From an optimization exercise on the open Yosys and OpenROAD flow, aimed at small area and a short achievable clock period; shortcuts taken in it are not production practice. Only simulation tests tie the RTL to the original design; equivalence was not proved. No activity file was given, so power comes from the tool's default toggle rates.

===== design/flow/config.mk =====
export PLATFORM = sky130hd
export DESIGN_NAME = MAP
export DESIGN_NICKNAME = MAP
export VERILOG_FILES = /design/flow/design.v
export SDC_FILE = /design/flow/constraint.sdc
export NUM_CORES = 4
export LEC_CHECK = 0
export CAP_MARGIN = 20
export CORE_MARGIN = 2
export CORE_UTILIZATION = 40
export SLEW_MARGIN = 20

===== design/flow/constraint.sdc =====
create_clock -name core_clock -period 7.0 [get_ports {clk}]
set_input_delay 1.4000 -clock core_clock [delete_from_list [all_inputs] [get_ports {clk}]]
set_output_delay 1.4000 -clock core_clock [all_outputs]
set_load 0.01 [all_outputs]

===== design/flow/design.v =====
module ASC(
	input				[2:0]					cont,
	input										clk,
	input										rstn,
	input		signed[13:0]				E_A,
	input		signed[13:0]				E_B,
	input		signed[13:0]				E_C,
	output	reg	[11:0]				sh_num, 
	output	signed[11:0]				d 
);
	wire		signed[6:0]					E_A_H;
	wire		signed[6:0]					E_A_L;
	wire		signed[6:0]					E_B_H;
	wire		signed[6:0]					E_B_L;
	wire		signed[6:0]					E_C_H;
	wire		signed[6:0]					E_C_L;
	wire     signed[5:0]					sh_temp_num_0; 
	wire		signed[5:0]					sh_temp_num_1; 
	wire		signed[13:0]				temp_d; 
	assign	E_A_H = E_A[13:7];
	assign	E_A_L	= E_A[6:0];
	assign	E_B_L = E_B[6:0];
	assign	E_B_H = E_B[13:7];
	assign	E_C_H = E_C[13:7];
	assign   E_C_L = E_C[6:0];
	assign	sh_temp_num_0 = ($signed(E_B_L + E_A_L - E_C_L - $signed({1'b0,1'd1})) > $signed(7'd37)) ? 7'd37 : $signed(E_B_L + E_A_L - E_C_L - $signed({1'b0,1'd1})) >= 0 ? E_B_L + E_A_L - E_C_L - $signed({1'b0,1'd1}) : 7'b0;
	assign	sh_temp_num_1 = ($signed(E_B_H + E_A_H - E_C_H - $signed({1'b0,1'd1})) > $signed(7'd37)) ? 7'd37 : $signed(E_B_H + E_A_H - E_C_H - $signed({1'b0,1'd1})) >= 0 ? E_B_H + E_A_H - E_C_H - $signed({1'b0,1'd1}) : 7'b0;
	assign	temp_d		  =			cont == 3'b001 ? {(E_C_H - E_B_H - E_A_H + $signed(7'd15)),(E_C_L - E_B_L - E_A_L + $signed(7'd15))} 
												 : cont == 3'b000 ? (E_C - E_A - E_B + $signed(10'd127)) : cont == 3'b010 ? (E_C - E_A_L - E_B_L - $signed(10'd97)) : 14'b0; 
	assign   d[0]          =         (cont == 3'b000 || cont == 3'b010) ? (temp_d == 'b0 ? 1'b1 : temp_d[9]) : (temp_d[6:0] == 'b0) ? 1'b1 :temp_d[6];
	assign	d[1]			  =			(cont == 3'b001) ? (temp_d[13:7] == 'b0 ? 1'b1 : temp_d[13] ): 1'b0;
	assign   d[10:2]       =          9'b0;
	assign   d[11]          =          'b0;
	always @(posedge clk or negedge rstn)begin
		if(!rstn)begin
			sh_num			<=			12'b0;	
		end else begin
			sh_num			<=	12'b0;
			if(cont == 3'b001)begin
				sh_num			<=	{sh_temp_num_1,sh_temp_num_0};
			end else if(cont == 3'b000)begin
				if($signed(E_A+E_B-E_C- $signed(10'd100)) > $signed(10'd76))begin
					sh_num			<=	12'd76;
				end else if($signed(E_A+E_B-E_C- $signed(10'd100)) >= 2'd0)begin
					sh_num			<=	$signed(E_A+E_B-E_C- $signed(10'd100));
				end
			end else if(cont == 3'b010)begin
				if($signed(E_A_L + E_B_L - E_C + $signed(10'd124)) > $signed(12'd50))begin
					sh_num			<=	12'd50;
				end else if($signed(E_A_L + E_B_L - E_C + $signed(10'd124)) > 2'd0)begin
					sh_num			<=	$signed(E_A_L + E_B_L - E_C + $signed(10'd124));
				end
			end
		end
	end
endmodule
module  Abso(
	input			[2:0]						cont,
	input			[74:0]					p_reg_temp,
	input										S_A,
	input										S_B,
	input										S_A_H,
	input										S_B_H,
	output									s2,
	output									s2_h,
	output		[73:0]					p_reg
);
	wire										s_star; 
	wire										s_star_h;
	wire										s_a; 
	wire										s_a_h;
	reg			[74:0]					reg_temp;
	assign		s_star   =     S_A ^ S_B;
	assign		s_star_h =     S_A_H ^ S_B_H;
	assign		s_a      =     cont == 3'b000 || cont == 3'b010 ? p_reg_temp[74] : cont == 3'b001 ? p_reg_temp[35] : 1'b0;
	assign		s_a_h    =     cont == 3'b001 ? p_reg_temp[72] : 1'b0;
	assign		s2			= 		(~s_a & s_star) | (s_a & (~s_star));
	assign		s2_h		= 		(~s_a_h & s_star_h) | (s_a_h & (~s_star_h));
	assign		p_reg		=		cont == 3'b000 || cont == 3'b010 ? reg_temp[73:0] : cont == 3'b001 ? {3'b0,reg_temp[71:37],1'b0,reg_temp[34:0]} :74'b0;
	always@(*)begin
		reg_temp = 75'b0;
		if(cont == 3'b000)begin
			if(s_a == 1'b1)begin
				reg_temp			=			~p_reg_temp + 1'b1; 
				end else begin
				reg_temp			=			p_reg_temp;
			end
		end else if(cont == 3'd1)begin
			reg_temp[74:73]	=			2'b0;
			if(s_a_h == 1'b1)begin
				reg_temp[72:37]=			~p_reg_temp[72:37] + 1'b1;
			end else begin
				reg_temp[72:37]=			p_reg_temp[72:37];
			end
			reg_temp[36]		=			'b0;
			if(s_a  == 1'b1)begin
				reg_temp[35:0]	=			~p_reg_temp[35:0] + 1'b1;
			end else begin
			   reg_temp[35:0]	=  		p_reg_temp[35:0];
			end
		end else if(cont == 3'd2)begin
			if(s_a == 1'b1)begin
				reg_temp[74:26]			=	~p_reg_temp[74:26] + 1'b1;
				reg_temp[25:0]	=			26'b0;			
			end else begin
				reg_temp[74:26]=			p_reg_temp[74:26];
				reg_temp[25:0]	=			26'b0;
			end
		end
	end
endmodule
module Adder(
	input			[48:0]					x,
	input			[47:0]					y,
	output		[47:0]					sum,
	output									cout
);
	wire			[6:0]					carry;
	wire 		[48:0]						temp;
	assign	temp		=	x + y;
	assign	sum 		= 	temp[47:0];
	assign	cout		= 	temp[48];
endmodule
module CAL(
	input	signed[73:0]					sh_reg_T4_1,
	input	signed[47:0]					sum,
	input										cin,
	input			[2:0]						cont,
   input										S_A,
	input										S_B,
	input										S_C,
	input										S_A_H,
	input										S_B_H,
	input										S_C_H,
	output	reg[74:0]					p_reg_temp 
);
	reg										signal;
	reg										signal_h;
	wire			[25:0]					M_C;
	assign		M_C			=			(cont == 3'b0 || cont == 3'b010) ? sh_reg_T4_1[73:48] : (cont == 3'b001) ? {sh_reg_T4_1[69:57],sh_reg_T4_1[34:22]} : 26'b0;
	always@(*)begin
		signal   =     (!S_A && !S_B && S_C) || (!S_A && S_B && !S_C) || (S_A && S_B && S_C) || (S_A && !S_B && !S_C);
		signal_h =     (!S_A_H && !S_B_H && S_C_H) || (!S_A_H && S_B_H && !S_C_H) || (S_A_H && S_B_H && S_C_H) || (S_A_H && !S_B_H && !S_C_H);
		if(cont == 3'd0)begin
			p_reg_temp[74:48]			=			$signed({signal,M_C}) + $signed({1'b0,cin});
			p_reg_temp[47:0]		 	=			sum; 
		end else 
		if(cont == 3'b001) begin
			p_reg_temp[74:73]       =        2'b0;
			p_reg_temp[72:59]			=			$signed({signal_h,M_C[25:13]}) + $signed({1'b0,sum[45]});
			p_reg_temp[58:37]			=			sum[44:23];
			p_reg_temp[36]			   =			'd0;
			p_reg_temp[35:22]       =        $signed({signal,M_C[12:0]}) + $signed({1'b0,sum[22]});
			p_reg_temp[21:0]        =			sum[21:0];
		end else if(cont == 3'b010)begin
			p_reg_temp[74:48]       =	     $signed({signal,M_C}) + $signed({1'b0,sum[22]});
			p_reg_temp[47:26]       =       sum[21:0];
			p_reg_temp[25:0]        =       26'b0;
		end else begin
			p_reg_temp = 75'b0;
		end
	end
endmodule
module Con_shift(
	input			[11:0]					d_temp,
	input			[73:0]					p_reg,
	input			[2:0]						cont,
	output	reg [73:0]					con_sh
);
	wire		[1:0]							d;
	assign 			d			=			d_temp[1:0];
	always @(*)begin
		if(cont == 3'b000)begin
			if(d[0] != 1'b0)begin
				con_sh = p_reg << 5'd24;
			end else begin
				con_sh = p_reg;
			end
		end else if(cont == 3'b001)begin
			con_sh = 74'b0;
			if(d[1] != 1'b0)begin
				con_sh[70:36] = p_reg[70:36] << 5'd11;
			end else begin
				con_sh[70:36] = p_reg[70:36];
		end
			if(d[0] != 1'b0)begin
				con_sh[34:0] = p_reg[34:0] << 5'd11;
			end else begin
				con_sh[34:0] = p_reg[34:0];
			end
		end else begin
				con_sh = p_reg;
			end
	end
endmodule
module F_t_chip(
	input										in1,
	input										in2,
	input										in3,
	input										in4,
	input										cin,
	output									cout,
	output									carry,
	output									sum
);
	wire											xor_1;
	wire											xor_2;
	wire											xor_3;
	assign			xor_1	=	in1 ^ in2;
	assign			xor_2	= 	in4 ^ in3;
	assign			xor_3 = 	xor_1 ^ xor_2;
	assign			sum 	= 	xor_3 ^ cin;
	assign			cout	= 	xor_1 == 1'b0 ? in1 : xor_1 == 1'b1 ? in3 : 1'b0;
	assign         carry = 	xor_3 == 1'b0 ? in4 : xor_3 == 1'b1 ? cin : 1'b0;
endmodule
module F_t_file(
	input				[47:0]				P_1,
	input				[47:0]				P_2,
	input				[47:0]				P_3,
	input				[47:0]				P_4,
	output			[47:0]				Carry, 
	output			[47:0]				Sum
);
	wire				[48:0]				temp; 
	wire				[47:0]				carry; 
	assign			Carry[0] = 1'b0;
	assign			Carry[47:1] = carry[46:0];
	F_t_chip f_t_chip(
		.in1									(P_1[0]),
		.in2									(P_2[0]),
		.in3									(P_3[0]),
		.in4									(P_4[0]),
		.cin									(1'b0),
		.carry									(carry[0]),
		.cout									(temp[1]),
		.sum									(Sum[0])
	);
	genvar i;
	parameter	SIZE = 47;
	generate
		for(i=1;i<=SIZE;i=i+1)
		begin:heap
			F_t_chip f_t_chip(
				.in1							(P_1[i]),
				.in2						  (P_2[i]),
				.in3							(P_3[i]),
				.in4							(P_4[i]),
				.cin							(temp[i]),
				.cout							(temp[i + 1]),
				.carry						(carry[i]),
				.sum							(Sum[i])
			);
		end
   endgenerate
endmodule
module First_one(
	input			[31:0]					F,
	output	reg[4:0]						P,
	output	reg							V
);
	wire			[15:0]					level_1_P;
	wire			[15:0]					level_1_V;
	wire			[1:0]						level_2_P[7:0];
	wire			[7:0]						level_2_V;
	wire			[2:0]						level_3_P[3:0];
	wire			[3:0]						level_3_V;
	wire			[3:0]						level_4_P[1:0];
	wire			[1:0]						level_4_V;
	wire			[4:0]						level_5_P;
	wire										level_5_V;
	genvar i;
	generate
		for(i = 0; i < 16; i = i + 1)begin:First_one_one_level_1
			First_one_2 first_one_2(
				.f_0										(F[i * 2 + 1]),
				.f_1										(F[i * 2]),
				.P											(level_1_P[i]),
				.V											(level_1_V[i])
			);
		end
	endgenerate
	generate
		for(i = 0; i < 8; i = i + 1)begin:First_one_one_level_2
			First_one_4 first_one_4(
				.p1										(level_1_P[i * 2 + 1]),
				.p2										(level_1_P[i * 2]),
				.v1										(level_1_V[i * 2 + 1]),
				.v2										(level_1_V[i * 2]),
				.P											(level_2_P[i]),
				.V											(level_2_V[i])
			);
		end
	endgenerate
	generate
		for(i = 0; i < 4; i = i + 1)begin:First_one_one_level_3
			First_one_8 first_one_8(
				.P2_0										(level_2_P[i * 2 + 1]),
				.P2_1										(level_2_P[i * 2]),
				.V2_0										(level_2_V[i * 2 + 1]),
				.V2_1										(level_2_V[i * 2]),
				.P3_0										(level_3_P[i]),
				.V3_0										(level_3_V[i])
			);
		end
	endgenerate
	generate
		for(i = 0; i < 2; i = i + 1)begin:First_one_one_level_4
			First_one_16 first_one_16(
				.P3_0										(level_3_P[i * 2 + 1]),
				.P3_1										(level_3_P[i * 2]),
				.V3_0										(level_3_V[i * 2 + 1]),
				.V3_1										(level_3_V[i * 2]),
				.P4_0										(level_4_P[i]),
				.V4_0										(level_4_V[i])
			);
		end
	endgenerate
	First_one_32 first_one_32(
		.P4_0										(level_4_P[1]),
		.P4_1										(level_4_P[0]),
		.V4_0										(level_4_V[1]),
		.V4_1										(level_4_V[0]),
		.P5_0										(level_5_P),
		.V5_0										(level_5_V)
	);
	always@(*)begin
		P = level_5_P;
		V = level_5_V;
	end
endmodule
module First_one_16(
	input										V3_0,
	input										V3_1,
	input			[2:0]						P3_0,
	input			[2:0]						P3_1,
	output		[3:0]						P4_0,
	output									V4_0
);
	assign			V4_0			=			V3_0 | V3_1;
	assign			P4_0			=			(V3_0 != 1'b0) ? {1'b0,P3_0} : (V3_1 == 1'b1) ? {1'b1,P3_1} :4'b0;
endmodule
module First_one_2(
	input										f_0,
	input										f_1,
	output									P,
	output									V
);
	assign			P	 			=			(f_0 == 1'd0) ? (f_1 == 1'd1) ? 1'd1 : 1'b0 : 1'b0;
	assign			V				=			(f_0 == 1'd0) ? (f_1 == 1'd1) ? 1'd1 : 1'd0 : 1'd1;
endmodule
module First_one_32(
	input										V4_0,
	input										V4_1,
	input			[3:0]						P4_0,
	input			[3:0]						P4_1,
	output		[4:0]						P5_0,
	output									V5_0
);
	assign			V5_0			=			V4_0 | V4_1;
	assign			P5_0			=			(V4_0 != 1'b0) ? {1'b0,P4_0} : (V4_1 == 1'b1) ? {1'b1,P4_1} :5'b0;
endmodule
module First_one_4(
	input									p1,
	input									p2,
	input									v1,
	input									v2,
	output			[1:0]				P,
	output								V
);
	assign			V			=			v1 | v2;
	assign			P[1]		=			(v1 == 1'b1) ? 1'b0 : (v2 == 1'b1) ? 1'b1 : 1'b0;
	assign			P[0]		=			(v1 == 1'b1) ? p1 : (v2 == 1'b1) ? p2 : 1'b0;
endmodule
module First_one_8(
	input										V2_0,
	input										V2_1,
	input			[1:0]						P2_0,
	input			[1:0]						P2_1,
	output		[2:0]						P3_0,
	output									V3_0
);
	assign			V3_0			=			V2_0 | V2_1;
	assign			P3_0			=			(V2_0 != 1'b0) ? {1'b0,P2_0} : (V2_1 == 1'b1) ? {1'b1,P2_1} :3'b0;
endmodule
module Get_operator(
	input			[25:0]					M_C_A,  
	input			[47:0]					Sum,
	input			[48:0]					Carry,
	input			[2:0]						cont,
	output		[55:0]					num_p_0, 
	output		[55:0]					num_p_1, 
	output		[55:0]					num_n_0, 
	output		[55:0]					num_n_1  
);
	wire			[12:0]					M_C_A_H;
	wire			[12:0]					M_C_A_L;
	assign			M_C_A_H			=			M_C_A[25:13];
	assign			M_C_A_L			=			M_C_A[12:0];
	assign			num_p_0			=			(cont == 3'b000) ? {M_C_A,Sum[47:24],6'b0} : (cont == 3'b1)  
															? {M_C_A_H,Sum[44:34],8'b0,M_C_A_L,Sum[21:11]} : (cont == 3'b010) 
																							? {M_C_A,Sum[21:0],8'b0} : {56'b0};
	assign			num_p_1			=			(cont == 3'b000) ? {25'b0,Carry[48:24],6'b0} : (cont == 3'b001)
															? {12'b0,Carry[45:34],8'b0,12'b0,Carry[22:11]} : (cont == 3'b010)
																							? {24'b0,1'b0,Carry[22:0],8'b0} : {56'b0};
	assign			num_n_0			=			(cont == 3'b000) ? {M_C_A[1:0],Sum,6'b0}   : (cont == 3'b001) 
															? {M_C_A[14:13],Sum[44:23],8'b0,M_C_A[1:0],Sum[21:0]} :{56 * {1'b0}};
	assign			num_n_1			=			(cont == 3'b0)    ? {1'b0,Carry,6'b0} :       (cont == 3'b001)
															? {1'b0, Carry[45:23], 8'b0, 1'b0, Carry[22:0]}       : {56 * {1'b0}};
endmodule
module LeadingZeroAnt_1(
	input			[25:0]					M_C_A,
	input			[47:0]					Sum,
	input			[48:0]					Carry,
	input										S_A,
	input										S_B,
	input										S_C,
	input										S_A_H,
	input										S_B_H,
	input										S_C_H,
	input			[1:0]						d,
	input			[2:0]						cont,
	output		[55:0]					GP_n,
	output		[55:0]					GP_p,
	output		[55:0]					GP_z,
	output		[55:0]					GN_n,
	output		[55:0]					GN_p,
	output		[55:0]					GN_z,
	output		[55:0]					F
);
	wire			[55:0]					num_p_0;
	wire			[55:0]					num_p_1;
	wire			[55:0]					num_n_0;
	wire			[55:0]					num_n_1;
	wire			[55:0]					op0;
	wire			[55:0]					op1;
	Get_operator get_operator(
		.cont										(cont),
		.M_C_A									(M_C_A),
		.Sum										(Sum),
		.Carry									(Carry),
		.num_p_0									(num_p_0),
		.num_p_1									(num_p_1),
		.num_n_0									(num_n_0),
		.num_n_1									(num_n_1)
	);
	Select_operator select_operator(
		.cont										(cont),
		.num_p_0									(num_p_0),
		.num_p_1									(num_p_1),
		.num_n_0									(num_n_0),
		.num_n_1									(num_n_1),
		.d											(d),
		.op_0										(op0),
		.op_1										(op1)
	);
	Precode precode(
		.op0										(op0),
		.op1										(op1),
		.cont										(cont),
		.S_A										(S_A),
		.S_B										(S_B),
		.S_C										(S_C),
		.S_A_H									(S_A_H),
		.S_B_H									(S_B_H),
		.S_C_H									(S_C_H),
		.GP_n										(GP_n),
		.GP_p										(GP_p),
		.GP_z										(GP_z),
		.GN_n										(GN_n),
		.GN_p										(GN_p),
		.GN_z										(GN_z),
		.F											(F)
	);
endmodule
module LeadingZeroAnt_2(
	input										S_A,
	input										S_B,
	input										S_C,
	input										S_A_H,
	input										S_B_H,
	input										S_C_H,
	input			[2:0]						cont,
	input			[55:0]					GP_n,
	input			[55:0]					GP_p,
	input			[55:0]					GP_z,
	input			[55:0]					GN_n,
	input			[55:0]					GN_p,
	input			[55:0]					GN_z,
	input			[55:0]					F,
	output		[11:0]						levelp_4,
	output		[11:0]						leveln_4,
	output	reg[1:0]						V, 
	output	reg[9:0]						P 
);
	wire			[9:0]						p_temp;
	wire			[1:0]						v_temp;
	wire			[31:0]					F_left;
	assign			F_left			=			{F[23:0],8'b0};
	Revising_1	revising_1_instance(
		.cont										(cont),
		.GP_n										(GP_n),
		.GP_p										(GP_p),
		.GP_z										(GP_z),
		.GN_n										(GN_n),
		.GN_p										(GN_p),
		.GN_z										(GN_z),
		.S_A										(S_A),
		.S_B										(S_B),
		.S_C										(S_C),
		.S_A_H									(S_A_H),
		.S_B_H									(S_B_H),
		.S_C_H									(S_C_H),
		.levelp_4_out								(levelp_4),
		.leveln_4_out								(leveln_4)
	);
	First_one first_one_high(
		.F											(F[55:24]),
		.P											(p_temp[9:5]),
		.V											(v_temp[1])
	);
	First_one first_one_low(
		.F											(F_left),
		.P											(p_temp[4:0]),
		.V											(v_temp[0])
	);
	always@(*)begin
		if(cont == 3'b000 || cont == 3'b010)begin
			V[0] 		=			v_temp[1] | v_temp[0];
			V[1]		=	'b0;
			P[9:6]	=			4'b0;
			P[5]		=			v_temp[1] == 1'b1 ? 1'b0 : v_temp == 1'b1 ? 1'b1 : 1'b0;
			P[4:0]	=			v_temp[1] == 1'b1 ? p_temp[9:5] : v_temp[0] == 1'b1 ?p_temp[4:0] : 5'b0;
		end else if (cont == 3'b001)begin
			V[1]		=			v_temp[1];
			V[0]		=			v_temp[0];
			P[9:5]   =  		p_temp[9:5];
			P[4:0]	=			p_temp[4:0];
		end else begin
			V[1]		=			1'b0;
			V[0]		=			1'b0;
			P[9:5]   =        5'b0;
			P[4:0]   =        5'b0;
		end
	end 
endmodule
module LeadingZeroAnt_3(
	input										S_A,
	input										S_B,
	input										S_C,
	input										S_A_H,
	input										S_B_H,
	input										S_C_H,
	input			[2:0]						cont,
	input			[11:0]					levelp_4,
	input			[11:0]					leveln_4,
	output		[1:0]						revising
);
	wire										signal;
	wire										signal_h;
	reg			[1:0]						Y_P;
	reg			[1:0]						Y_N;
	reg			[1:0]						N_P;
	wire			[2:0]						levelp_5[1:0],leveln_5[1:0]; 
	reg			[2 : 0]					levelp_6,leveln_6; 
	assign		signal   =     (!S_A && !S_B && S_C) || (!S_A && S_B && !S_C) || (S_A && S_B && S_C) || (S_A && !S_B && !S_C);
	assign		signal_h =     (!S_A_H && !S_B_H && S_C_H) || (!S_A_H && S_B_H && !S_C_H) || (S_A_H && S_B_H && S_C_H) || (S_A_H && !S_B_H && !S_C_H);
	assign      revising[0] =	(signal & (Y_P[0] | Y_N[0])) | ((~signal) &	N_P[0]); 
	assign 		revising[1] =  (signal_h & (Y_P[1] | Y_P[0])) | ((~signal_h) & N_P[1]);
	genvar i;
	generate
		for(i = 0; i <= 1; i = i + 1)begin:level_revising_5_p
			assign		levelp_5[i]          =			(levelp_4[i * 6 + 5:i * 6 + 3] == 3'd0 && levelp_4[i*6+2 : i * 6] == 3'd0) ? 3'd0
																		: ((levelp_4[i * 6 + 5:i * 6 + 3] == 3'd0 && levelp_4[i*6+2 : i * 6] == 3'd1) || (levelp_4[i * 6 + 5:i * 6 + 3] == 3'd1 && levelp_4[i*6+2 : i * 6] == 3'd0))
																						?	3'd1 : ((levelp_4[i * 6 + 5:i * 6 + 3] == 3'd2) || (levelp_4[i * 6 + 5:i * 6 + 3] == 3'b0 && levelp_4[i*6+2 : i * 6] == 3'b010)) ? 3'd2
																													: ((levelp_4[i * 6 + 5:i * 6 + 3] == 3'd3) || (levelp_4[i * 6 + 5:i * 6 + 3] == 3'd0 && levelp_4[i*6+2 : i * 6] == 3'd3) 
																																			|| (levelp_4[i * 6 + 5:i * 6 + 3] == 3'b001 &&levelp_4[i*6+2 : i * 6] == 3'd2)) ? 3'd3 : 3'd4;
		end
	endgenerate
	always@(*)begin
		levelp_6 = 3'd0;
		if(cont == 3'b000 || cont == 3'b010)begin
			if(levelp_5[1] == 3'd0 && levelp_5[0] == 3'd0)begin
				levelp_6 = 3'd0;
			end else if ((levelp_5[1] == 3'd1 && levelp_5[0] == 3'd0) 
							|| (levelp_5[1] == 3'd0 && levelp_5[0] == 3'd1))begin
				levelp_6 = 3'd1;
			end else if((levelp_5[1]== 3'd2) || (levelp_5[1] == 3'd0 && levelp_5[0] == 3'd2))begin
				levelp_6 = 3'd2;
			end else if(levelp_5[1] == 3'd3 || (levelp_5[1]== 3'd0 && levelp_5[0] == 3'd3)
																	|| (levelp_5[1] == 3'd1 && levelp_5[0] == 3'd2))begin
				levelp_6 = 3'd3;
			end else begin
				levelp_6 = 3'd4;
			end
			Y_P[0] = (levelp_6 == 3'd3);
			N_P[0]   = (levelp_6 == 3'd2);
			Y_P[1] = 'b0;N_P[1] = 'b0;
		end else begin
			Y_P[1] = (levelp_5[1] == 3'd3);
			N_P[1]   = (levelp_5[1] == 3'd2);
			Y_P[0] = (levelp_5[0] == 3'd3);
			N_P[0]   = (levelp_5[0] == 3'd2);
		end
	end
	generate
		for(i = 0; i <= 1; i = i + 1)begin:level_revising_5_n
			assign		leveln_5[i]          =			(leveln_4[i * 6 + 5:i * 6 + 3] == 3'd0 && leveln_4[i*6+2 : i * 6] == 3'd0) ? 3'd0
																		: ((leveln_4[i * 6 + 5:i * 6 + 3] == 3'd0 && leveln_4[i*6+2 : i * 6] == 3'd1) || (leveln_4[i * 6 + 5:i * 6 + 3] == 3'd1 && leveln_4[i*6+2 : i * 6] == 3'd0))
																						?	3'd1 : ((leveln_4[i * 6 + 5:i * 6 + 3] == 3'd2) || (leveln_4[i * 6 + 5:i * 6 + 3] == 3'b0 && leveln_4[i*6+2 : i * 6] == 3'b010)) ? 3'd2
																													: ((leveln_4[i * 6 + 5:i * 6 + 3] == 3'd3) || (leveln_4[i * 6 + 5:i * 6 + 3] == 3'd0 && leveln_4[i*6+2 : i * 6] == 3'd3) 
																																			|| (leveln_4[i * 6 + 5:i * 6 + 3] == 3'b001 &&leveln_4[i*6+2 : i * 6] == 3'd2)) ? 3'd3 : 3'd4;
		end
	endgenerate
	always@(*)begin
		leveln_6 = 3'd0;
		if(cont == 3'b000 || cont == 3'b010)begin
			if(leveln_5[1] == 3'd0 && leveln_5[0] == 3'd0)begin
				leveln_6 = 3'd0;
			end else if ((leveln_5[1] == 3'd1 && leveln_5[0] == 3'd0) 
							|| (leveln_5[1] == 3'd0 && leveln_5[0] == 3'd1))begin
				leveln_6 = 3'd1;
			end else if((leveln_5[1]== 3'd2) || (leveln_5[1] == 3'd0 && leveln_5[0] == 3'd2))begin
				leveln_6 = 3'd2;
			end else if(leveln_5[1] == 3'd3 || (leveln_5[1]== 3'd0 && leveln_5[0] == 3'd3)
																	|| (leveln_5[1] == 3'd1 && leveln_5[0] == 3'd2))begin
				leveln_6 = 3'd3;
			end else begin
				leveln_6 = 3'd4;
			end
			Y_N[0] = (leveln_6 == 3'd3);Y_N[1] = 1'b0;
		end else begin
			Y_N[1] = (leveln_5[1] == 3'd3);
			Y_N[0] = (leveln_5[0] == 3'd3);
		end
	end
endmodule
module MAP(
	input						clk,
	input						rstn,
	input				[31:0]		A,
	input				[31:0]		B,
	input				[31:0]		C,
	input				[2:0]			cont,
	output 			[31:0]		out
);
	wire				[13:0]		e_a;
	wire				[13:0]		e_b;
	wire				[13:0]		e_c;
	wire				[11:0]		sh_num;
	wire				[23:0]		m_c;
	wire				[23:0]		m_a;
	wire				[23:0]		m_b;
	wire								s_a;
	wire								s_b;
	wire								s_c;
	wire								s_a_h;
	wire								s_b_h;
	wire								s_c_h;
	wire				[75:0]		sh_reg;
	wire				[75:0]		sh_reg_out;
	wire								S_A_1t2;
	wire								S_B_1t2;
	wire								S_C_1t2;
	wire								S_A_H_1t2;
	wire								S_B_H_1t2;
	wire								S_C_H_1t2;
	wire				[3:0]			trap_0_1t2;
	wire				[2:0]			trap_ans_0_1t2;
	wire				[2:0]			trap_ans_1_1t2;
	wire				[3:0]			trap_1_1t2;
	wire				[2:0]			cont_1t2;
	wire								S_A_2t3;
	wire								S_B_2t3;
	wire								S_C_2t3;
	wire								S_A_H_2t3;
	wire								S_B_H_2t3;
	wire								S_C_H_2t3;
	wire				[3:0]			trap_0_2t3;
	wire				[2:0]			trap_ans_0_2t3;
	wire				[2:0]			trap_ans_1_2t3;
	wire				[3:0]			trap_1_2t3;
	wire				[2:0]			cont_2t3;
	wire				[575:0]		M_out_plain_2t3;
	wire				[75:0]		sh_reg_2t3;
	wire				[11:0]		sh_num_2t3;
	wire				[11:0]		E_2t3;
	wire				[11:0]		d_2t3;
	wire				[575:0]		M_out_lin;
	wire				[11:0]		d_lin;
	wire								S_A_3_1t3_2;
	wire								S_B_3_1t3_2;
	wire								S_C_3_1t3_2;
	wire								S_A_H_3_1t3_2;
	wire								S_B_H_3_1t3_2;
	wire								S_C_H_3_1t3_2;
	wire				[3:0]			trap_0_3_1t3_2;
	wire				[2:0]			trap_ans_0_3_1t3_2;
	wire				[2:0]			trap_ans_1_3_1t3_2;
	wire				[3:0]			trap_1_3_1t3_2;
	wire				[73:0]		sh_rev_reg_3_1t3_2;
	wire				[3:0]			sti_3_1t3_2;
	wire 				[287:0]		Level3_lin_3_1t3_2;
	wire				[11:0]		d_3_1t3_2;
	wire				[11:0]		E_3_1t3_2;
	wire				[2:0]			cont3_1t3_2;
	wire				[75:0]		sh_reg_l; 
	wire				[287:0]			L3_level_lin;
	wire				[3:0]			sti_3_2t4_1;
	wire 				[47:0]		Carry_3_2t4_1;
	wire				[73:0]		sh_rev_reg_3_2t4_1;
	wire				[47:0]		Sum_3_2t4_1;
	wire				[47:0]			Carry_lin;
	wire				[47:0]			Sum_lin;
	wire								S_A_3_2t4_1;
	wire								S_B_3_2t4_1;
	wire								S_C_3_2t4_1;
	wire								S_A_H_3_2t4_1;
	wire								S_B_H_3_2t4_1;
	wire								S_C_H_3_2t4_1;
	wire				[3:0]			trap_0_3_2t4_1;
	wire				[2:0]			trap_ans_0_3_2t4_1;
	wire				[2:0]			trap_ans_1_3_2t4_1;
	wire				[3:0]			trap_1_3_2t4_1;
	wire				[11:0]		d_3_2t4_1;
	wire				[11:0]		E_3_2t4_1;
	wire				[2:0]			cont_3_2t4_1;
	wire				[73:0]		sh_reg_4_1t42;
	wire				[48:0]		Carry_4_1t4_2;
	wire				[47:0]		Sum_4_1t4_2;
	wire				[55:0]		GP_n_4_1t4_2;
	wire				[55:0]		GP_p_4_1t4_2;
	wire				[55:0]		GP_z_4_1t4_2;
	wire				[55:0]		GN_n_4_1t4_2;
	wire				[55:0]		GN_p_4_1t4_2;
	wire				[55:0]		GN_z_4_1t4_2;
	wire								S_A_4_1t4_2;
	wire								S_B_4_1t4_2;
	wire								S_C_4_1t4_2;
	wire								S_A_H_4_1t4_2;
	wire								S_B_H_4_1t4_2;
	wire								S_C_H_4_1t4_2;
	wire				[3:0]			trap_0_4_1t4_2;
	wire				[2:0]			trap_ans_0_4_1t4_2;
	wire				[2:0]			trap_ans_1_4_1t4_2;
	wire				[3:0]			trap_1_4_1t4_2;
	wire				[2:0]			cont_4_1t4_2;
	wire				[55:0]		F_4_1t4_2;
	wire				[11:0]		d_4_1t4_2;
	wire				[11:0]		E_4_1t4_2;
	wire				[25:0]		sh_left_lin_T4_1;
	wire				[47:0]		sh_right_lin_T4_1;
	wire								signal_lin_T4_1;
	wire								signal_h_lin_T4_1;
	wire				[1:0]			d_s_T4_1;
	wire				[48:0]		Carryp;
	wire				[47:0]		Sump;
	wire				[55:0]		GP_n_lin;
	wire				[55:0]		GP_p_lin;
	wire				[55:0]		GP_z_lin;
	wire				[55:0]		GN_n_lin;
	wire				[55:0]		GN_p_lin;
	wire				[55:0]		GN_z_lin;
	wire				[55:0]		F_lin;	
	wire				[74:0]		p_reg;
	wire				[9:0]			sh_num_4_2t4_3;
	wire				[1:0]			esh_4_2t4_3;
	wire				[1:0]			revising_4_2t;
	wire				[9:0]			P;
	wire				[1:0]			V;
	wire								cin;
	wire				[74:0]		p_reg_temp;
	wire				[47:0]		sum_cal;
	wire								S_A_4_2t4_3;
	wire								S_B_4_2t4_3;
	wire								S_C_4_2t4_3;
	wire								S_A_H_4_2t4_3;
	wire								S_B_H_4_2t4_3;
	wire								S_C_H_4_2t4_3;
	wire				[3:0]			trap_0_4_2t4_3;
	wire				[2:0]			trap_ans_0_4_2t4_3;
	wire				[2:0]			trap_ans_1_4_2t4_3;
	wire				[3:0]			trap_1_4_2t4_3;
	wire				[2:0]			cont_4_2t4_3;
	wire				[11:0]		d_4_2t4_3;
	wire				[11:0]			levelp_4_4_2t4_3;	
	wire				[11:0]			leveln_4_4_2t4_3;
	wire				[11:0]		E_4_2t4_3;
	wire				[11:0]		levelp_4_lin_T4_2;
	wire				[11:0]		leveln_4_lin_T4_2;
	wire				[73:0]		sh_reg_4_1t4_2;
	wire				[73:0]		p_reg_4_3t5;
	wire				[9:0]			sh_num_4_3t5;
	wire				[1:0]			esh_4_3t5;
	wire				[1:0]			revising_4_3t5;
	wire								S_A_4_3t5;
	wire								S_B_4_3t5;
	wire								S_C_4_3t5;
	wire								S_A_H_4_3t5;
	wire								S_B_H_4_3t5;
	wire								S_C_H_4_3t5;
	wire				[3:0]			trap_0_4_3t5;
	wire				[2:0]			trap_ans_0_4_3t5;
	wire				[2:0]			trap_ans_1_4_3t5;
	wire				[3:0]			trap_1_4_3t5;
	wire				[2:0]			cont_4_3t5;
	wire				[11:0]		d_4_3t5;
	wire								s2_4_3t5;
	wire								s2h_4_3t5;
	wire				[1:0]			revising_lin_T4_3;
	wire				[73:0]		p_reg_lin;
	wire								s2_lin_T4_3;
	wire								s2h_lin_T4_3;
	wire				[11:0]		E_4_3t5;
	wire				[11:0]		e_pre_c;
	wire				[73:0]		con_sh;
	wire				[23:0]		M_result;
	Pretreatment pretreatment(
		.clk										(clk), 
		.rstn										(rstn),
		.A											(A),
		.B											(B),
		.C											(C),
		.cont										(cont),
		.E_A										(e_a),
		.E_B										(e_b),
		.E_C										(e_c),
		.M_C										(m_c),
		.M_A										(m_a),
		.M_B										(m_b),
		.S_A										(s_a),
		.S_A_H									(s_a_h),
		.S_B										(s_b),
		.S_B_H									(s_b_h),
		.S_C										(s_c),
		.S_C_H									(s_c_h),
		.con_state								(cont_1t2)
	);
	ASC	asc(
		.cont										(cont_1t2),
		.clk										(clk),
		.rstn										(rstn),
		.E_A										(e_a),
		.E_B										(e_b),
		.E_C										(e_c),
		.sh_num									(sh_num_2t3),
		.d											(d_lin)	
	);
	Shift_reg shift_reg( 
		.cont										(cont_1t2),
		.M_C										(m_c),
		.clk										(clk),
		.rstn										(rstn),
		.sh_reg									(sh_reg_2t3)
	);
	Multiple multiple(
		.cont										(cont_1t2),
		.M_A										(m_a),
		.M_B										(m_b),
		.M_out_plain							(M_out_lin)
	);
	T2_reg t2_reg		(
		.M_out_plain_in						(M_out_lin),
		.clk										(clk),
		.rstn										(rstn),
		.cont										(cont_1t2),
		.S_A_T1									(s_a),
		.S_B_T1									(s_b),
		.S_C_T1									(s_c),
		.S_A_H_T1								(s_a_h),
		.S_B_H_T1								(s_b_h),
		.S_C_H_T1								(s_c_h),
		.d_lin									(d_lin),
		.E_A										(e_a),
		.E_B										(e_b),
		.E_C										(e_c),
		.S_A_T2									(S_A_2t3),
		.S_B_T2									(S_B_2t3),
		.S_C_T2									(S_C_2t3),
		.S_A_H_T2								(S_A_H_2t3),
		.S_B_H_T2								(S_B_H_2t3),
		.S_C_H_T2								(S_C_H_2t3),
		.cont_T2									(cont_2t3),
		.E_T2										(E_2t3),
		.d_T2										(d_2t3),
		.M_out_plain_out						(M_out_plain_2t3)
	);
	Shifting	 shifting(
		.cont										(cont_2t3),
		.sh_in_reg								(sh_reg_2t3),
		.sh_num									(sh_num_2t3),
		.sh_out_reg								(sh_reg_l)
	);
	Reverse reverse(
		.clk										(clk),
		.rstn										(rstn),
		.cont										(cont_2t3),
		.sh_reg									(sh_reg_l),
		.S_A									   (S_A_2t3),
		.S_B										(S_B_2t3),
		.S_C										(S_C_2t3),
		.S_A_H									(S_A_H_2t3),
		.S_B_H									(S_B_H_2t3),
		.S_C_H									(S_C_H_2t3),
		.sh_rev_reg								(sh_rev_reg_3_1t3_2),
		.sti										(sti_3_1t3_2)
	);
	Wallace_L3 wallace(
		.M_out_plain_in						(M_out_plain_2t3),
		.L3_level								(L3_level_lin)
	);
	T3_1_reg t3_1_reg(
		.clk										(clk),
		.rstn										(rstn),
		.L3_level								(L3_level_lin),
		.S_A_T2									(S_A_2t3),
		.S_B_T2									(S_B_2t3),
		.S_C_T2									(S_C_2t3),
		.S_A_H_T2								(S_A_H_2t3),
		.S_B_H_T2								(S_B_H_2t3),
		.S_C_H_T2								(S_C_H_2t3),
		.cont										(cont_2t3),
		.d_T2										(d_2t3),
		.E_T2										(E_2t3),
		.d_T3_1									(d_3_1t3_2),
		.E_T3_1									(E_3_1t3_2),
		.cont_T3_1								(cont3_1t3_2),
		.S_A_T3_1								(S_A_3_1t3_2),
		.S_B_T3_1								(S_B_3_1t3_2),
		.S_C_T3_1								(S_C_3_1t3_2),
		.S_A_H_T3_1								(S_A_H_3_1t3_2),
		.S_B_H_T3_1								(S_B_H_3_1t3_2),
		.S_C_H_T3_1								(S_C_H_3_1t3_2),
		.Level_out								(Level3_lin_3_1t3_2)
	);
	Wallace_L4_L5 wallace_l3(
		.Level_in								(Level3_lin_3_1t3_2),
		.Carry									(Carry_lin),
		.Sum										(Sum_lin)
	);
	T3_2_reg t3_2_reg(
		.clk										(clk),
		.rstn										(rstn),
		.Carry_in								(Carry_lin),
		.Sum_in									(Sum_lin),
		.cont_T3_1								(cont3_1t3_2),
		.E_T3_1									(E_3_1t3_2),
		.d_T3_1									(d_3_1t3_2),
		.sh_rev_reg_in							(sh_rev_reg_3_1t3_2),
		.sti										(sti_3_1t3_2),
		.S_A_T3_1								(S_A_3_1t3_2),
		.S_B_T3_1								(S_B_3_1t3_2),
		.S_C_T3_1								(S_C_3_1t3_2),
		.S_A_H_T3_1								(S_A_H_3_1t3_2),
		.S_B_H_T3_1								(S_B_H_3_1t3_2),
		.S_C_H_T3_1								(S_C_H_3_1t3_2),
		.Sum_out									(Sum_3_2t4_1),
		.sh_rev_reg_out						(sh_rev_reg_3_2t4_1),
		.S_A_T3_2								(S_A_3_2t4_1),
		.S_B_T3_2								(S_B_3_2t4_1),
		.S_C_T3_2								(S_C_3_2t4_1),
		.S_A_H_T3_2								(S_A_H_3_2t4_1),
		.S_B_H_T3_2								(S_B_H_3_2t4_1),
		.S_C_H_T3_2								(S_C_H_3_2t4_1),
		.cont_T3_2								(cont_3_2t4_1),
		.d_T3_2									(d_3_2t4_1),
		.E_T3_2									(E_3_2t4_1),
		.sti_out									(sti_3_2t4_1),
		.Carry_out								(Carry_3_2t4_1)
	);
	T4_CSA_file t4_csa(
		.in1										(Sum_3_2t4_1),
		.in2										(Carry_3_2t4_1),
		.in3										(sh_right_lin_T4_1),
		.signal									(signal_lin_T4_1),
		.signal_h								(signal_h_lin_T4_1),
		.cont										(cont_3_2t4_1),
		.Carry									(Carryp),
		.Sum										(Sump)
	);
	LeadingZeroAnt_1 leadingzeroant_1(
		.cont										(cont_3_2t4_1),
		.Sum										(Sump),
		.Carry									(Carryp),
		.d											(d_s_T4_1),
		.S_A										(S_A_3_2t4_1),
		.S_B										(S_B_3_2t4_1),
		.S_C										(S_C_3_2t4_1),
		.S_A_H									(S_A_H_3_2t4_1),
		.S_B_H									(S_B_H_3_2t4_1),
		.S_C_H									(S_C_H_3_2t4_1),
		.M_C_A									(sh_left_lin_T4_1),
		.GP_n										(GP_n_lin),
		.GP_p										(GP_p_lin),
		.GP_z										(GP_z_lin),
		.GN_n										(GN_n_lin),
		.GN_p										(GN_p_lin),
		.GN_z										(GN_z_lin),
		.F											(F_lin)
	);
	T4_1_addit t4_1_a(
		.cont_T3_2								(cont_3_2t4_1),
		.sh_reg_T3_2							(sh_rev_reg_3_2t4_1),
		.S_A_T3_2								(S_A_3_2t4_1),
		.S_B_T3_2								(S_B_3_2t4_1),
		.S_C_T3_2								(S_C_3_2t4_1),
		.S_A_H_T3_2								(S_A_H_3_2t4_1),
		.S_B_H_T3_2								(S_B_H_3_2t4_1),
		.S_C_H_T3_2								(S_C_H_3_2t4_1),
		.d_T3_2									(d_3_2t4_1),
		.sh_left									(sh_left_lin_T4_1),
		.sh_right								(sh_right_lin_T4_1),
		.signal									(signal_lin_T4_1),
		.signal_h								(signal_h_lin_T4_1),
		.d_s										(d_s_T4_1)
	);
	T4_1_reg t4_1_reg( 
		.clk										(clk),
		.rstn										(rstn),
		.cont										(cont_3_2t4_1),
		.GP_n_in									(GP_n_lin),
		.GP_p_in									(GP_p_lin),
		.GP_z_in									(GP_z_lin),
		.GN_n_in									(GN_n_lin),
		.GN_p_in									(GN_p_lin),
		.GN_z_in									(GN_z_lin),
		.F_in										(F_lin),
		.Carry_in								(Carryp),
		.Sum_in									(Sump),
		.S_A_T3_2								(S_A_3_2t4_1),
		.S_B_T3_2								(S_B_3_2t4_1),
		.S_C_T3_2								(S_C_3_2t4_1),
		.S_A_H_T3_2								(S_A_H_3_2t4_1),
		.S_B_H_T3_2								(S_B_H_3_2t4_1),
		.S_C_H_T3_2							(S_C_H_3_2t4_1),
		.sh_reg_T3_2							(sh_rev_reg_3_2t4_1),
		.E_T3_2									(E_3_2t4_1),
		.d_T3_2									(d_3_2t4_1),
		.sh_reg_T4_1 							(sh_reg_4_1t4_2),
		.Carry_out								(Carry_4_1t4_2),
		.Sum_out									(Sum_4_1t4_2),
		.GP_n_out								(GP_n_4_1t4_2),
		.GP_p_out								(GP_p_4_1t4_2),
		.GP_z_out								(GP_z_4_1t4_2),
		.GN_z_out								(GN_z_4_1t4_2),
		.GN_p_out								(GN_p_4_1t4_2),
		.GN_n_out								(GN_n_4_1t4_2),
		.S_A_T4_1								(S_A_4_1t4_2),
		.S_B_T4_1								(S_B_4_1t4_2),
		.S_C_T4_1								(S_C_4_1t4_2),
		.S_A_H_T4_1								(S_A_H_4_1t4_2),
		.S_B_H_T4_1								(S_B_H_4_1t4_2),
		.S_C_H_T4_1								(S_C_H_4_1t4_2),
		.cont_T4_1								(cont_4_1t4_2),
		.d_T4_1									(d_4_1t4_2),
		.E_T4_1									(E_4_1t4_2),
		.F_out									(F_4_1t4_2)
	);
	LeadingZeroAnt_2 leadingzeroant_2(
		.cont									(cont_4_1t4_2), 
		.S_A									(S_A_4_1t4_2),
		.S_B									(S_B_4_1t4_2),
		.S_C									(S_C_4_1t4_2),
		.GP_n									(GP_n_4_1t4_2),
		.GP_p									(GP_p_4_1t4_2),
		.GP_z									(GP_z_4_1t4_2),
		.GN_p									(GN_p_4_1t4_2),
		.GN_n									(GN_n_4_1t4_2),
		.GN_z									(GN_z_4_1t4_2),
		.F										(F_4_1t4_2),
		.S_A_H								(S_A_H_4_1t4_2),
		.S_B_H								(S_B_H_4_1t4_2),
		.S_C_H								(S_C_H_4_1t4_2),
		.P										(P),
		.V										(V),
		.levelp_4							(levelp_4_lin_T4_2),
		.leveln_4							(leveln_4_lin_T4_2)
	);
	Adder		add(
		.x										(Carry_4_1t4_2),
		.y										(Sum_4_1t4_2),
		.cout									(cin),
		.sum									(sum_cal)
	);
	CAL cal(
		.sh_reg_T4_1						(sh_reg_4_1t4_2),
		.sum									(sum_cal),
		.cont									(cont_4_1t4_2),
		.S_A									(S_A_4_1t4_2),
		.S_B									(S_B_4_1t4_2),
		.S_C									(S_C_4_1t4_2),
		.S_A_H								(S_A_H_4_1t4_2),
		.S_B_H								(S_B_H_4_1t4_2),
		.S_C_H								(S_C_H_4_1t4_2),
		.cin									(cin),
		.p_reg_temp							(p_reg_temp)
	);
	T4_2_reg t4_2_reg(
		.clk									(clk),
		.rstn									(rstn),
		.cont									(cont_4_1t4_2),
		.P										(P),
		.V										(V),
		.p_reg_temp							(p_reg_temp),
		.levelp_4_in							(levelp_4_lin_T4_2),
		.leveln_4_in						(leveln_4_lin_T4_2),
		.S_A_T4_1							(S_A_4_1t4_2),
		.S_B_T4_1							(S_B_4_1t4_2),
		.S_C_T4_1							(S_C_4_1t4_2),
		.S_A_H_T4_1							(S_A_H_4_1t4_2),
		.S_B_H_T4_1							(S_B_H_4_1t4_2),
		.S_C_H_T4_1							(S_C_H_4_1t4_2),
		.d_T4_1								(d_4_1t4_2),
		.E_T4_1								(E_4_1t4_2),
		.sh_num								(sh_num_4_2t4_3),
		.esh									(esh_4_2t4_3),
		.cont_T4_2							(cont_4_2t4_3),
		.levelp_4_out						(levelp_4_4_2t4_3),
		.leveln_4_out						(leveln_4_4_2t4_3),
		.S_A_T4_2							(S_A_4_2t4_3),
		.S_B_T4_2							(S_B_4_2t4_3),
		.S_C_T4_2							(S_C_4_2t4_3),
		.S_A_H_T4_2							(S_A_H_4_2t4_3),
		.S_B_H_T4_2							(S_B_H_4_2t4_3),
		.S_C_H_T4_2							(S_C_H_4_2t4_3),
		.E_T4_2								(E_4_2t4_3),
		.d_T4_2								(d_4_2t4_3),
		.p_reg								(p_reg)					
	);
	LeadingZeroAnt_3 leadingZeroAnt_3(
		.S_A									(S_A_4_2t4_3),
		.S_B									(S_B_4_2t4_3),
		.S_C									(S_C_4_2t4_3),
		.S_A_H								(S_A_H_4_2t4_3),
		.S_B_H								(S_B_H_4_2t4_3),
		.S_C_H								(S_C_H_4_2t4_3),
		.cont									(cont_4_2t4_3), 
		.levelp_4							(levelp_4_4_2t4_3),
		.leveln_4							(leveln_4_4_2t4_3),
		.revising							(revising_lin_T4_3)
	);
	Abso abso(
		.cont									(cont_4_2t4_3),
		.p_reg_temp							(p_reg),
		.s2									(s2_lin_T4_3),
		.s2_h									(s2h_lin_T4_3),
		.S_A									(S_A_4_2t4_3),
		.S_B									(S_B_4_2t4_3),
		.S_A_H								(S_A_H_4_2t4_3),
		.S_B_H								(S_B_H_4_2t4_3),
		.p_reg								(p_reg_lin)
	);
	T4_3_reg t4_3_reg(
		.clk									(clk),
		.rstn									(rstn),
		.cont_T4_2							(cont_4_2t4_3),
		.P										(sh_num_4_2t4_3),
		.V										(esh_4_2t4_3),
		.p_reg_temp							(p_reg_lin),
		.revising							(revising_lin_T4_3),
		.S_A_T4_2							(S_A_4_2t4_3),
		.S_B_T4_2							(S_B_4_2t4_3),
		.S_C_T4_2							(S_C_4_2t4_3),
		.S_A_H_T4_2							(S_A_H_4_2t4_3),
		.S_B_H_T4_2							(S_B_H_4_2t4_3),
		.S_C_H_T4_2							(S_C_H_4_2t4_3),
		.d_T4_2								(d_4_2t4_3),
		.E_PRE_C								(e_pre_c),
		.s										(s2_lin_T4_3),
		.s_h									(s2h_lin_T4_3),
		.revi									(revising_4_3t5),
		.sh_num								(sh_num_4_3t5),
		.esh									(esh_4_3t5),
		.p_reg								(p_reg_4_3t5),
		.cont_T4_3							(cont_4_3t5),
		.S_A_T4_3							(S_A_4_3t5),
		.S_B_T4_3							(S_B_4_3t5),
		.S_C_T4_3							(S_C_4_3t5),
		.S_A_H_T4_3							(S_A_H_4_3t5),
		.S_B_H_T4_3							(S_B_H_4_3t5),
		.S_C_H_T4_3							(S_C_H_4_3t5),
		.E_T4_3								(E_4_3t5),
		.d_T4_3								(d_4_3t5),
		.s2_T4_3								(s2_4_3t5),
		.s2h_T4_3							(s2h_4_3t5)
	);
	Pre_calculation pre_cal(
		.cont_T_4_2							(cont_4_3t5),
		.E_T_4_2								(E_4_2t4_3),
		.d_T_4_2								(d_4_2t4_3),
		.P										(sh_num_4_2t4_3),
		.V										(esh_4_2t4_3),
		.E_PRE_C								(e_pre_c)
	);
	Con_shift con_shift(
		.d_temp								(d_4_3t5),
		.p_reg								(p_reg_4_3t5),
		.con_sh								(con_sh),
		.cont									(cont_4_3t5)
	);
	Vari_shift varis_reduce(
		.cont									(cont_4_3t5),
		.sh_num								(sh_num_4_3t5),
		.esh									(esh_4_3t5),
		.con_sh								(con_sh),
		.revise 								(revising_4_3t5),
		.M_result							(M_result)
	);
	MaF maf(
		.cont									(cont_4_3t5),
		.M_in									(M_result),
		.clk									(clk),
		.rstn									(rstn),
		.E										(E_4_3t5),
		.s2_T4								(s2_4_3t5),
		.s2h_T4									(s2h_4_3t5),
		.result								(out)
	);
endmodule
module MaF(
	input										clk,
	input										rstn,
	input			[2:0]						cont,
	input			[23:0]					M_in,
	input										s2_T4,
	output	reg[31:0]					result,
	input			[11:0]					E,
	input										s2h_T4
);
	always @(posedge clk or negedge rstn)begin
		if(!rstn)begin
			result				<=	 'b0;
		end else begin
			if(cont == 3'b0)begin
				result[31]			<=	s2_T4;
				result[30:23]		<=	E[7:0] + 8'd127;
				result[22:0]		<=	M_in[22:0];
			end else if(cont == 3'b001)begin
				result[15]			<=	s2_T4;
				result[31]			<=	s2h_T4;
				result[30:26]		<=	E[10:6] + 5'd15;
				result[25:16]		<=	M_in[21:12];
				result[15]			<=	s2h_T4;
				result[14:10]		<= E[5:0] + 5'd15;
				result[9:0]			<=	M_in[9:0];
			end else if(cont == 3'b010)begin
				result[31]			<=	s2_T4;
				result[30:23]		<=	E[7:0] + 8'd127;
				result[22:0]		<=	M_in[22:0];
			end else begin
				result[31]			<=	'b0;
				result[30:23]		<=	8'b0;
				result[22:0]		<=	8'b0;
			end
		end
	end
endmodule
module Multiple(
	input			[2:0]						cont,
	input			[23:0]					M_A,
	input			[23:0]					M_B,
	output 		[575:0]					M_out_plain 
);
	reg	[47:0]							M_out_temp[23:0];
	wire	[47:0]							M_out[11:0];
	reg	[5:0]								i;
	parameter	PSIZE = 6; 
	assign		M_out_plain[47:0]    = M_out[0]; 
	assign		M_out_plain[95:48]   = M_out[1]; 
	assign		M_out_plain[143:96]  = M_out[2]; 
	assign		M_out_plain[191:144] = M_out[3]; 
	assign		M_out_plain[239:192] = M_out[4]; 
	assign		M_out_plain[287:240] = M_out[5]; 
	assign		M_out_plain[335:288] = M_out[6]; 
	assign		M_out_plain[383:336] = M_out[7]; 
	assign		M_out_plain[431:384] = M_out[8]; 
	assign		M_out_plain[479:432] = M_out[9]; 
	assign		M_out_plain[527:480] = M_out[10]; 
	assign		M_out_plain[575:528] = M_out[11]; 
	always@(*)begin 
		for(i = 5'd0; i < 5'd24; i = i + 5'd1)begin
			if(cont == 3'b0)begin
				if(M_B[i] == 1'b0)begin
					M_out_temp[i] = 48'b0;
				end
				else begin
					M_out_temp[i] = M_A << i;
				end
			end
			else if(cont== 3'b001)begin
				M_out_temp[i]	=	48'b0;
				if(i < 5'd11)begin
					if(M_B[i] == 1'b1)begin
						M_out_temp[i]	= M_A[10:0] << i;
					end
				end else begin
					if(M_B[i] == 1'b1)begin
						M_out_temp[i]	= M_A[22:12]<< (i + 5'd12);
					end
				end
			end
			else if(cont == 3'b010)begin
				if(i < 5'd11)begin
					if(M_B[i] == 'b1)begin
						M_out_temp[i]	= M_A[10:0] << i;
					end
					else begin
						M_out_temp[i]	=	48'b0;
					end
				end else begin
					M_out_temp[i]	=	48'b0;
				end
			end else begin
				M_out_temp[i]	= 48'b0;
			end
		end
	end
		genvar j;
		generate
			for(j = 0; j < PSIZE; j = j + 1)begin:first_level
				F_t_file f_t_file(
					.P_1										(M_out_temp[j * 4]),
					.P_2										(M_out_temp[j * 4 + 1]),
					.P_3										(M_out_temp[j * 4+ 2]),
					.P_4										(M_out_temp[j * 4 + 3]),
					.Carry									(M_out[j * 2]),
					.Sum										(M_out[j * 2 + 1])
				);
			end
		endgenerate
endmodule
module Pre_calculation(
	input			[2:0]						cont_T_4_2,
	input			[11:0]					E_T_4_2,
	input			[9:0]						P,
	input			[1:0]						V,
	input			[11:0]					d_T_4_2,
	output	reg[11:0]					E_PRE_C 
);
	always @(*)begin
		if(cont_T_4_2 [1] == 1'd1)begin 
			E_PRE_C			=			E_T_4_2 + 6'b01_1011 - {1'b0,P[5:0]};
		end else if(cont_T_4_2[0]  == 1'd0) begin  
			if(d_T_4_2[0] != 1'b0)begin
				if(V[0] == 1'b0)begin
					E_PRE_C			=			E_T_4_2 + 12'b00_0011;
				end else begin
					E_PRE_C			=			E_T_4_2 + 12'b00_0011 - {1'b0,P[5:0]};
				end
			end else begin
				if(V[0] == 1'b0)begin
					E_PRE_C			=			E_T_4_2 + 12'b011011 ;
				end else begin
					E_PRE_C			=			E_T_4_2 + 12'b011011 - {1'b0,P[5:0]};
				end
			end
		end else if(cont_T_4_2[0] == 1'b1)begin 
			if(d_T_4_2[1] != 1'b0)begin
				if(V[1] == 1'b0)begin
					E_PRE_C			=			E_T_4_2[11:6] + 6'b0011;
				end else begin
					E_PRE_C			=			E_T_4_2[11:6] + 6'd3 - {1'b0,P[9:5]};
				end
			end else begin
				if(V[1] == 1'b0)begin
					E_PRE_C			=			E_T_4_2[11:6] + 6'b00_1110;
				end else begin
					E_PRE_C			=			E_T_4_2[11:6] + 6'b0_1110 - {1'b0,P[9:5]};
				end
			end
			if(d_T_4_2[0] != 1'b0)begin
				if(V[0] == 1'b0)begin
					E_PRE_C			=			E_T_4_2[5:0] + 6'b00_0011;
				end else begin
					E_PRE_C			=			E_T_4_2[5:0] + 6'b0_0011 - {1'b0,P[4:0]};
				end
			end else begin
				if(V[0] == 1'b0)begin
					E_PRE_C   		=			E_T_4_2[5:0] + 6'b00_1110;
				end else begin
					E_PRE_C			=			E_T_4_2[5:0] + 5'b0_1110 - {1'b0,P[4:0]};
				end
			end
		end else begin
			E_PRE_C			=			12'b0;
		end
	end
endmodule
module Precode(
	input			[2:0]						cont, 
	input			[55:0]					op0, 
	input			[55:0]					op1, 
	input										S_A,
	input										S_B,
	input										S_C,
	input										S_A_H,
	input										S_B_H,
	input										S_C_H,
	output	reg[55:0]					F,
	output	reg[55:0]					GP_p,
	output	reg[55:0]					GP_n,
	output	reg[55:0]					GP_z,
	output	reg[55:0]					GN_p,
	output	reg[55:0]					GN_n,
	output	reg[55:0]					GN_z
);
	wire										signal; 
	wire										signal_h; 
	wire			[55:0]					G;
	wire			[55:0]					Z;
	wire			[55:0]					T;
	reg			[5:0]						i;
	wire			[55:0]					op_0;
	wire			[55:0]					op_1;
	assign			op_0			=			op0;
	assign			op_1			=			op1;
	assign		signal   =     (!S_A && !S_B && S_C) || (!S_A && S_B && !S_C) || (S_A && S_B && S_C) || (S_A && !S_B && !S_C);
	assign		signal_h =     (!S_A_H && !S_B_H && S_C_H) || (!S_A_H && S_B_H && !S_C_H) || (S_A_H && S_B_H && S_C_H) || (S_A_H && !S_B_H && !S_C_H);
	assign			T			=			op_0 ^ op_1;
	assign			G			=			op_0 & op_1;
	assign			Z			=			~(op_0 | op_1);
	always@(*)begin
		F = 56'b0;
		i = 6'd0;
		if(cont == 3'b000)begin
			for(i = 6'd7; i < 6'd55; i = i + 1'd1)begin
				F[i] =  (T[i + 'b1] & ((G[i] & (~(Z[i - 'b1]))) | (Z[i] & (~(G[i - 'b1]))))) | (~T[i + 'b1] & ((Z[i] & (~Z[i - 'b1])) | (G[i] & (~G[i - 'b1]))));
			end
			F[6] = (T[7] & ((G[6] & signal) | Z[6])) | (~T[7] & ((Z[6] & signal) | G[6]));
			F[55] = (signal & ((G[55] & (~Z[54])) | (Z[55] & (~G[54])))) | (~signal & ((Z[55] & (~Z[54])) | (~Z[55])));
			F[5:0] = 6'b0;
		end else if(cont == 3'b001) begin
			for(i = 6'd33; i < 6'd55; i = i + 1'd1)begin
				F[i] =  (T[i + 'b1] & ((G[i] & (~(Z[i - 'b1]))) | (Z[i] & (~(G[i - 'b1]))))) | (~T[i + 'b1] & ((Z[i] & (~Z[i - 'b1])) | (G[i] & (~G[i - 'b1]))));
			end
			F[32] = (T[33] & ((G[32] & signal_h) | Z[32])) | (~T[33] & ((Z[32] & signal_h) | G[32]));
			F[55] = (signal_h & ((G[55] & (~Z[54])) | (Z[55] & (~G[54])))) | (~signal_h & ((Z[55] & (~Z[54])) | (~Z[55])));
			F[31:24] = 8'b0;
			for(i = 6'd1; i <= 6'd22; i = i + 1'd1)begin
				F[i] =  (T[i + 'b1] & ((G[i] & (~(Z[i - 'b1]))) | (Z[i] & (~(G[i - 'b1]))))) | (~T[i + 'b1] & ((Z[i] & (~Z[i - 'b1])) | (G[i] & (~G[i - 'b1]))));
			end
			F[0] = (T[1] & ((G[0] & signal) | Z[0])) | (~T[1] & ((Z[0] & signal) | G[0]));
			F[23] = (signal & ((G[23] & (~Z[22])) | (Z[23] & (~G[22])))) | (~signal & ((Z[23] & (~Z[22])) | (~Z[23])));
		end else if(cont == 3'b010)begin
			for(i = 6'd9; i < 6'd55; i = i + 1'd1)begin
				F[i] =  (T[i + 'b1] & ((G[i] & (~(Z[i - 'b1]))) | (Z[i] & (~(G[i - 'b1]))))) | (~T[i + 'b1] & ((Z[i] & (~Z[i - 'b1])) | (G[i] & (~G[i - 'b1]))));
			end
			F[8] = (T[9] & ((G[8] & signal) | Z[8])) | (~T[9] & ((Z[8] & signal) | G[8]));
			F[55] = (signal & ((G[55] & (~Z[54])) | Z[55] & (~G[54]))) | (~signal & ((Z[55] & (~Z[54])) | (~Z[55])));
		end
	end
	always@(*)begin
		i    = 6'd0;
		GP_p = 56'b0;
		GP_n = 56'b0;
		GP_z = 56'b0; 
		GN_p = 56'b0;
		GN_n = 56'b0;
		GN_z = 56'b0;
		if(cont == 3'b000)begin
			for(i = 6'd6; i <= 6'd54; i = i + 1'b1)begin 
				GP_p[i] = G[i];
				GP_n[i] = T[i + 1'b1] & Z[i];
				GP_z[i] = ~(G[i] | (T[i + 1'b1] & Z[i]));
				GN_p[i] = Z[i];
				GN_n[i] = T[i + 1'b1] & G[i];
				GN_z[i] = ~(Z[i] | (T[i + 1'b1] & G[i])); 
			end
			if(signal == 1'b1) 
			begin
				GP_p[55] = G[55];
				GP_n[55] = Z[55];
				GP_z[55] = ~(G[55] | Z[55]);
				GN_p[55] = Z[55];
				GN_n[55] = G[55];
				GN_z[55] = ~(Z[55] | G[55]);
 			end else begin
				GP_p[55] = G[55];
				GP_n[55] = 1'b0;
				GP_z[55] = ~(G[55]);
				GN_p[55] = Z[55];
				GN_n[55] = 1'b0;
				GN_z[55] = ~(Z[55]); 
			end
			GP_p[5:0] = 6'b0; 
			GP_n[5:0] = 6'b0;
			GP_z[5:0] = 6'b1111_11;
			GN_p[5:0] = 6'b0;
			GN_n[5:0] = 6'b0;
			GN_z[5:0] = 6'b1111_11; 
		end else if(cont == 3'b001) begin
			for(i = 6'd32; i <= 6'd54; i = i + 1'b1)begin 
				GP_p[i] = G[i];
				GP_n[i] = T[i + 1'b1] & Z[i];
				GP_z[i] = ~(G[i] | (T[i + 1'b1] & Z[i]));
				GN_p[i] = Z[i];
				GN_n[i] = T[i + 1'b1] & G[i];
				GN_z[i] = ~(Z[i] | (T[i + 1'b1] & G[i])); 
			end
			if(signal_h == 1'b1) 
			begin
				GP_p[55] = G[55];
				GP_n[55] = Z[55];
				GP_z[55] = ~(G[55] | Z[55]);
				GN_p[55] = Z[55];
				GN_n[55] = G[55];
				GN_z[55] = ~(Z[55] | G[55]);
			end else begin
				GP_p[55] = G[55];
				GP_n[55] = 1'b0;
				GP_z[55] = ~(G[55]);
				GN_p[55] = Z[55];
				GN_n[55] = 1'b0;
				GN_z[55] = ~(Z[55]); 
			end
			for(i = 6'd0; i < 6'd23; i = i + 1'b1)begin 
				GP_p[i] = G[i];
				GP_n[i] = T[i + 1'b1] & Z[i];
				GP_z[i] = ~(G[i] | (T[i + 1'b1] & Z[i]));
				GN_p[i] = Z[i];
				GN_n[i] = T[i + 1'b1] & G[i];
				GN_z[i] = ~(Z[i] | (T[i + 1'b1] & G[i])); 
			end
			if(signal == 1'b1) 
			begin
				GP_p[23] = G[23];
				GP_n[23] = Z[23];
				GP_z[23] = ~(G[23] | Z[23]);
				GN_p[23] = Z[23];
				GN_n[23] = G[23];
				GN_z[23] = ~(Z[23] | G[23]); 
			end else begin
				GP_p[23] = G[23];
				GP_n[23] = 1'b0;
				GP_z[23] = ~(G[23]);
				GN_p[23] = Z[23];
				GN_n[23] = 1'b0;
				GN_z[23] = ~(Z[23]); 
			end
			GP_p[31:24] = 8'b0;
			GP_n[31:24] = 8'b0;
			GP_z[31:24] = 8'b1111_1111;
			GN_p[31:24] = 8'b0;
			GN_n[31:24] = 8'b0;
			GN_z[31:24] = 8'b1111_1111;
		end else if(cont == 3'b010)begin
			for(i = 6'd8; i <= 6'd54; i = i + 1'b1)begin 
				GP_p[i] = G[i];
				GP_n[i] = T[i + 1'b1] & Z[i];
				GP_z[i] = ~(G[i] | (T[i + 1'b1] & Z[i]));
				GN_p[i] = Z[i];
				GN_n[i] = T[i + 1'b1] & G[i];
				GN_z[i] = ~(Z[i] | (T[i + 1'b1] & G[i])); 
			end
			if(signal == 1'b1) 
			begin
				GP_p[55] = G[55];
				GP_n[55] = Z[55];
				GP_z[55] = ~(G[55] | Z[55]);
				GN_p[55] = Z[55];
				GN_n[55] = G[55];
				GN_z[55] = ~(Z[55] | G[55]); 
			end else begin
				GP_p[55] = G[55];
				GP_n[55] = 1'b0;
				GP_z[55] = ~(G[55]);
				GN_p[55] = Z[55];
				GN_n[55] = 1'b0;
				GN_z[55] = ~(Z[55]); 
			end
			GP_p[7:0] = 8'b0; 
			GP_n[7:0] = 8'b0;
			GP_z[7:0] = 8'b1111_1111;
			GN_p[7:0] = 8'b0;
			GN_n[7:0] = 8'b0;
			GN_z[7:0] = 8'b1111_1111; 
		end 
	end
endmodule
module Pretreatment(
	input						clk, 
	input						rstn, 
	input			[31:0]	A,
	input			[31:0]	B,
	input			[31:0]	C,
	input			[2:0]		cont,
	output reg	[23:0]	M_A,
	output reg	[23:0]	M_B,
	output reg  [23:0]	M_C,
	output reg	[13:0]	E_A,
	output reg	[13:0]	E_B,
	output reg	[13:0]	E_C,
	output reg	         S_A,
	output reg			S_B,
	output reg				S_C,
	output reg				S_A_H,
	output reg				S_B_H,
	output reg				S_C_H,
	output reg	[2:0]	   con_state 
);
	wire 		[22:0]	M_A_0;
	wire		[22:0]	M_B_0;
	wire		[22:0]	M_C_0;
	wire					S_A_0; 
	wire					S_B_0;
	wire					S_C_0;
	wire		[7:0]		E_A_0;
	wire		[7:0]		E_B_0;
	wire		[7:0]		E_C_0;
	wire 		[9:0]		M_A_1;
	wire		[9:0]		M_B_1;
	wire		[9:0]		M_C_1;
	wire					S_A_1;
	wire					S_B_1;
	wire					S_C_1;
	wire		[4:0]		E_A_1;
	wire		[4:0]		E_B_1;
	wire		[4:0]		E_C_1;
	wire 		[9:0]		M_A_2;
	wire		[9:0]		M_B_2;
	wire		[9:0]		M_C_2;
	wire					S_A_2;
	wire					S_B_2;
	wire					S_C_2;
	wire		[4:0]		E_A_2;
	wire		[4:0]		E_B_2;
	wire		[4:0]		E_C_2;
	assign  	M_A_0		=		A[22:0];
	assign  	M_B_0		=		B[22:0];
	assign  	M_C_0		=		C[22:0];
	assign	S_A_0		=		A[31];
	assign	S_B_0		=		B[31];
	assign	S_C_0		=		C[31];
	assign	E_A_0		=		A[30:23];
	assign	E_B_0		=		B[30:23];
	assign	E_C_0		=		C[30:23];
	assign  	M_A_1		=		A[25:16];
	assign  	M_B_1		=		B[25:16];
	assign  	M_C_1		=		C[25:16];
	assign	S_A_1		=		A[31];
	assign	S_B_1		=		B[31];
	assign	S_C_1		=		C[31];
	assign	E_A_1		=		A[30:26];
	assign	E_B_1		=		B[30:26];
	assign	E_C_1		=		C[30:26];
	assign	M_A_2		=		A[9:0];
	assign	M_B_2		=		B[9:0];
	assign		M_C_2	=		C[9:0];
	assign	S_B_2		=		B[15];
	assign	S_A_2		=		A[15];
	assign	S_C_2		=		C[15];
	assign	E_A_2	=			A[14:10];
	assign	E_B_2		=		B[14:10];
	assign	E_C_2		=		C[14:10];
	always @(posedge clk or negedge rstn)begin
		if(!rstn) begin 
		end
		else begin 
		end
	end
	always @(posedge clk or negedge rstn) begin
		if(!rstn) begin
			con_state <= 3'b0;
			M_A 	<=	24'b0;
			M_B	<=	24'b0;
			M_C	<=	24'b0;
			E_A	<=	14'b0;
			E_B	<=	14'b0;
			E_C	<=	14'b0;
			S_A	<=	1'b0;
			S_B	<=	1'b0;
			S_C	<=	1'b0;
			S_A_H	<=	'b0;
			S_B_H	<=	'b0;
			S_C_H	<=	'b0;
		end else begin
			con_state <= cont;
			M_A 	<=	24'b0;
			M_B	<=	24'b0;
			M_C	<=	24'b0;
			E_A	<=	14'b0;
			E_B	<=	14'b0;
			E_C	<=	14'b0;
			S_A	<=	1'b0;
			S_B	<=	1'b0;
			S_C	<=	1'b0;
			S_A_H	<=	'b0;
			S_B_H	<=	'b0;
			S_C_H	<=	'b0;
			if(cont[1] == 'b1)begin 
				M_A	<=	{13'b0,1'b1,M_A_2};
				M_B	<=	{13'b0,1'b1,M_B_2};
				M_C	<=	{1'b1,M_C_0};
				E_A	<=	{9'b0,E_A_2};
				E_B	<=	{9'b0,E_B_2};
				E_C	<=	{6'b0,E_C_0};
				S_A	<=	S_A_2;
				S_B	<=	S_B_2;
				S_C	<=	S_C_0;
			end else	if (cont[0] == 'b1)begin 
				M_A	<=	{1'b0,1'b1,M_A_1,1'b0,1'b1,M_A_2};
				M_B	<=	{1'b0,1'b0,1'b1,M_B_1,1'b1,M_B_2};
				M_C	<=	{1'b0,1'b0,1'b1,M_C_1,1'b1,M_C_2};
				E_A	<=	{1'b0,1'b0,E_A_1,1'b0,1'b0,E_A_2};
				E_B	<=	{1'b0,1'b0,E_B_1,1'b0,1'b0,E_B_2};
				E_C	<=	{1'b0,1'b0,E_C_1,1'b0,1'b0,E_C_2};
				S_A	<=	S_A_2;
				S_B	<=	S_B_2;
				S_C	<=	S_C_2;
				S_A_H	<=	S_A_1;
				S_B_H	<=	S_B_1;
				S_C_H	<=	S_C_1;
			end else if(cont[0] == 'b0)begin 
				M_A	<=	{1'b1,M_A_0};
				M_B	<=	{1'b1,M_B_0};
				M_C	<=	{1'b1,M_C_0};
				E_A	<=	{6'b0,E_A_0};
				E_B	<=	{6'b0,E_B_0};
				E_C	<=	{6'b0,E_C_0};
				S_A	<=	S_A_0;
				S_B	<=	S_B_0;
				S_C	<=	S_C_0;
			end
		end
	end
endmodule
module Reverse(
	input										clk,
	input										rstn,
	input				[2:0]					cont,
	input				[75:0]				sh_reg,
	input										S_A,
	input										S_A_H,
	input										S_B,
	input										S_B_H,
	input										S_C,
	input										S_C_H,
	output	reg	[73:0]				sh_rev_reg,
	output	reg	[3:0]					sti 
);
	wire										signal;
	wire										signal_h;
	assign		signal   =     (!S_A && !S_B && S_C) || (!S_A && S_B && !S_C) || (S_A && S_B && S_C) || (S_A && !S_B && !S_C);
	assign		signal_h =     (!S_A_H && !S_B_H && S_C_H) || (!S_A_H && S_B_H && !S_C_H) || (S_A_H && S_B_H && S_C_H) || (S_A_H && !S_B_H && !S_C_H);
	always @(posedge clk)begin	
		sh_rev_reg			<=	74'b0;
		sti					<=	4'b0;
		if(cont == 3'b000)begin
			if(signal == 1'b1)begin
				sh_rev_reg  <= ~sh_reg[75:2];
				sti[1:0]			<=	~sh_reg[1:0];
			end else begin
				sh_rev_reg	<=	sh_reg[75:2];
				sti[1:0]			<=	sh_reg[1:0];
			end
		end else if(cont == 3'b001) begin
			if(signal == 1'b1)begin
				sh_rev_reg[34:0]	<=	~sh_reg[36:2];
				sti[1:0]				<=	~sh_reg[1:0];
			end else begin
				sh_rev_reg[34:0]	<=	sh_reg[36:2];
				sti[1:0]				<=	sh_reg[1:0];
			end
			if(signal_h == 1'b1)begin
				sh_rev_reg[73:35]	<=	{4'b0,~sh_reg[74:40]};
				sti[3:2]				<=	~sh_reg[39:38];
			end 
			else begin
				sh_rev_reg[73:35]	<=	{4'b0,sh_reg[74:40]};
				sti[1:0]					<=	sh_reg[39:38];
			end
		end
		else if(cont == 3'b010)begin
			if(signal == 1'b1)begin
				sh_rev_reg			<=	{~sh_reg[75:28],26'b0};
				sti[1:0]				<=	~sh_reg[27:26];
			end
			else begin
				sh_rev_reg			<=	{sh_reg[75:28],26'b0};
				sti[1:0]				<=	sh_reg[27:26];
			end
		end else begin
			sh_rev_reg				<=	74'b0;
			sti						<=	4'b0;
		end
	end
endmodule
module Revising_1(
	input			[2:0]						cont,
	input			[55:0]					GP_p,
	input			[55:0]					GP_n,
	input			[55:0]					GP_z,
	input			[55:0]					GN_p,
	input			[55:0]					GN_n,
	input			[55:0]					GN_z,
	input										S_A,
	input										S_B,
	input										S_C,
	input										S_A_H,
	input										S_B_H,
	input										S_C_H,
	output		[11:0]						levelp_4_out,
	output		[11:0]						leveln_4_out
);
	wire										signal;
	wire										signal_h;
	wire			[2:0]						levelp_1[27:0],leveln_1[27:0]; 
	wire			[2:0]						levelp_2[13:0],leveln_2[13:0]; 
	wire			[2:0]						levelp_3[6:0],leveln_3[6:0]; 
	reg			[2:0]						levelp_4[3:0],leveln_4[3:0]; 
	reg			[1:0]						index;
	reg			[1:0]						index_n;
	genvar i;
	assign 		levelp_4_out[2:0]			=			levelp_4[0];
	assign 		levelp_4_out[5:3]			=			levelp_4[1];
	assign 		levelp_4_out[8:6]			=			levelp_4[2];
	assign 		levelp_4_out[11:9]		=			levelp_4[3];
	assign 		leveln_4_out[2:0]			=			leveln_4[0];
	assign 		leveln_4_out[5:3]			=			leveln_4[1];
	assign 		leveln_4_out[8:6]			=			leveln_4[2];
	assign 		leveln_4_out[11:9]		=			leveln_4[3];
	generate
		for(i = 0; i <= 27; i = i + 1)begin:level_revising_1_p
			assign			levelp_1[i]			=			(GP_n[i * 2 + 1] == 1'b1 || (GP_z[i * 2 + 1] == 1'b1 && GP_n[i * 2] == 1'b1)) ? 3'b010 :
																		(GP_z[i * 2 + 1] == 1'b1 && GP_z[i * 2] == 1'b1) ? 3'b000 : ((GP_z[i * 2 + 1] == 1'b1 && GP_p[i * 2] == 1'b1) 
																			|| (GP_p[i * 2 + 1] == 1'b1 && GP_z[i * 2] == 1'b1)) ? 3'b001 : GP_p[i * 2 + 1] == 1'b1 && GP_n[i * 2] == 1'b1 ? 3'b011 : 3'b 100;
		end
	endgenerate
	generate
		for(i = 0; i <= 13; i = i + 1)begin:level_revising_2_p
			assign		levelp_2[i]          =			(levelp_1[i * 2 + 1] == 3'd0 && levelp_1[i * 2] == 3'd0) ? 3'd0
																		: ((levelp_1[i * 2 + 1] == 3'd0 && levelp_1[i * 2] == 3'd1) || (levelp_1[i * 2 + 1] == 3'd1 && levelp_1[i * 2] == 3'd0))
																						?	3'd1 : ((levelp_1[i * 2 + 1] == 3'd2) || (levelp_1[i * 2 + 1] == 3'b0 && levelp_1[i * 2] == 3'b010)) ? 3'd2
																													: ((levelp_1[i * 2 + 1] == 3'd3) || (levelp_1[i * 2 + 1] == 3'd0 && levelp_1[i * 2] == 3'd3) 
																																			|| (levelp_1[i * 2 + 1] == 3'b001 &&levelp_1[i * 2] == 3'd2)) ? 3'd3 : 3'd4;
		end
	endgenerate
	generate
		for(i = 0; i <= 6; i = i + 1)begin:level_revising_3_p
			assign		levelp_3[i]          =			(levelp_2[i * 2 + 1] == 3'd0 && levelp_2[i * 2] == 3'd0) ? 3'd0
																		: ((levelp_2[i * 2 + 1] == 3'd0 && levelp_2[i * 2] == 3'd1) || (levelp_2[i * 2 + 1] == 3'd1 && levelp_2[i * 2] == 3'd0))
																						?	3'd1 : ((levelp_2[i * 2 + 1] == 3'd2) || (levelp_2[i * 2 + 1] == 3'b0 && levelp_2[i * 2] == 3'b010)) ? 3'd2
																													: ((levelp_2[i * 2 + 1] == 3'd3) || (levelp_2[i * 2 + 1] == 3'd0 && levelp_2[i * 2] == 3'd3) 
																																			|| (levelp_2[i * 2 + 1] == 3'b001 &&levelp_2[i * 2] == 3'd2)) ? 3'd3 : 3'd4;
		end
	endgenerate
	always@(*)begin
		index = 2'd0;
		if(cont == 3'b000 || cont == 3'b010)begin
			for(index = 2'd0; index <= 2'd2; index = index + 2'd1)begin
				if(levelp_3[index * 2 + 1] == 3'd0 && levelp_3[index * 2] == 3'd0)begin
					levelp_4[index] = 3'd0;
				end else if ((levelp_3[index * 2 + 1] == 3'd1 && levelp_3[index * 2] == 3'd0) 
							|| (levelp_3[index * 2 + 1] == 3'd0 && levelp_3[index * 2] == 3'd1))begin
					levelp_4[index] = 3'd1;
				end else if((levelp_3[index * 2 + 1] == 3'd2) || (levelp_3[index * 2 + 1] == 3'd0 && levelp_3[index * 2] == 3'd2))begin
					levelp_4[index] = 3'd2;
				end else if(levelp_3[index * 2 + 1] == 3'd3 || (levelp_3[index * 2 + 1] == 3'd0 && levelp_3[index * 2] == 3'd3)
																	|| (levelp_3[index * 2 + 1] == 3'd1 && levelp_3[index * 2] == 3'd2))begin
					levelp_4[index] = 3'd3;
				end else begin
					levelp_4[index] = 3'd4;
				end
			end
			levelp_4[3] = levelp_3[6];
		end else begin
			if(levelp_3[5] == 3'd0 && levelp_3[4] == 3'd0)begin
				levelp_4[2] = 3'd0;
			end else if ((levelp_3[5] == 3'd1 && levelp_3[4] == 3'd0) 
								|| (levelp_3[5] == 3'd0 && levelp_3[4] == 3'd1))begin
				levelp_4[2] = 3'd1;
			end else if((levelp_3[5] == 3'd2) || (levelp_3[5] == 3'd0 && levelp_3[4] == 3'd2))begin
				levelp_4[2] = 3'd2;
			end else if(levelp_3[5] == 3'd3 || (levelp_3[5] == 3'd0 && levelp_3[4] == 3'd3)
																		|| (levelp_3[5] == 3'd1 && levelp_3[4] == 3'd2))begin
				levelp_4[2] = 3'd3;
			end else begin
				levelp_4[2] = 3'd4;
			end
			if(levelp_3[1] == 3'd0 && levelp_3[0] == 3'd0)begin
				levelp_4[0] = 3'd0;
			end else if ((levelp_3[1] == 3'd1 && levelp_3[0] == 3'd0) 
								|| (levelp_3[1] == 3'd0 && levelp_3[0] == 3'd1))begin
				levelp_4[0] = 3'd1;
			end else if((levelp_3[1] == 3'd2) || (levelp_3[1] == 3'd0 && levelp_3[0] == 3'd2))begin
				levelp_4[0] = 3'd2;
			end else if(levelp_3[1] == 3'd3 || (levelp_3[1] == 3'd0 && levelp_3[0] == 3'd3)
																		|| (levelp_3[1] == 3'd1 && levelp_3[0] == 3'd2))begin
				levelp_4[0] = 3'd3;
			end else begin
				levelp_4[0] = 3'd4;
			end
			levelp_4[1] = levelp_3[2];
			levelp_4[3] = levelp_3[6];
		end
	end
	generate
		for(i = 0; i <= 27; i = i + 1)begin:level_revising_1_n
			assign			leveln_1[i]			=			(GN_n[i * 2 + 1] == 1'b1 || (GN_z[i * 2 + 1] == 1'b1 && GN_n[i * 2] == 1'b1)) ? 3'b010 :
																		(GN_z[i * 2 + 1] == 1'b1 && GN_z[i * 2] == 1'b1) ? 3'b000 : ((GN_z[i * 2 + 1] == 1'b1 && GN_p[i * 2] == 1'b1) 
																			|| (GN_p[i * 2 + 1] == 1'b1 && GN_z[i * 2] == 1'b1)) ? 3'b001 : GN_p[i * 2 + 1] == 1'b1 && GN_n[i * 2] == 1'b1 ? 3'b011 : 3'b 100;
		end
	endgenerate
	generate
		for(i = 0; i <= 13; i = i + 1)begin:level_revising_2_n
			assign		leveln_2[i]          =			(leveln_1[i * 2 + 1] == 3'd0 && leveln_1[i * 2] == 3'd0) ? 3'd0
																		: ((leveln_1[i * 2 + 1] == 3'd0 && leveln_1[i * 2] == 3'd1) || (leveln_1[i * 2 + 1] == 3'd1 && leveln_1[i * 2] == 3'd0))
																						?	3'd1 : ((leveln_1[i * 2 + 1] == 3'd2) || (leveln_1[i * 2 + 1] == 3'b0 && leveln_1[i * 2] == 3'b010)) ? 3'd2
																													: ((leveln_1[i * 2 + 1] == 3'd3) || (leveln_1[i * 2 + 1] == 3'd0 && leveln_1[i * 2] == 3'd3) 
																																			|| (leveln_1[i * 2 + 1] == 3'b001 &&leveln_1[i * 2] == 3'd2)) ? 3'd3 : 3'd4;
		end
	endgenerate
	generate
		for(i = 0; i <= 6; i = i + 1)begin:level_revising_3_n
			assign		leveln_3[i]          =			(leveln_2[i * 2 + 1] == 3'd0 && leveln_2[i * 2] == 3'd0) ? 3'd0
																		: ((leveln_2[i * 2 + 1] == 3'd0 && leveln_2[i * 2] == 3'd1) || (leveln_2[i * 2 + 1] == 3'd1 && leveln_2[i * 2] == 3'd0))
																						?	3'd1 : ((leveln_2[i * 2 + 1] == 3'd2) || (leveln_2[i * 2 + 1] == 3'b0 && leveln_2[i * 2] == 3'b010)) ? 3'd2
																													: ((leveln_2[i * 2 + 1] == 3'd3) || (leveln_2[i * 2 + 1] == 3'd0 && leveln_2[i * 2] == 3'd3) 
																																			|| (leveln_2[i * 2 + 1] == 3'b001 &&leveln_2[i * 2] == 3'd2)) ? 3'd3 : 3'd4;
		end
	endgenerate
	always@(*)begin
		index_n = 2'd0;
		if(cont == 3'b000 || cont == 3'b010)begin
			for(index_n = 2'd0; index_n <= 2'd2; index_n = index_n + 2'd1)begin
				if(leveln_3[index_n * 2 + 1] == 3'd0 && leveln_3[index_n * 2] == 3'd0)begin
					leveln_4[index_n] = 3'd0;
				end else if ((leveln_3[index_n * 2 + 1] == 3'd1 && leveln_3[index_n * 2] == 3'd0) 
							|| (leveln_3[index_n * 2 + 1] == 3'd0 && leveln_3[index_n * 2] == 3'd1))begin
					leveln_4[index_n] = 3'd1;
				end else if((leveln_3[index_n * 2 + 1] == 3'd2) || (leveln_3[index_n * 2 + 1] == 3'd0 && leveln_3[index_n * 2] == 3'd2))begin
					leveln_4[index_n] = 3'd2;
				end else if(leveln_3[index_n * 2 + 1] == 3'd3 || (leveln_3[index_n * 2 + 1] == 3'd0 && leveln_3[index_n * 2] == 3'd3)
																	|| (leveln_3[index_n * 2 + 1] == 3'd1 && leveln_3[index_n * 2] == 3'd2))begin
					leveln_4[index_n] = 3'd3;
				end else begin
					leveln_4[index_n] = 3'd4;
				end
			end
			leveln_4[3] = leveln_3[6];
		end else begin
			if(leveln_3[5] == 3'd0 && leveln_3[4] == 3'd0)begin
				leveln_4[2] = 3'd0;
			end else if ((leveln_3[5] == 3'd1 && leveln_3[4] == 3'd0) 
								|| (leveln_3[5] == 3'd0 && leveln_3[4] == 3'd1))begin
				leveln_4[2] = 3'd1;
			end else if((leveln_3[5] == 3'd2) || (leveln_3[5] == 3'd0 && leveln_3[4] == 3'd2))begin
				leveln_4[2] = 3'd2;
			end else if(leveln_3[5] == 3'd3 || (leveln_3[5] == 3'd0 && leveln_3[4] == 3'd3)
																		|| (leveln_3[5] == 3'd1 && leveln_3[4] == 3'd2))begin
				leveln_4[2] = 3'd3;
			end else begin
				leveln_4[2] = 3'd4;
			end
			if(leveln_3[1] == 3'd0 && leveln_3[0] == 3'd0)begin
				leveln_4[0] = 3'd0;
			end else if ((leveln_3[1] == 3'd1 && leveln_3[0] == 3'd0) 
								|| (leveln_3[1] == 3'd0 && leveln_3[0] == 3'd1))begin
				leveln_4[0] = 3'd1;
			end else if((leveln_3[1] == 3'd2) || (leveln_3[1] == 3'd0 && leveln_3[0] == 3'd2))begin
				leveln_4[0] = 3'd2;
			end else if(leveln_3[1] == 3'd3 || (leveln_3[1] == 3'd0 && leveln_3[0] == 3'd3)
																		|| (leveln_3[1] == 3'd1 && leveln_3[0] == 3'd2))begin
				leveln_4[0] = 3'd3;
			end else begin
				leveln_4[0] = 3'd4;
			end
			leveln_4[1] = leveln_3[2];
			leveln_4[3] = leveln_3[6];
		end
	end
endmodule
module Select_operator( 
	input			[2:0]						cont,
	input			[55:0]					num_p_0,
	input			[55:0]					num_p_1,
	input			[55:0]					num_n_0,
	input			[55:0]					num_n_1,
	input			[1:0]						d, 
	output		[55:0]					op_0, 
	output		[55:0]					op_1 
);
	reg			[55:0]					temp_op_0;
	reg			[55:0]					temp_op_1;
	assign			op_0			=			temp_op_1;
	assign			op_1			=			temp_op_0;
	always @(*)begin
		temp_op_0	= 56'b0;
		temp_op_1	= 56'b0;
		if(cont == 3'b001)begin 
			if(d[1] == 1'b1)begin
				temp_op_0[55:32]	= num_n_0[55:32];
				temp_op_1[55:32]	= num_n_1[55:32];
			end else begin
				temp_op_0[55:32]	= num_p_0[55:32];
				temp_op_1[55:32]	= num_p_1[55:32];
			end
			if(d[0] == 1'b1)begin
				temp_op_0[23:0]	= num_n_0[23:0];
				temp_op_1[23:0]	= num_n_1[23:0];
			end else begin
				temp_op_0[23:0]	= num_p_0[23:0];
				temp_op_1[23:0]	= num_p_1[23:0];
			end
		end else if(cont == 3'b000)begin
			if(d[0] == 1'b1)begin
				temp_op_0	= num_n_0;
				temp_op_1	= num_n_1;
			end else begin
				temp_op_0	= num_p_0;
				temp_op_1	= num_p_1;
			end
		end else if(cont == 3'b010)begin
			temp_op_0	= num_p_0;
			temp_op_1	= num_p_1;
		end
	end
endmodule
module Shift_reg( 
	input				[2:0]					cont, 
	input										clk,
	input										rstn,
	input				[23:0]				M_C, 
	output	reg	[75:0]				sh_reg 
);
	wire				[10:0]	M_C_H;
	wire				[10:0]	M_C_L;
	assign	M_C_H 	=		M_C[21:11];
	assign	M_C_L    =     M_C[10:0];
	always @(posedge clk or negedge rstn)begin
		if(!rstn)begin
			sh_reg				<=	76'b0;
		end else begin
			if(cont == 3'b000)begin
				sh_reg				<= {M_C,2'b0,48'b0,2'b0};
			end
			else if(cont == 3'b001) begin
				sh_reg				<=	{1'b0,M_C_H,2'b0,11'b0,11'b0,1'b0,1'b0,1'b0,M_C_L,2'b0,11'b0,11'b0,2'b0};
			end	
			else if(cont == 3'b010)begin
				sh_reg				<= {M_C,2'b0,11'b0,11'b0,2'b0,26'b0};
			end
			else begin
				sh_reg       		<=	{76 * {1'd0}};
			end
		end
	end 
endmodule
module Shifting(
	input					[75:0]			sh_in_reg,
	input					[2:0]				cont,
	input					[11:0]			sh_num,
	output	reg		[75:0]			sh_out_reg
);
	always @( *)begin
		if(cont == 3'b000) begin
			sh_out_reg				=			sh_in_reg >> sh_num;
		end
		else if(cont == 3'b001)begin
			sh_out_reg[75:37]		=			{1'b0,sh_in_reg[74:38]>>sh_num[11:6],1'b0};
			sh_out_reg[36:0]		=				sh_in_reg[36:0] >> sh_num[5:0];
		end
		else if(cont == 3'b010)begin
			sh_out_reg				=			sh_in_reg>>sh_num;
		end
		else begin
			sh_out_reg           =			76'b0;
		end
	end
endmodule
module T2_reg(
	input				[575:0]				M_out_plain_in,
	input										clk,
	input										rstn,
	input										cont,
	input 		wire	         		S_A_T1,
	input 		wire						S_B_T1,
	input 		wire						S_C_T1,
	input			wire						S_A_H_T1,
	input			wire						S_B_H_T1,
	input			wire						S_C_H_T1,
	input			wire						d_lin,
	input 		wire		[13:0]		E_A,
	input 		wire		[13:0]		E_B,
	input 		wire		[13:0]		E_C,
	output		reg						S_A_T2,
	output		reg						S_B_T2,
	output		reg						S_C_T2,
	output		reg						S_A_H_T2,
	output		reg						S_B_H_T2,
	output		reg						S_C_H_T2,
	output		reg		[2:0]			cont_T2,
	output		reg	[11:0]			d_T2,
	output		reg		[11:0]		E_T2,
	output	reg	[575:0]				M_out_plain_out
);
	wire                  [5:0]		tempa,tempb;
	assign  tempa = E_A[13:7] + E_B[13:7] - 7'd30;
	assign  tempb = E_C[13:7] - 7'b001_1101;
	always@(posedge clk or negedge rstn)begin
		if(!rstn)begin
			M_out_plain_out <= 576'b0;
			S_A_H_T2			<=			'b0;
			S_B_H_T2			<=			'b0;
			S_C_H_T2			<=			'b0;
			S_A_T2			<=			'b0;
			S_B_T2			<=			'b0;
			S_C_T2			<=			'b0;
			cont_T2			<=			3'b0;
			d_T2				<=			12'b0;
			E_T2				<=			10'b0;
		end else begin
			M_out_plain_out <= M_out_plain_in;
			S_A_H_T2			<=			S_A_H_T1;
			S_B_H_T2			<=			S_B_H_T1;
			S_C_H_T2			<=			S_C_H_T1;
			S_A_T2			<=			S_A_T1;
			S_B_T2			<=			S_B_T1;
			S_C_T2			<=			S_C_T1;
			cont_T2			<=			cont;
			d_T2				<=			d_lin;
			if(cont == 3'b000)begin
				E_T2			<=			(E_A + E_B + 14'b01_1111_0000_0010) > (E_C + 14'b01_1111_0110_0110) ? (E_A + E_B - 14'b00_0000_1111_1110) : (E_C - 14'b00_0000_1001_1010);
			end else if(cont == 3'b001)begin
				E_T2[11:6]	<=			(E_A[13:7] + E_B[13:7] + 7'b010_0010) > (E_C[13:7] + 7'b010_0011) ? tempa : tempb;
				E_T2[5:0]	<=			(E_A[6:0] + E_B[6:0] + 7'b0100_0010) > (E_C[6:0] + 7'b000_0011) ? (E_A[6:0] + E_B[6:0] - 7'b01_1110) : (E_C[6:0] - 7'd29);
			end else if(cont == 3'b010)begin
				E_T2			<=			(E_A + E_B + 14'b01_1111_1110_0010) > (E_C + 14'b01_1111_0110_0110) ? E_A + E_B - 14'b001_1110 :E_C - 14'd154;
			end else begin
				E_T2			<=			12'b0;
			end
		end
	end
endmodule
module T3_1_reg(
	input										clk,
	input										rstn,
	input				[287:0]				L3_level,
	input										S_A_T2,
	input										S_B_T2,
	input										S_C_T2,
	input										S_A_H_T2,
	input										S_B_H_T2,
	input										S_C_H_T2,
	input			[2:0]						cont,
	input			[11:0]					d_T2,
	input			[11:0]					E_T2,
	output	reg							S_A_T3_1,
	output	reg							S_B_T3_1,
	output	reg							S_C_T3_1,
	output	reg							S_A_H_T3_1,
	output	reg							S_B_H_T3_1,
	output	reg							S_C_H_T3_1,
	output	reg[2:0]						cont_T3_1,
	output   reg[11:0]               d_T3_1,
	output	reg[11:0]					E_T3_1,
	output	reg	[287:0]				Level_out
);
	always@(posedge clk or negedge rstn)begin
		if(!rstn)begin
			Level_out		<= 48'b0;
			S_A_T3_1 			<= 'b0;
			S_B_T3_1 			<= 'b0;
			S_C_T3_1 			<= 'b0;
			S_A_H_T3_1 			<=	'b0;
			S_B_H_T3_1 			<= 'b0;
			S_C_H_T3_1 			<= 'b0;
			cont_T3_1 			<= 3'b0;
			d_T3_1				<= 12'b0;
			E_T3_1				<=	12'b0;
		end else begin
			Level_out		<= L3_level;
			S_A_T3_1 			<= S_A_T2;
			S_B_T3_1 			<= S_B_T2;
			S_C_T3_1 			<= S_C_T2;
			S_A_H_T3_1 			<=	S_A_H_T2;
			S_B_H_T3_1 			<= S_B_H_T2;
			S_C_H_T3_1 			<= S_C_H_T2;
			cont_T3_1 			<= cont;
			d_T3_1            <= d_T2;
			E_T3_1				<=	E_T2;
		end
	end
endmodule
module T3_2_reg(
	input										clk,
	input										rstn,
	input				[47:0]				Carry_in,
	input				[47:0]				Sum_in,
	input										S_A_T3_1,
	input										S_B_T3_1,
	input										S_C_T3_1,
	input										S_A_H_T3_1,
	input										S_B_H_T3_1,
	input										S_C_H_T3_1,
	input				[2:0]					cont_T3_1,
	input				[11:0]				d_T3_1,
	input				[11:0]				E_T3_1,
	input				[73:0]				sh_rev_reg_in,
	input				[3:0]					sti,
	output	reg[73:0]					sh_rev_reg_out,
	output	reg	[47:0]				Carry_out,
	output	reg							S_A_T3_2,
	output	reg							S_B_T3_2,
	output	reg							S_C_T3_2,
	output	reg							S_A_H_T3_2,
	output	reg							S_B_H_T3_2,
	output	reg							S_C_H_T3_2,
	output	reg[2:0]						cont_T3_2,
	output   reg[11:0]               d_T3_2,
	output	reg[11:0]					E_T3_2,
	output	reg[3:0]						sti_out,
	output	reg	[47:0]				Sum_out
);
	always@(posedge clk or negedge rstn)begin
		if(!rstn)begin
			Carry_out	<= 48'b0;
			Sum_out		<= 48'b0;
			S_A_T3_2 			<= 'b0;
			S_B_T3_2 			<= 'b0;
			S_C_T3_2 			<= 'b0;
			S_A_H_T3_2 			<=	'b0;
			S_B_H_T3_2 			<= 'b0;
			S_C_H_T3_2 			<= 'b0;
			cont_T3_2 			<= 3'b0;
			d_T3_2				<= 12'b0;
			E_T3_2				<=	12'b0;
			sh_rev_reg_out		<= 74'b0;
			sti_out					<=	4'b0;
		end else begin
			Carry_out	<= Carry_in;
			Sum_out		<= Sum_in;
			S_A_T3_2 			<= S_A_T3_1;
			S_B_T3_2 			<= S_B_T3_1;
			S_C_T3_2 				<= S_C_T3_1;
			S_A_H_T3_2 			<=	S_A_H_T3_1;
			S_B_H_T3_2 			<= S_B_H_T3_1;
			S_C_H_T3_2 			<= S_C_H_T3_1;
			cont_T3_2 			<= cont_T3_1;
			d_T3_2            <= d_T3_1;
			E_T3_2				<=	E_T3_1;
			sh_rev_reg_out		<=	sh_rev_reg_in;
			sti_out				<=	sti;
		end
	end
endmodule
module T4_1_addit(
	input			[2:0]						cont_T3_2,
	input			[73:0]					sh_reg_T3_2,
	input										S_A_T3_2,
	input										S_B_T3_2,
	input										S_C_T3_2,
	input										S_A_H_T3_2,
	input										S_B_H_T3_2,
	input										S_C_H_T3_2,
	input			[11:0]					d_T3_2,
	output		[25:0]					sh_left,
	output		[47:0]					sh_right,
	output									signal,
	output									signal_h,
	output		[1:0]						d_s
);
	assign		sh_left			=			(cont_T3_2 == 3'b0 || cont_T3_2 == 3'b010) ? sh_reg_T3_2[73:48] : (cont_T3_2 == 3'b001) ? {sh_reg_T3_2[69:57],sh_reg_T3_2[34:22]} : 26'b0;
	assign		sh_right			=			(cont_T3_2 == 3'b0) ? sh_reg_T3_2[47:0] : (cont_T3_2 == 3'b001) ? {3'b0,sh_reg_T3_2[56:35],1'b0,sh_reg_T3_2[21:0]} 
														: (cont_T3_2 == 3'b010) ? {3'b0,22'b0,1'b0,sh_reg_T3_2[47:26]} : {1'b0,1'b0,1'b0,1'b0,1'b0,1'b0,1'b0,1'b0,40'b0};  
	assign		signal			=			(!S_A_T3_2 && !S_B_T3_2 && S_C_T3_2) || (!S_A_T3_2 && S_B_T3_2 && !S_C_T3_2) || (S_A_T3_2 && S_B_T3_2 && S_C_T3_2) || (S_A_T3_2 && !S_B_T3_2 && !S_C_T3_2);
	assign		signal_h			=			(!S_A_H_T3_2 && !S_B_H_T3_2 && S_C_H_T3_2) || (!S_A_H_T3_2 && S_B_H_T3_2 && !S_C_H_T3_2) || (S_A_H_T3_2 && S_B_H_T3_2 && S_C_H_T3_2) || (S_A_H_T3_2 && !S_B_H_T3_2 && !S_C_H_T3_2);
	assign		d_s[1:0]         =        d_T3_2[1:0];
endmodule
module T4_1_reg(
	input										clk,
	input										rstn,
	input			[2:0]						cont,
	input			[55:0]					GP_n_in,
	input			[55:0]					GP_p_in,
	input			[55:0]					GP_z_in,
	input			[55:0]					GN_n_in,
	input			[55:0]					GN_p_in,
	input			[55:0]					GN_z_in,
	input			[55:0]					F_in,
	input			[48:0]					Carry_in,
	input			[47:0]					Sum_in,
	input										S_A_T3_2,
	input										S_B_T3_2,
	input										S_C_T3_2,
	input										S_A_H_T3_2,
	input										S_B_H_T3_2,
	input									S_C_H_T3_2,
	input			[73:0]					sh_reg_T3_2,
	input			[11:0]					d_T3_2,
	input			[11 : 0]					E_T3_2,
	output	reg[47:0]					Sum_out,
	output	reg[48:0]					Carry_out,
	output	reg[55:0]					GP_n_out,
	output	reg[55:0]					GP_p_out,
	output	reg[55:0]					GP_z_out,
	output	reg[55:0]					GN_n_out,
	output	reg[55:0]					GN_p_out,
	output	reg[55:0]					GN_z_out,
	output	reg[73:0]					sh_reg_T4_1,
	output	reg[55:0]					F_out,
	output	reg[11:0]					E_T4_1,
	output	reg							S_A_T4_1,
	output	reg							S_B_T4_1,
	output	reg							S_C_T4_1,
	output	reg							S_A_H_T4_1,
	output	reg							S_B_H_T4_1,
	output	reg							S_C_H_T4_1,
	output	reg[2:0]						cont_T4_1,
	output	reg[11:0]					d_T4_1
);
	always@(posedge clk or negedge rstn)begin
		if(!rstn)begin
			GP_n_out			<=	56'b0;
			GP_p_out			<=	56'b0;
			GP_z_out			<=	56'b0;
			GN_n_out			<=	56'b0;
			GN_p_out			<=	56'b0;
			GN_z_out			<=	56'b0;
			F_out				<=	56'b0;
			Sum_out  		<= 48'b0;
			Carry_out		<= 49'b0;
			S_A_H_T4_1		<=	'b0;
			S_B_H_T4_1		<=	'b0;
			S_C_H_T4_1		<=	'b0;
			S_A_T4_1			<=	'b0;
			S_B_T4_1			<=	'b0;
			S_C_T4_1			<=	'b0;
			cont_T4_1		<=	3'b0;
			d_T4_1			<=	12'b0;
			E_T4_1			<=	12'b0;
			sh_reg_T4_1		<=	74'b0;
		end else begin
			GP_n_out			<=	GP_n_in;
			GP_p_out			<=	GP_p_in;
			GP_z_out			<=	GP_z_in;
			GN_n_out			<=	GN_n_in;
			GN_p_out			<=	GN_p_in;
			GN_z_out			<=	GN_z_in;
			F_out				<=	F_in;
			Sum_out			<=	Sum_in;
			Carry_out		<= Carry_in;
			S_A_H_T4_1		<=	S_A_H_T3_2;
			S_B_H_T4_1		<=	S_B_H_T3_2;
			S_C_H_T4_1		<=	S_C_H_T3_2;
			S_A_T4_1			<=	S_A_T3_2;
			S_B_T4_1			<=	S_B_T3_2; 
			S_C_T4_1			<=	S_C_T3_2;
			cont_T4_1		<=	cont;
			d_T4_1			<=	d_T3_2;
			E_T4_1			<=	E_T3_2;
			sh_reg_T4_1		<=	sh_reg_T3_2;
		end
	end
endmodule
module T4_2_reg(
	input										clk,
	input										rstn,
	input			[2:0]						cont,
	input			[9:0]						P,
	input			[1:0]						V,
	input			[74:0]					p_reg_temp,
	input			[11:0]					levelp_4_in,
	input			[11:0]					leveln_4_in,
	input										S_A_T4_1,
	input										S_B_T4_1,
	input										S_C_T4_1,
	input										S_A_H_T4_1,
	input										S_B_H_T4_1,
	input										S_C_H_T4_1,
	input			[11:0]					E_T4_1,
	input			[11 : 0]					d_T4_1,
	output	reg[11:0]					E_T4_2,
	output	reg							S_A_T4_2,
	output	reg							S_B_T4_2,
	output	reg							S_C_T4_2,
	output	reg							S_A_H_T4_2,
	output	reg							S_B_H_T4_2,
	output	reg							S_C_H_T4_2,
	output	reg[2:0]						cont_T4_2,
	output	reg[11:0]					d_T4_2,
	output	reg[11:0]					levelp_4_out,
	output	reg[11:0]					leveln_4_out,
	output	reg[9:0]						sh_num,
	output	reg[1:0]						esh,
	output	reg[74:0]					p_reg
);
	always@(posedge clk or negedge rstn)begin
		if(!rstn)begin
			sh_num				<=			10'b0;
			p_reg					<=			75'b0;
			esh					<= 		2'b0;
			levelp_4_out		<=			3'b0;
			leveln_4_out		<=			3'b0;
			S_A_H_T4_2			<=			'b0;
			S_B_H_T4_2			<=			'b0;
			S_C_H_T4_2			<=			'b0;
			S_A_T4_2				<=			'b0;
			S_B_T4_2				<=			'b0;
			S_C_T4_2				<=			'b0;
			cont_T4_2			<=			3'b0;
			d_T4_2				<=			12'b0;
			E_T4_2				<=			12'b0;
		end else begin
			p_reg					<=			p_reg_temp;
			sh_num				<=			P;
			esh					<=			V;
			levelp_4_out		<=			levelp_4_in;
			leveln_4_out		<=			leveln_4_in;
			S_A_H_T4_2			<=			S_A_H_T4_1;
			S_B_H_T4_2			<=			S_B_H_T4_1;
			S_C_H_T4_2			<=			S_C_H_T4_1;
			S_A_T4_2				<=			S_A_T4_1;
			S_B_T4_2				<=			S_B_T4_1;
			S_C_T4_2				<=			S_C_T4_1;
			cont_T4_2			<=			cont;
			d_T4_2				<=			d_T4_1;
			E_T4_2				<=			E_T4_1;
		end
	end 
endmodule
module T4_3_reg(
	input										clk,
	input										rstn,
	input			[2:0]						cont_T4_2,
	input			[9:0]						P,
	input			[1:0]						V,
	input			[73:0]					p_reg_temp,
	input			[1:0]						revising,
	input										S_A_T4_2,
	input										S_B_T4_2,
	input										S_C_T4_2,
	input										S_A_H_T4_2,
	input										S_B_H_T4_2,
	input										S_C_H_T4_2,
	input			[11:0]					E_PRE_C,
	input			[11 : 0]					d_T4_2,
	input										s,
	input										s_h,
	output	reg[9:0]						sh_num,
	output	reg[1:0]						esh,
	output	reg[73:0]					p_reg,
	output	reg[1:0]						revi,
	output	reg[11:0]					E_T4_3,
	output	reg							S_A_T4_3,
	output	reg							S_B_T4_3,
	output	reg							S_C_T4_3,
	output	reg							S_A_H_T4_3,
	output	reg							S_B_H_T4_3,
	output	reg							S_C_H_T4_3,
	output	reg							s2_T4_3, 
	output	reg							s2h_T4_3, 
	output	reg[2:0]						cont_T4_3,
	output	reg[11:0]					d_T4_3
);
	always@(posedge clk or negedge rstn)begin
		if(!rstn)begin
			sh_num			<=	10'b0;
			p_reg				<=	75'b0;
			esh				<= 2'b0;
			revi				<=	2'b0;
			S_A_H_T4_3		<= 'b0;
			S_B_H_T4_3		<=	'b0;
			S_C_H_T4_3		<=	'b0;
			S_A_T4_3			<=	'b0;
			S_B_T4_3			<=	'b0;
			S_C_T4_3			<=	'b0;
			cont_T4_3		<=	3'b0;
			s2_T4_3			<= 'b0;
			s2h_T4_3			<= 'b0;
			d_T4_3			<=	12'b0;
			E_T4_3			<=	12'b0;
		end else begin
			p_reg				<=	p_reg_temp;
			sh_num			<=	P;
			esh				<=	V;
			revi				<=	revising;
			S_A_H_T4_3		<=	S_A_H_T4_2;
			S_B_H_T4_3		<=	S_B_H_T4_2;
			S_C_H_T4_3		<=	S_C_H_T4_2;
			S_A_T4_3			<=	S_A_T4_2;
			S_B_T4_3			<=	S_B_T4_2;
			S_C_T4_3			<=	S_C_T4_2;
			cont_T4_3		<=	cont_T4_2;
			s2_T4_3        <= s;
			s2h_T4_3       <= s_h;
			d_T4_3			<= d_T4_2;
		if(cont_T4_2[1] == 1'd1)begin 
				E_T4_3			<=	E_PRE_C  - {1'b0,revising[0]};
			end else if(cont_T4_2[0] == 1'd0)begin 
				E_T4_3	<=			E_PRE_C - {1'b0,revising[0]};
			end else if(cont_T4_2[0] == 1'd1)begin 
				E_T4_3[11:6] 	<= E_PRE_C[11:6]  - {1'b0,revising[1]} ;
				E_T4_3[5:0]  	<= E_PRE_C[5:0]   - {1'b0,revising[0]};
			end else begin
				E_T4_3			<=	12'b0;
			end
		end
	end 
endmodule
module		T4_CSA_file(
	input			[47:0]				in1,
	input			[47:0]				in2, 
	input			[47:0]				in3,
	input									signal, 
	input									signal_h, 
	input			[2:0]					cont,
	output	   [48:0]				Carry,
	output		[47:0]				Sum
);
	wire			[47:0]				temp;
	wire			[47:0]				c_temp;
	assign			temp			=			((cont == 3'b000 && signal == 1'b1)||(cont == 3'b001 && signal == 1'b1 && signal_h == 1'b0)) 
														? in2 + 1'b1 : (cont == 3'b001 && signal == 1'b0 && signal_h == 1'b1)? (in2 + (1'b1 << 5'd23)) 
																	:(cont == 3'b001 && signal == 1'b1 && signal == 1'b1) ? (in2 + (1'b1 << 5'd23 | 24'b1))
																								: (cont == 3'b010 && signal == 1'b1) ? in2 + 'b1 : in2;
	assign			Carry[0]    =        'b0;
	assign			Carry[48:1] =        c_temp[47:0];
	parameter		PSIZE 		= 			48; 
	genvar i;
	generate
		for(i = 0; i < PSIZE; i = i + 1)begin:csa_0
			Tr_Tw_CSA_chip tr_tw_csa(
			.x									(in1[i]),
			.y									(temp[i]),
			.z									(in3[i]),
			.s									(Sum[i]),
			.c									(c_temp[i])
			);
		end
	endgenerate
endmodule
module Tr_Tw_CSA_chip(
	input										x,
	input										y,
	input										z,
	output									s,
	output									c
);
	assign			s		=			x ^ y ^ z;
	assign			c		=			(x & y) | (x & z) | (y & z);
endmodule
module Tr_Tw_CSA_file(
	input			[47:0]				in1,
	input			[47:0]				in2,
	input			[47:0]				in3,
	output		[47:0]				carry, 
	output		[47:0]				sum
);
	wire			[47:0]				temp; 
	assign			carry[0]			=			'b0;
	assign			carry[47:1]		=			temp[46:0];
	genvar i;
	parameter	SIZE = 48;
	generate
		for(i = 0; i < SIZE; i = i + 1)begin:csa_file
			Tr_Tw_CSA_chip tr_tw_csa_chip(
				.x										(in1[i]),
				.y										(in2[i]),
				.z										(in3[i]),
				.s										(sum[i]),
				.c										(temp[i])
			);
		end
	endgenerate
endmodule
module Vari_shift(
	input			[2:0]						cont,
	input			[9:0]						sh_num,
	input			[1:0]						esh,
	input			[73:0]					con_sh,
	input			[1:0]						revise,
	output		[23:0]					M_result
);
	reg			[73:0]					sh_reg_temp;
	assign		M_result				=			(cont == 3'b000 )? sh_reg_temp[73:50] : (cont == 3'b001)
																? {1'b0,sh_reg_temp[70:60],1'b0,sh_reg_temp[34:24]} 
																		: (cont == 3'b010) ? sh_reg_temp[73:50] : 24'b0;
	always @(*)begin
		if(cont == 3'b000)begin
			if(esh[0] == 'b0)begin
				if(revise[0] == 1'b1)begin
					sh_reg_temp = con_sh << 1'b1;
				end else begin
				   sh_reg_temp = con_sh;
				end
			end else begin
				if(revise[0] == 1'b1)begin
					sh_reg_temp = con_sh << (sh_num[5:0] + 1'b1);
				end else begin
					sh_reg_temp = con_sh << sh_num[5:0];
				end
			end
		end else if (cont == 3'b001)begin
			if(esh[1] == 1'b1)begin
				sh_reg_temp[73:71] = 3'b0;
				sh_reg_temp[35]    = 'b0;
				if(revise[1] == 1'b1)begin
					sh_reg_temp[70:36] = con_sh[70:36] << (sh_num[9:5] + 1'b1);
				end else begin
					sh_reg_temp[70:36] = con_sh[70:36] << sh_num[9:5];
				end
			end else begin
				sh_reg_temp[73:71] = 3'b0;
				sh_reg_temp[35]    = 'b0;
				if(revise[1] == 1'b1)begin
					sh_reg_temp[70:36] = con_sh[70:36] << 1'b1;
				end else begin
					sh_reg_temp[70:36] = con_sh[70:36];
				end
			end 
			if(esh[0] == 1'b0)begin
				if(revise[0] == 1'b1)begin
					sh_reg_temp[34:0] = con_sh[34:0] << 1'b1;
				end else begin
					sh_reg_temp[34:0] =con_sh[34:0];
				end
			end else begin
				if(revise[0] == 1'b1)begin
					sh_reg_temp[34:0] =con_sh[34:0] << (sh_num[4:0] + 1'b1);
				end else begin
					sh_reg_temp[34:0] =con_sh[34:0]<< sh_num[4:0];
				end
			end
		end else if(cont == 3'b010)begin
			if(esh[0] == 'b0)begin
				if(revise[0] == 1'b1)begin
					sh_reg_temp = con_sh << 1'b1;
				end else begin
					sh_reg_temp = con_sh;
				end
			end else begin
			   if(revise[0] == 1'b1)begin
					sh_reg_temp = con_sh << (sh_num + {1'b0,1'b1});
				end
				else begin
					sh_reg_temp = con_sh << sh_num;
				end
			end
		end else begin
			sh_reg_temp = 74'b0;
		end
	end
endmodule
module	Wallace_L3(
	input				[575:0]				M_out_plain_in,
	output			[287:0]				L3_level
);
	wire				[575:0]				M_temp; 
	wire				[47:0]				L2_level[11:0]; 
	assign			L2_level[0]			=			M_temp[47:0]; 
	assign			L2_level[1]			=			M_temp[95:48]; 
	assign			L2_level[2]			=			M_temp[143:96]; 
	assign			L2_level[3]			=			M_temp[191:144]; 
	assign			L2_level[4]			=			M_temp[239:192]; 
	assign			L2_level[5]			=			M_temp[287:240]; 
	assign			L2_level[6]			=			M_temp[335:288]; 
	assign			L2_level[7]			=			M_temp[383:336]; 
	assign			L2_level[8]			=			M_temp[431:384]; 
	assign			L2_level[9]			=			M_temp[479:432]; 
	assign			L2_level[10]		=			M_temp[527:480]; 
	assign			L2_level[11]		=			M_temp[575:528]; 
	assign			M_temp				=			 M_out_plain_in;
	parameter      num_L_2 = 3;
	genvar i;
	generate
		for(i = 0; i < num_L_2;i = i + 1)begin:level_2
			F_t_file f_t_file_2t3(
				.P_1							(L2_level[i * 4 + 0]),
				.P_2							(L2_level[i * 4 + 1]),
				.P_3							(L2_level[i * 4 + 2]),
				.P_4							(L2_level[i * 4 + 3]),
				.Carry						(L3_level[(i * 2)*48 + 47 : i* 2 * 48]),
				.Sum							(L3_level[(i * 2 + 1) * 48 + 47 : (i * 2 + 1) * 48])
			);
		end
	endgenerate
endmodule
module Wallace_L4_L5(
	input			[287:0]					Level_in,
	output		[47:0]					Carry,
	output		[47:0]					Sum
);
	wire			[47:0]					L4_level[3:0];
	Tr_Tw_CSA_file tr_tw_csa_file_3t4_0(
		.in1										(Level_in[47:0]),
		.in2										(Level_in[95:48]),
		.in3										(Level_in[143:96]),
		.carry									(L4_level[0]),
		.sum										(L4_level[1])
	);
	Tr_Tw_CSA_file tr_tw_csa_file_3t4_1(
		.in1										(Level_in[191:144]),
		.in2										(Level_in[239:192]),
		.in3										(Level_in[287:240]),
		.carry									(L4_level[2]),
		.sum										(L4_level[3])
	);
	F_t_file f_t_file_4to(
		.P_1										(L4_level[0]),
		.P_2										(L4_level[1]),
		.P_3										(L4_level[2]),
		.P_4										(L4_level[3]),
		.Sum										(Sum),
		.Carry									(Carry)
	);
endmodule

===== design/flow/run.sh =====
#!/bin/bash
# synth_recipe.tcl (not shown) runs the flow's synth.tcl, then flattens the netlist and writes it again
# the make line also repeats each setting of config.mk as NAME=value (left out here)
make -C /OpenROAD-flow-scripts/flow DESIGN_CONFIG=/design/flow/config.mk WORK_HOME=/design/flow/orfs CLKGATE_MAP_FILE= SYNTH_SCRIPT=/design/flow/synth_recipe.tcl finish

wires.png
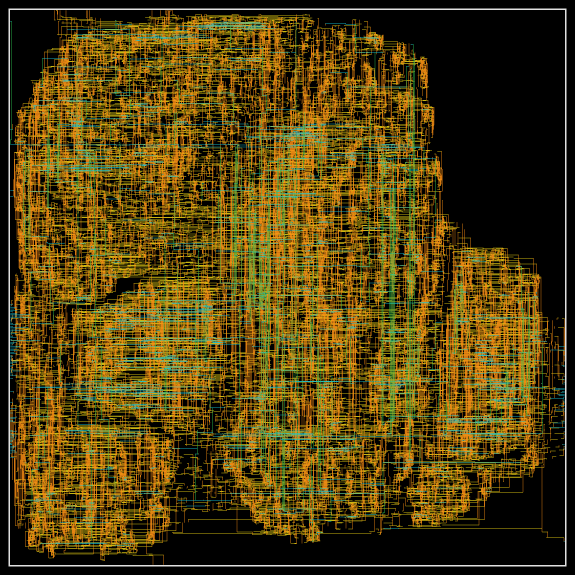
- orange: metal 2 (wire length 156 mm)
- yellow: metal 1 (wire length 150 mm)
- green: metal 4 (wire length 15400 µm)
- cyan: metal 3 (wire length 17200 µm)

clk_routes.png
Bar = 200 µm.
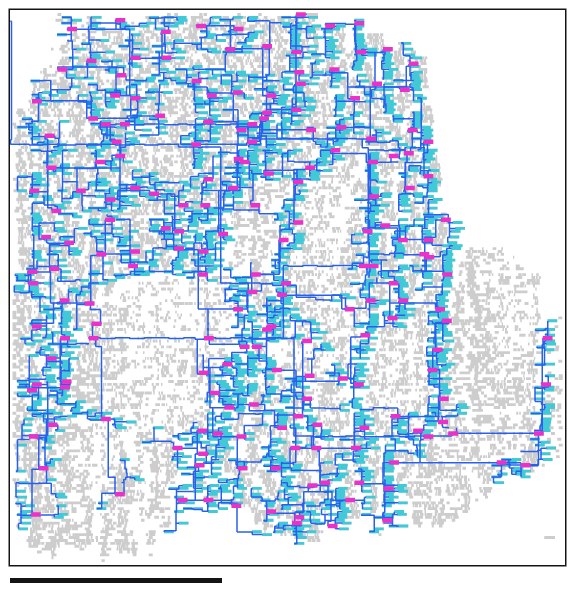
- blue: clock wires (length 22.0 mm)
- magenta: clock drivers (count 192)
- cyan: flip-flops (count 1743)
- routed clock nets: 193
- flops lie: spread over the die

clocks.png
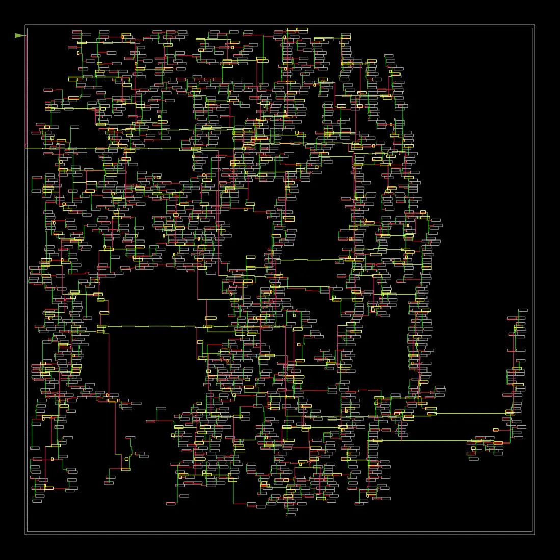
latest clock arrival within the worst-skew pair: 0.87 ns
P_clk: 10.8 mW

==> results.yml <==
placement:
  io_buffers: 132
  place_congestion: 0.988
  hpwl_um: 261000
  detailedPlace.worstSlack_ns: 1.80
power:
  comb-power_mw: 21.7
  p_total_mw: 47.7
  powerDensity_nw_per_um2: 400
  intPower_mw: 27.5
  leakagePower_nw: 51.9
  top_power_group: "combinational cells"
final_layout:
  mostFrequentLayoutCells: "1651 x dfrtp_1, 1256 x nand2_1, 911 x xnor2_1"
  clkCellAreaFrac_pct: 5.79
  biggestCellCategory: "multi-input gates"
  inverters_excl_clock: 547
  stdcell_count: 14736
  comb.multi_input.count: 8258
  seq_share_pct: 36.3
  fillers: 25450
  multi_input_area_um2: 60000
route:
  drc: 0
  wl_per_cell_um: 22.9
  wl_met1_um: 150000
  via_count: 82122
  met2_length_um: 156000
global_routing:
  grt_use_met1_pct: 33.4
  grtUsageMet3_pct: 3.03
  grt_pass1_vias: 80651
  grt_usage_pct: 24.4
  grt_max_degree: 178
  antenna_found_initial: 16
  grt_pass1_wl_um: 510000
die:
  chipWidth_um: 522
  coreArea_um2: 268000
  die_area_um2: 273000
  taps: 3552
  io_pins: 133
outcome:
  status: "finished clean"
job:
  drv_cap: 0
clocking:
  cts_setup_buffers: 0
  cts.repair.resized: 0
synthesis:
  synth_top_family_by_area: "simple AND/OR/NAND/NOR gates"
  synth_compound_area_share_pct: 11.9
  yosysMostFrequentCell: "dfrtp_1"
  ys_types: 108
  synth.area.top_cells: "dfrtp_1 39%, xnor2_1 7.5%, ha_1 5.3%, nand2_1 4.4%, xor2_1 3.8%"
  synth_fp_nets: 11830
worst_setup_path:
  setup.worst_path.start: "pretreatment.E_B[1]"
  crit_path_start_kind: "flop"
  rr_worst_depth: 22
  cp_num_buf_inv: 2
  arrival_ns: 6.04
sta:
  rsz0062_at_grt: "false"
  worstMarginPinSlew_ns: 1.24
  period_share_pct: 75.4
io_fan.png
Bar = 200 µm.
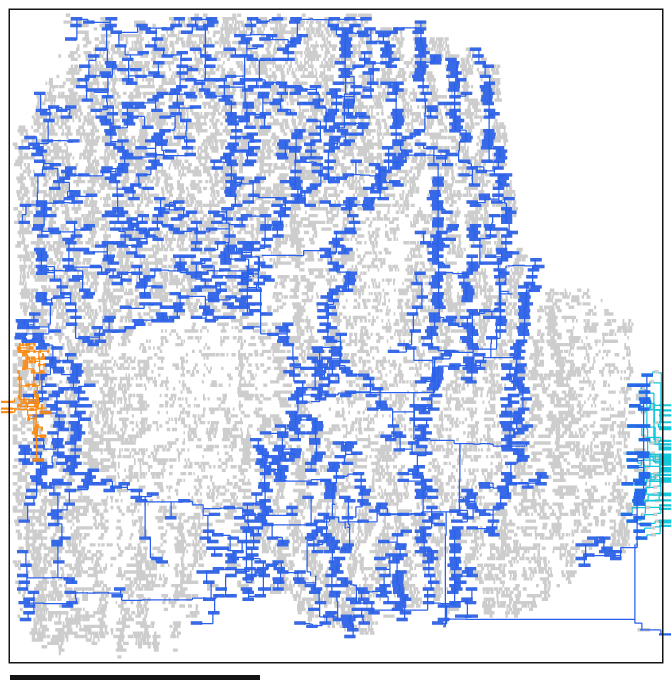
- cyan: out (bits 32; direction output; edge right; end cells 32; buffers 32; wire 733 µm)
- orange: cont (bits 3; direction input; edge left; end cells 55; buffers 5; wire 466 µm)
- blue: rstn (bits 1; direction input; edge right; end cells 1669; buffers 20; wire 12000 µm)

placement_by_type.png
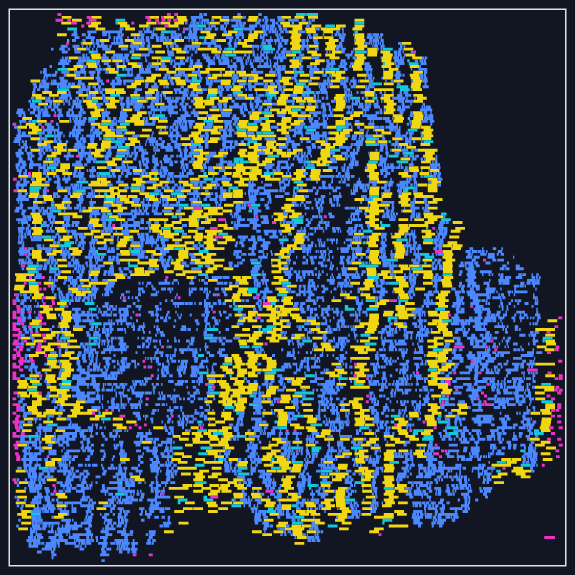
- blue: combinational and other logic (cells 8805; share of their area 54%)
- yellow: sequential cells (cells 1743; share of their area 38%)
- cyan: clock drivers and dummy loads (cells 355; share of their area 6.0%)
- magenta: remaining buffers and delay cells (cells 273; share of their area 2.2%)

-- re-timing with driven ports --
Ports are ideal in the flow. The routed layout listed here was re-timed in OpenROAD. Step 1, drivers: a clkbuf_16 drives clk and a buf_2 each remaining input, both assumed. Step 2 adds t to the input delays and takes it off the output delays; t is the mean of the earliest and latest rising clock arrival at the registers after step 1. Input paths then give back, and output paths get back, about the clock's delay inside the block. Three values: ideal ports, drivers, drivers and shift; two values: the first two.
t (ns): 0.939
setup slack, ns: 1.723 / 1.723 / 1.723
worst hold slack (ns): 0.289 / 0.289 / 0.289
clock arrival spread, ns: 0.098 / 0.098
pins driven straight from the clock port: 1
After both steps setup and hold are still met in this run. For this run, drivers alone change the setup slack by 0.000 ns; drivers and shift together by 0.000 ns.
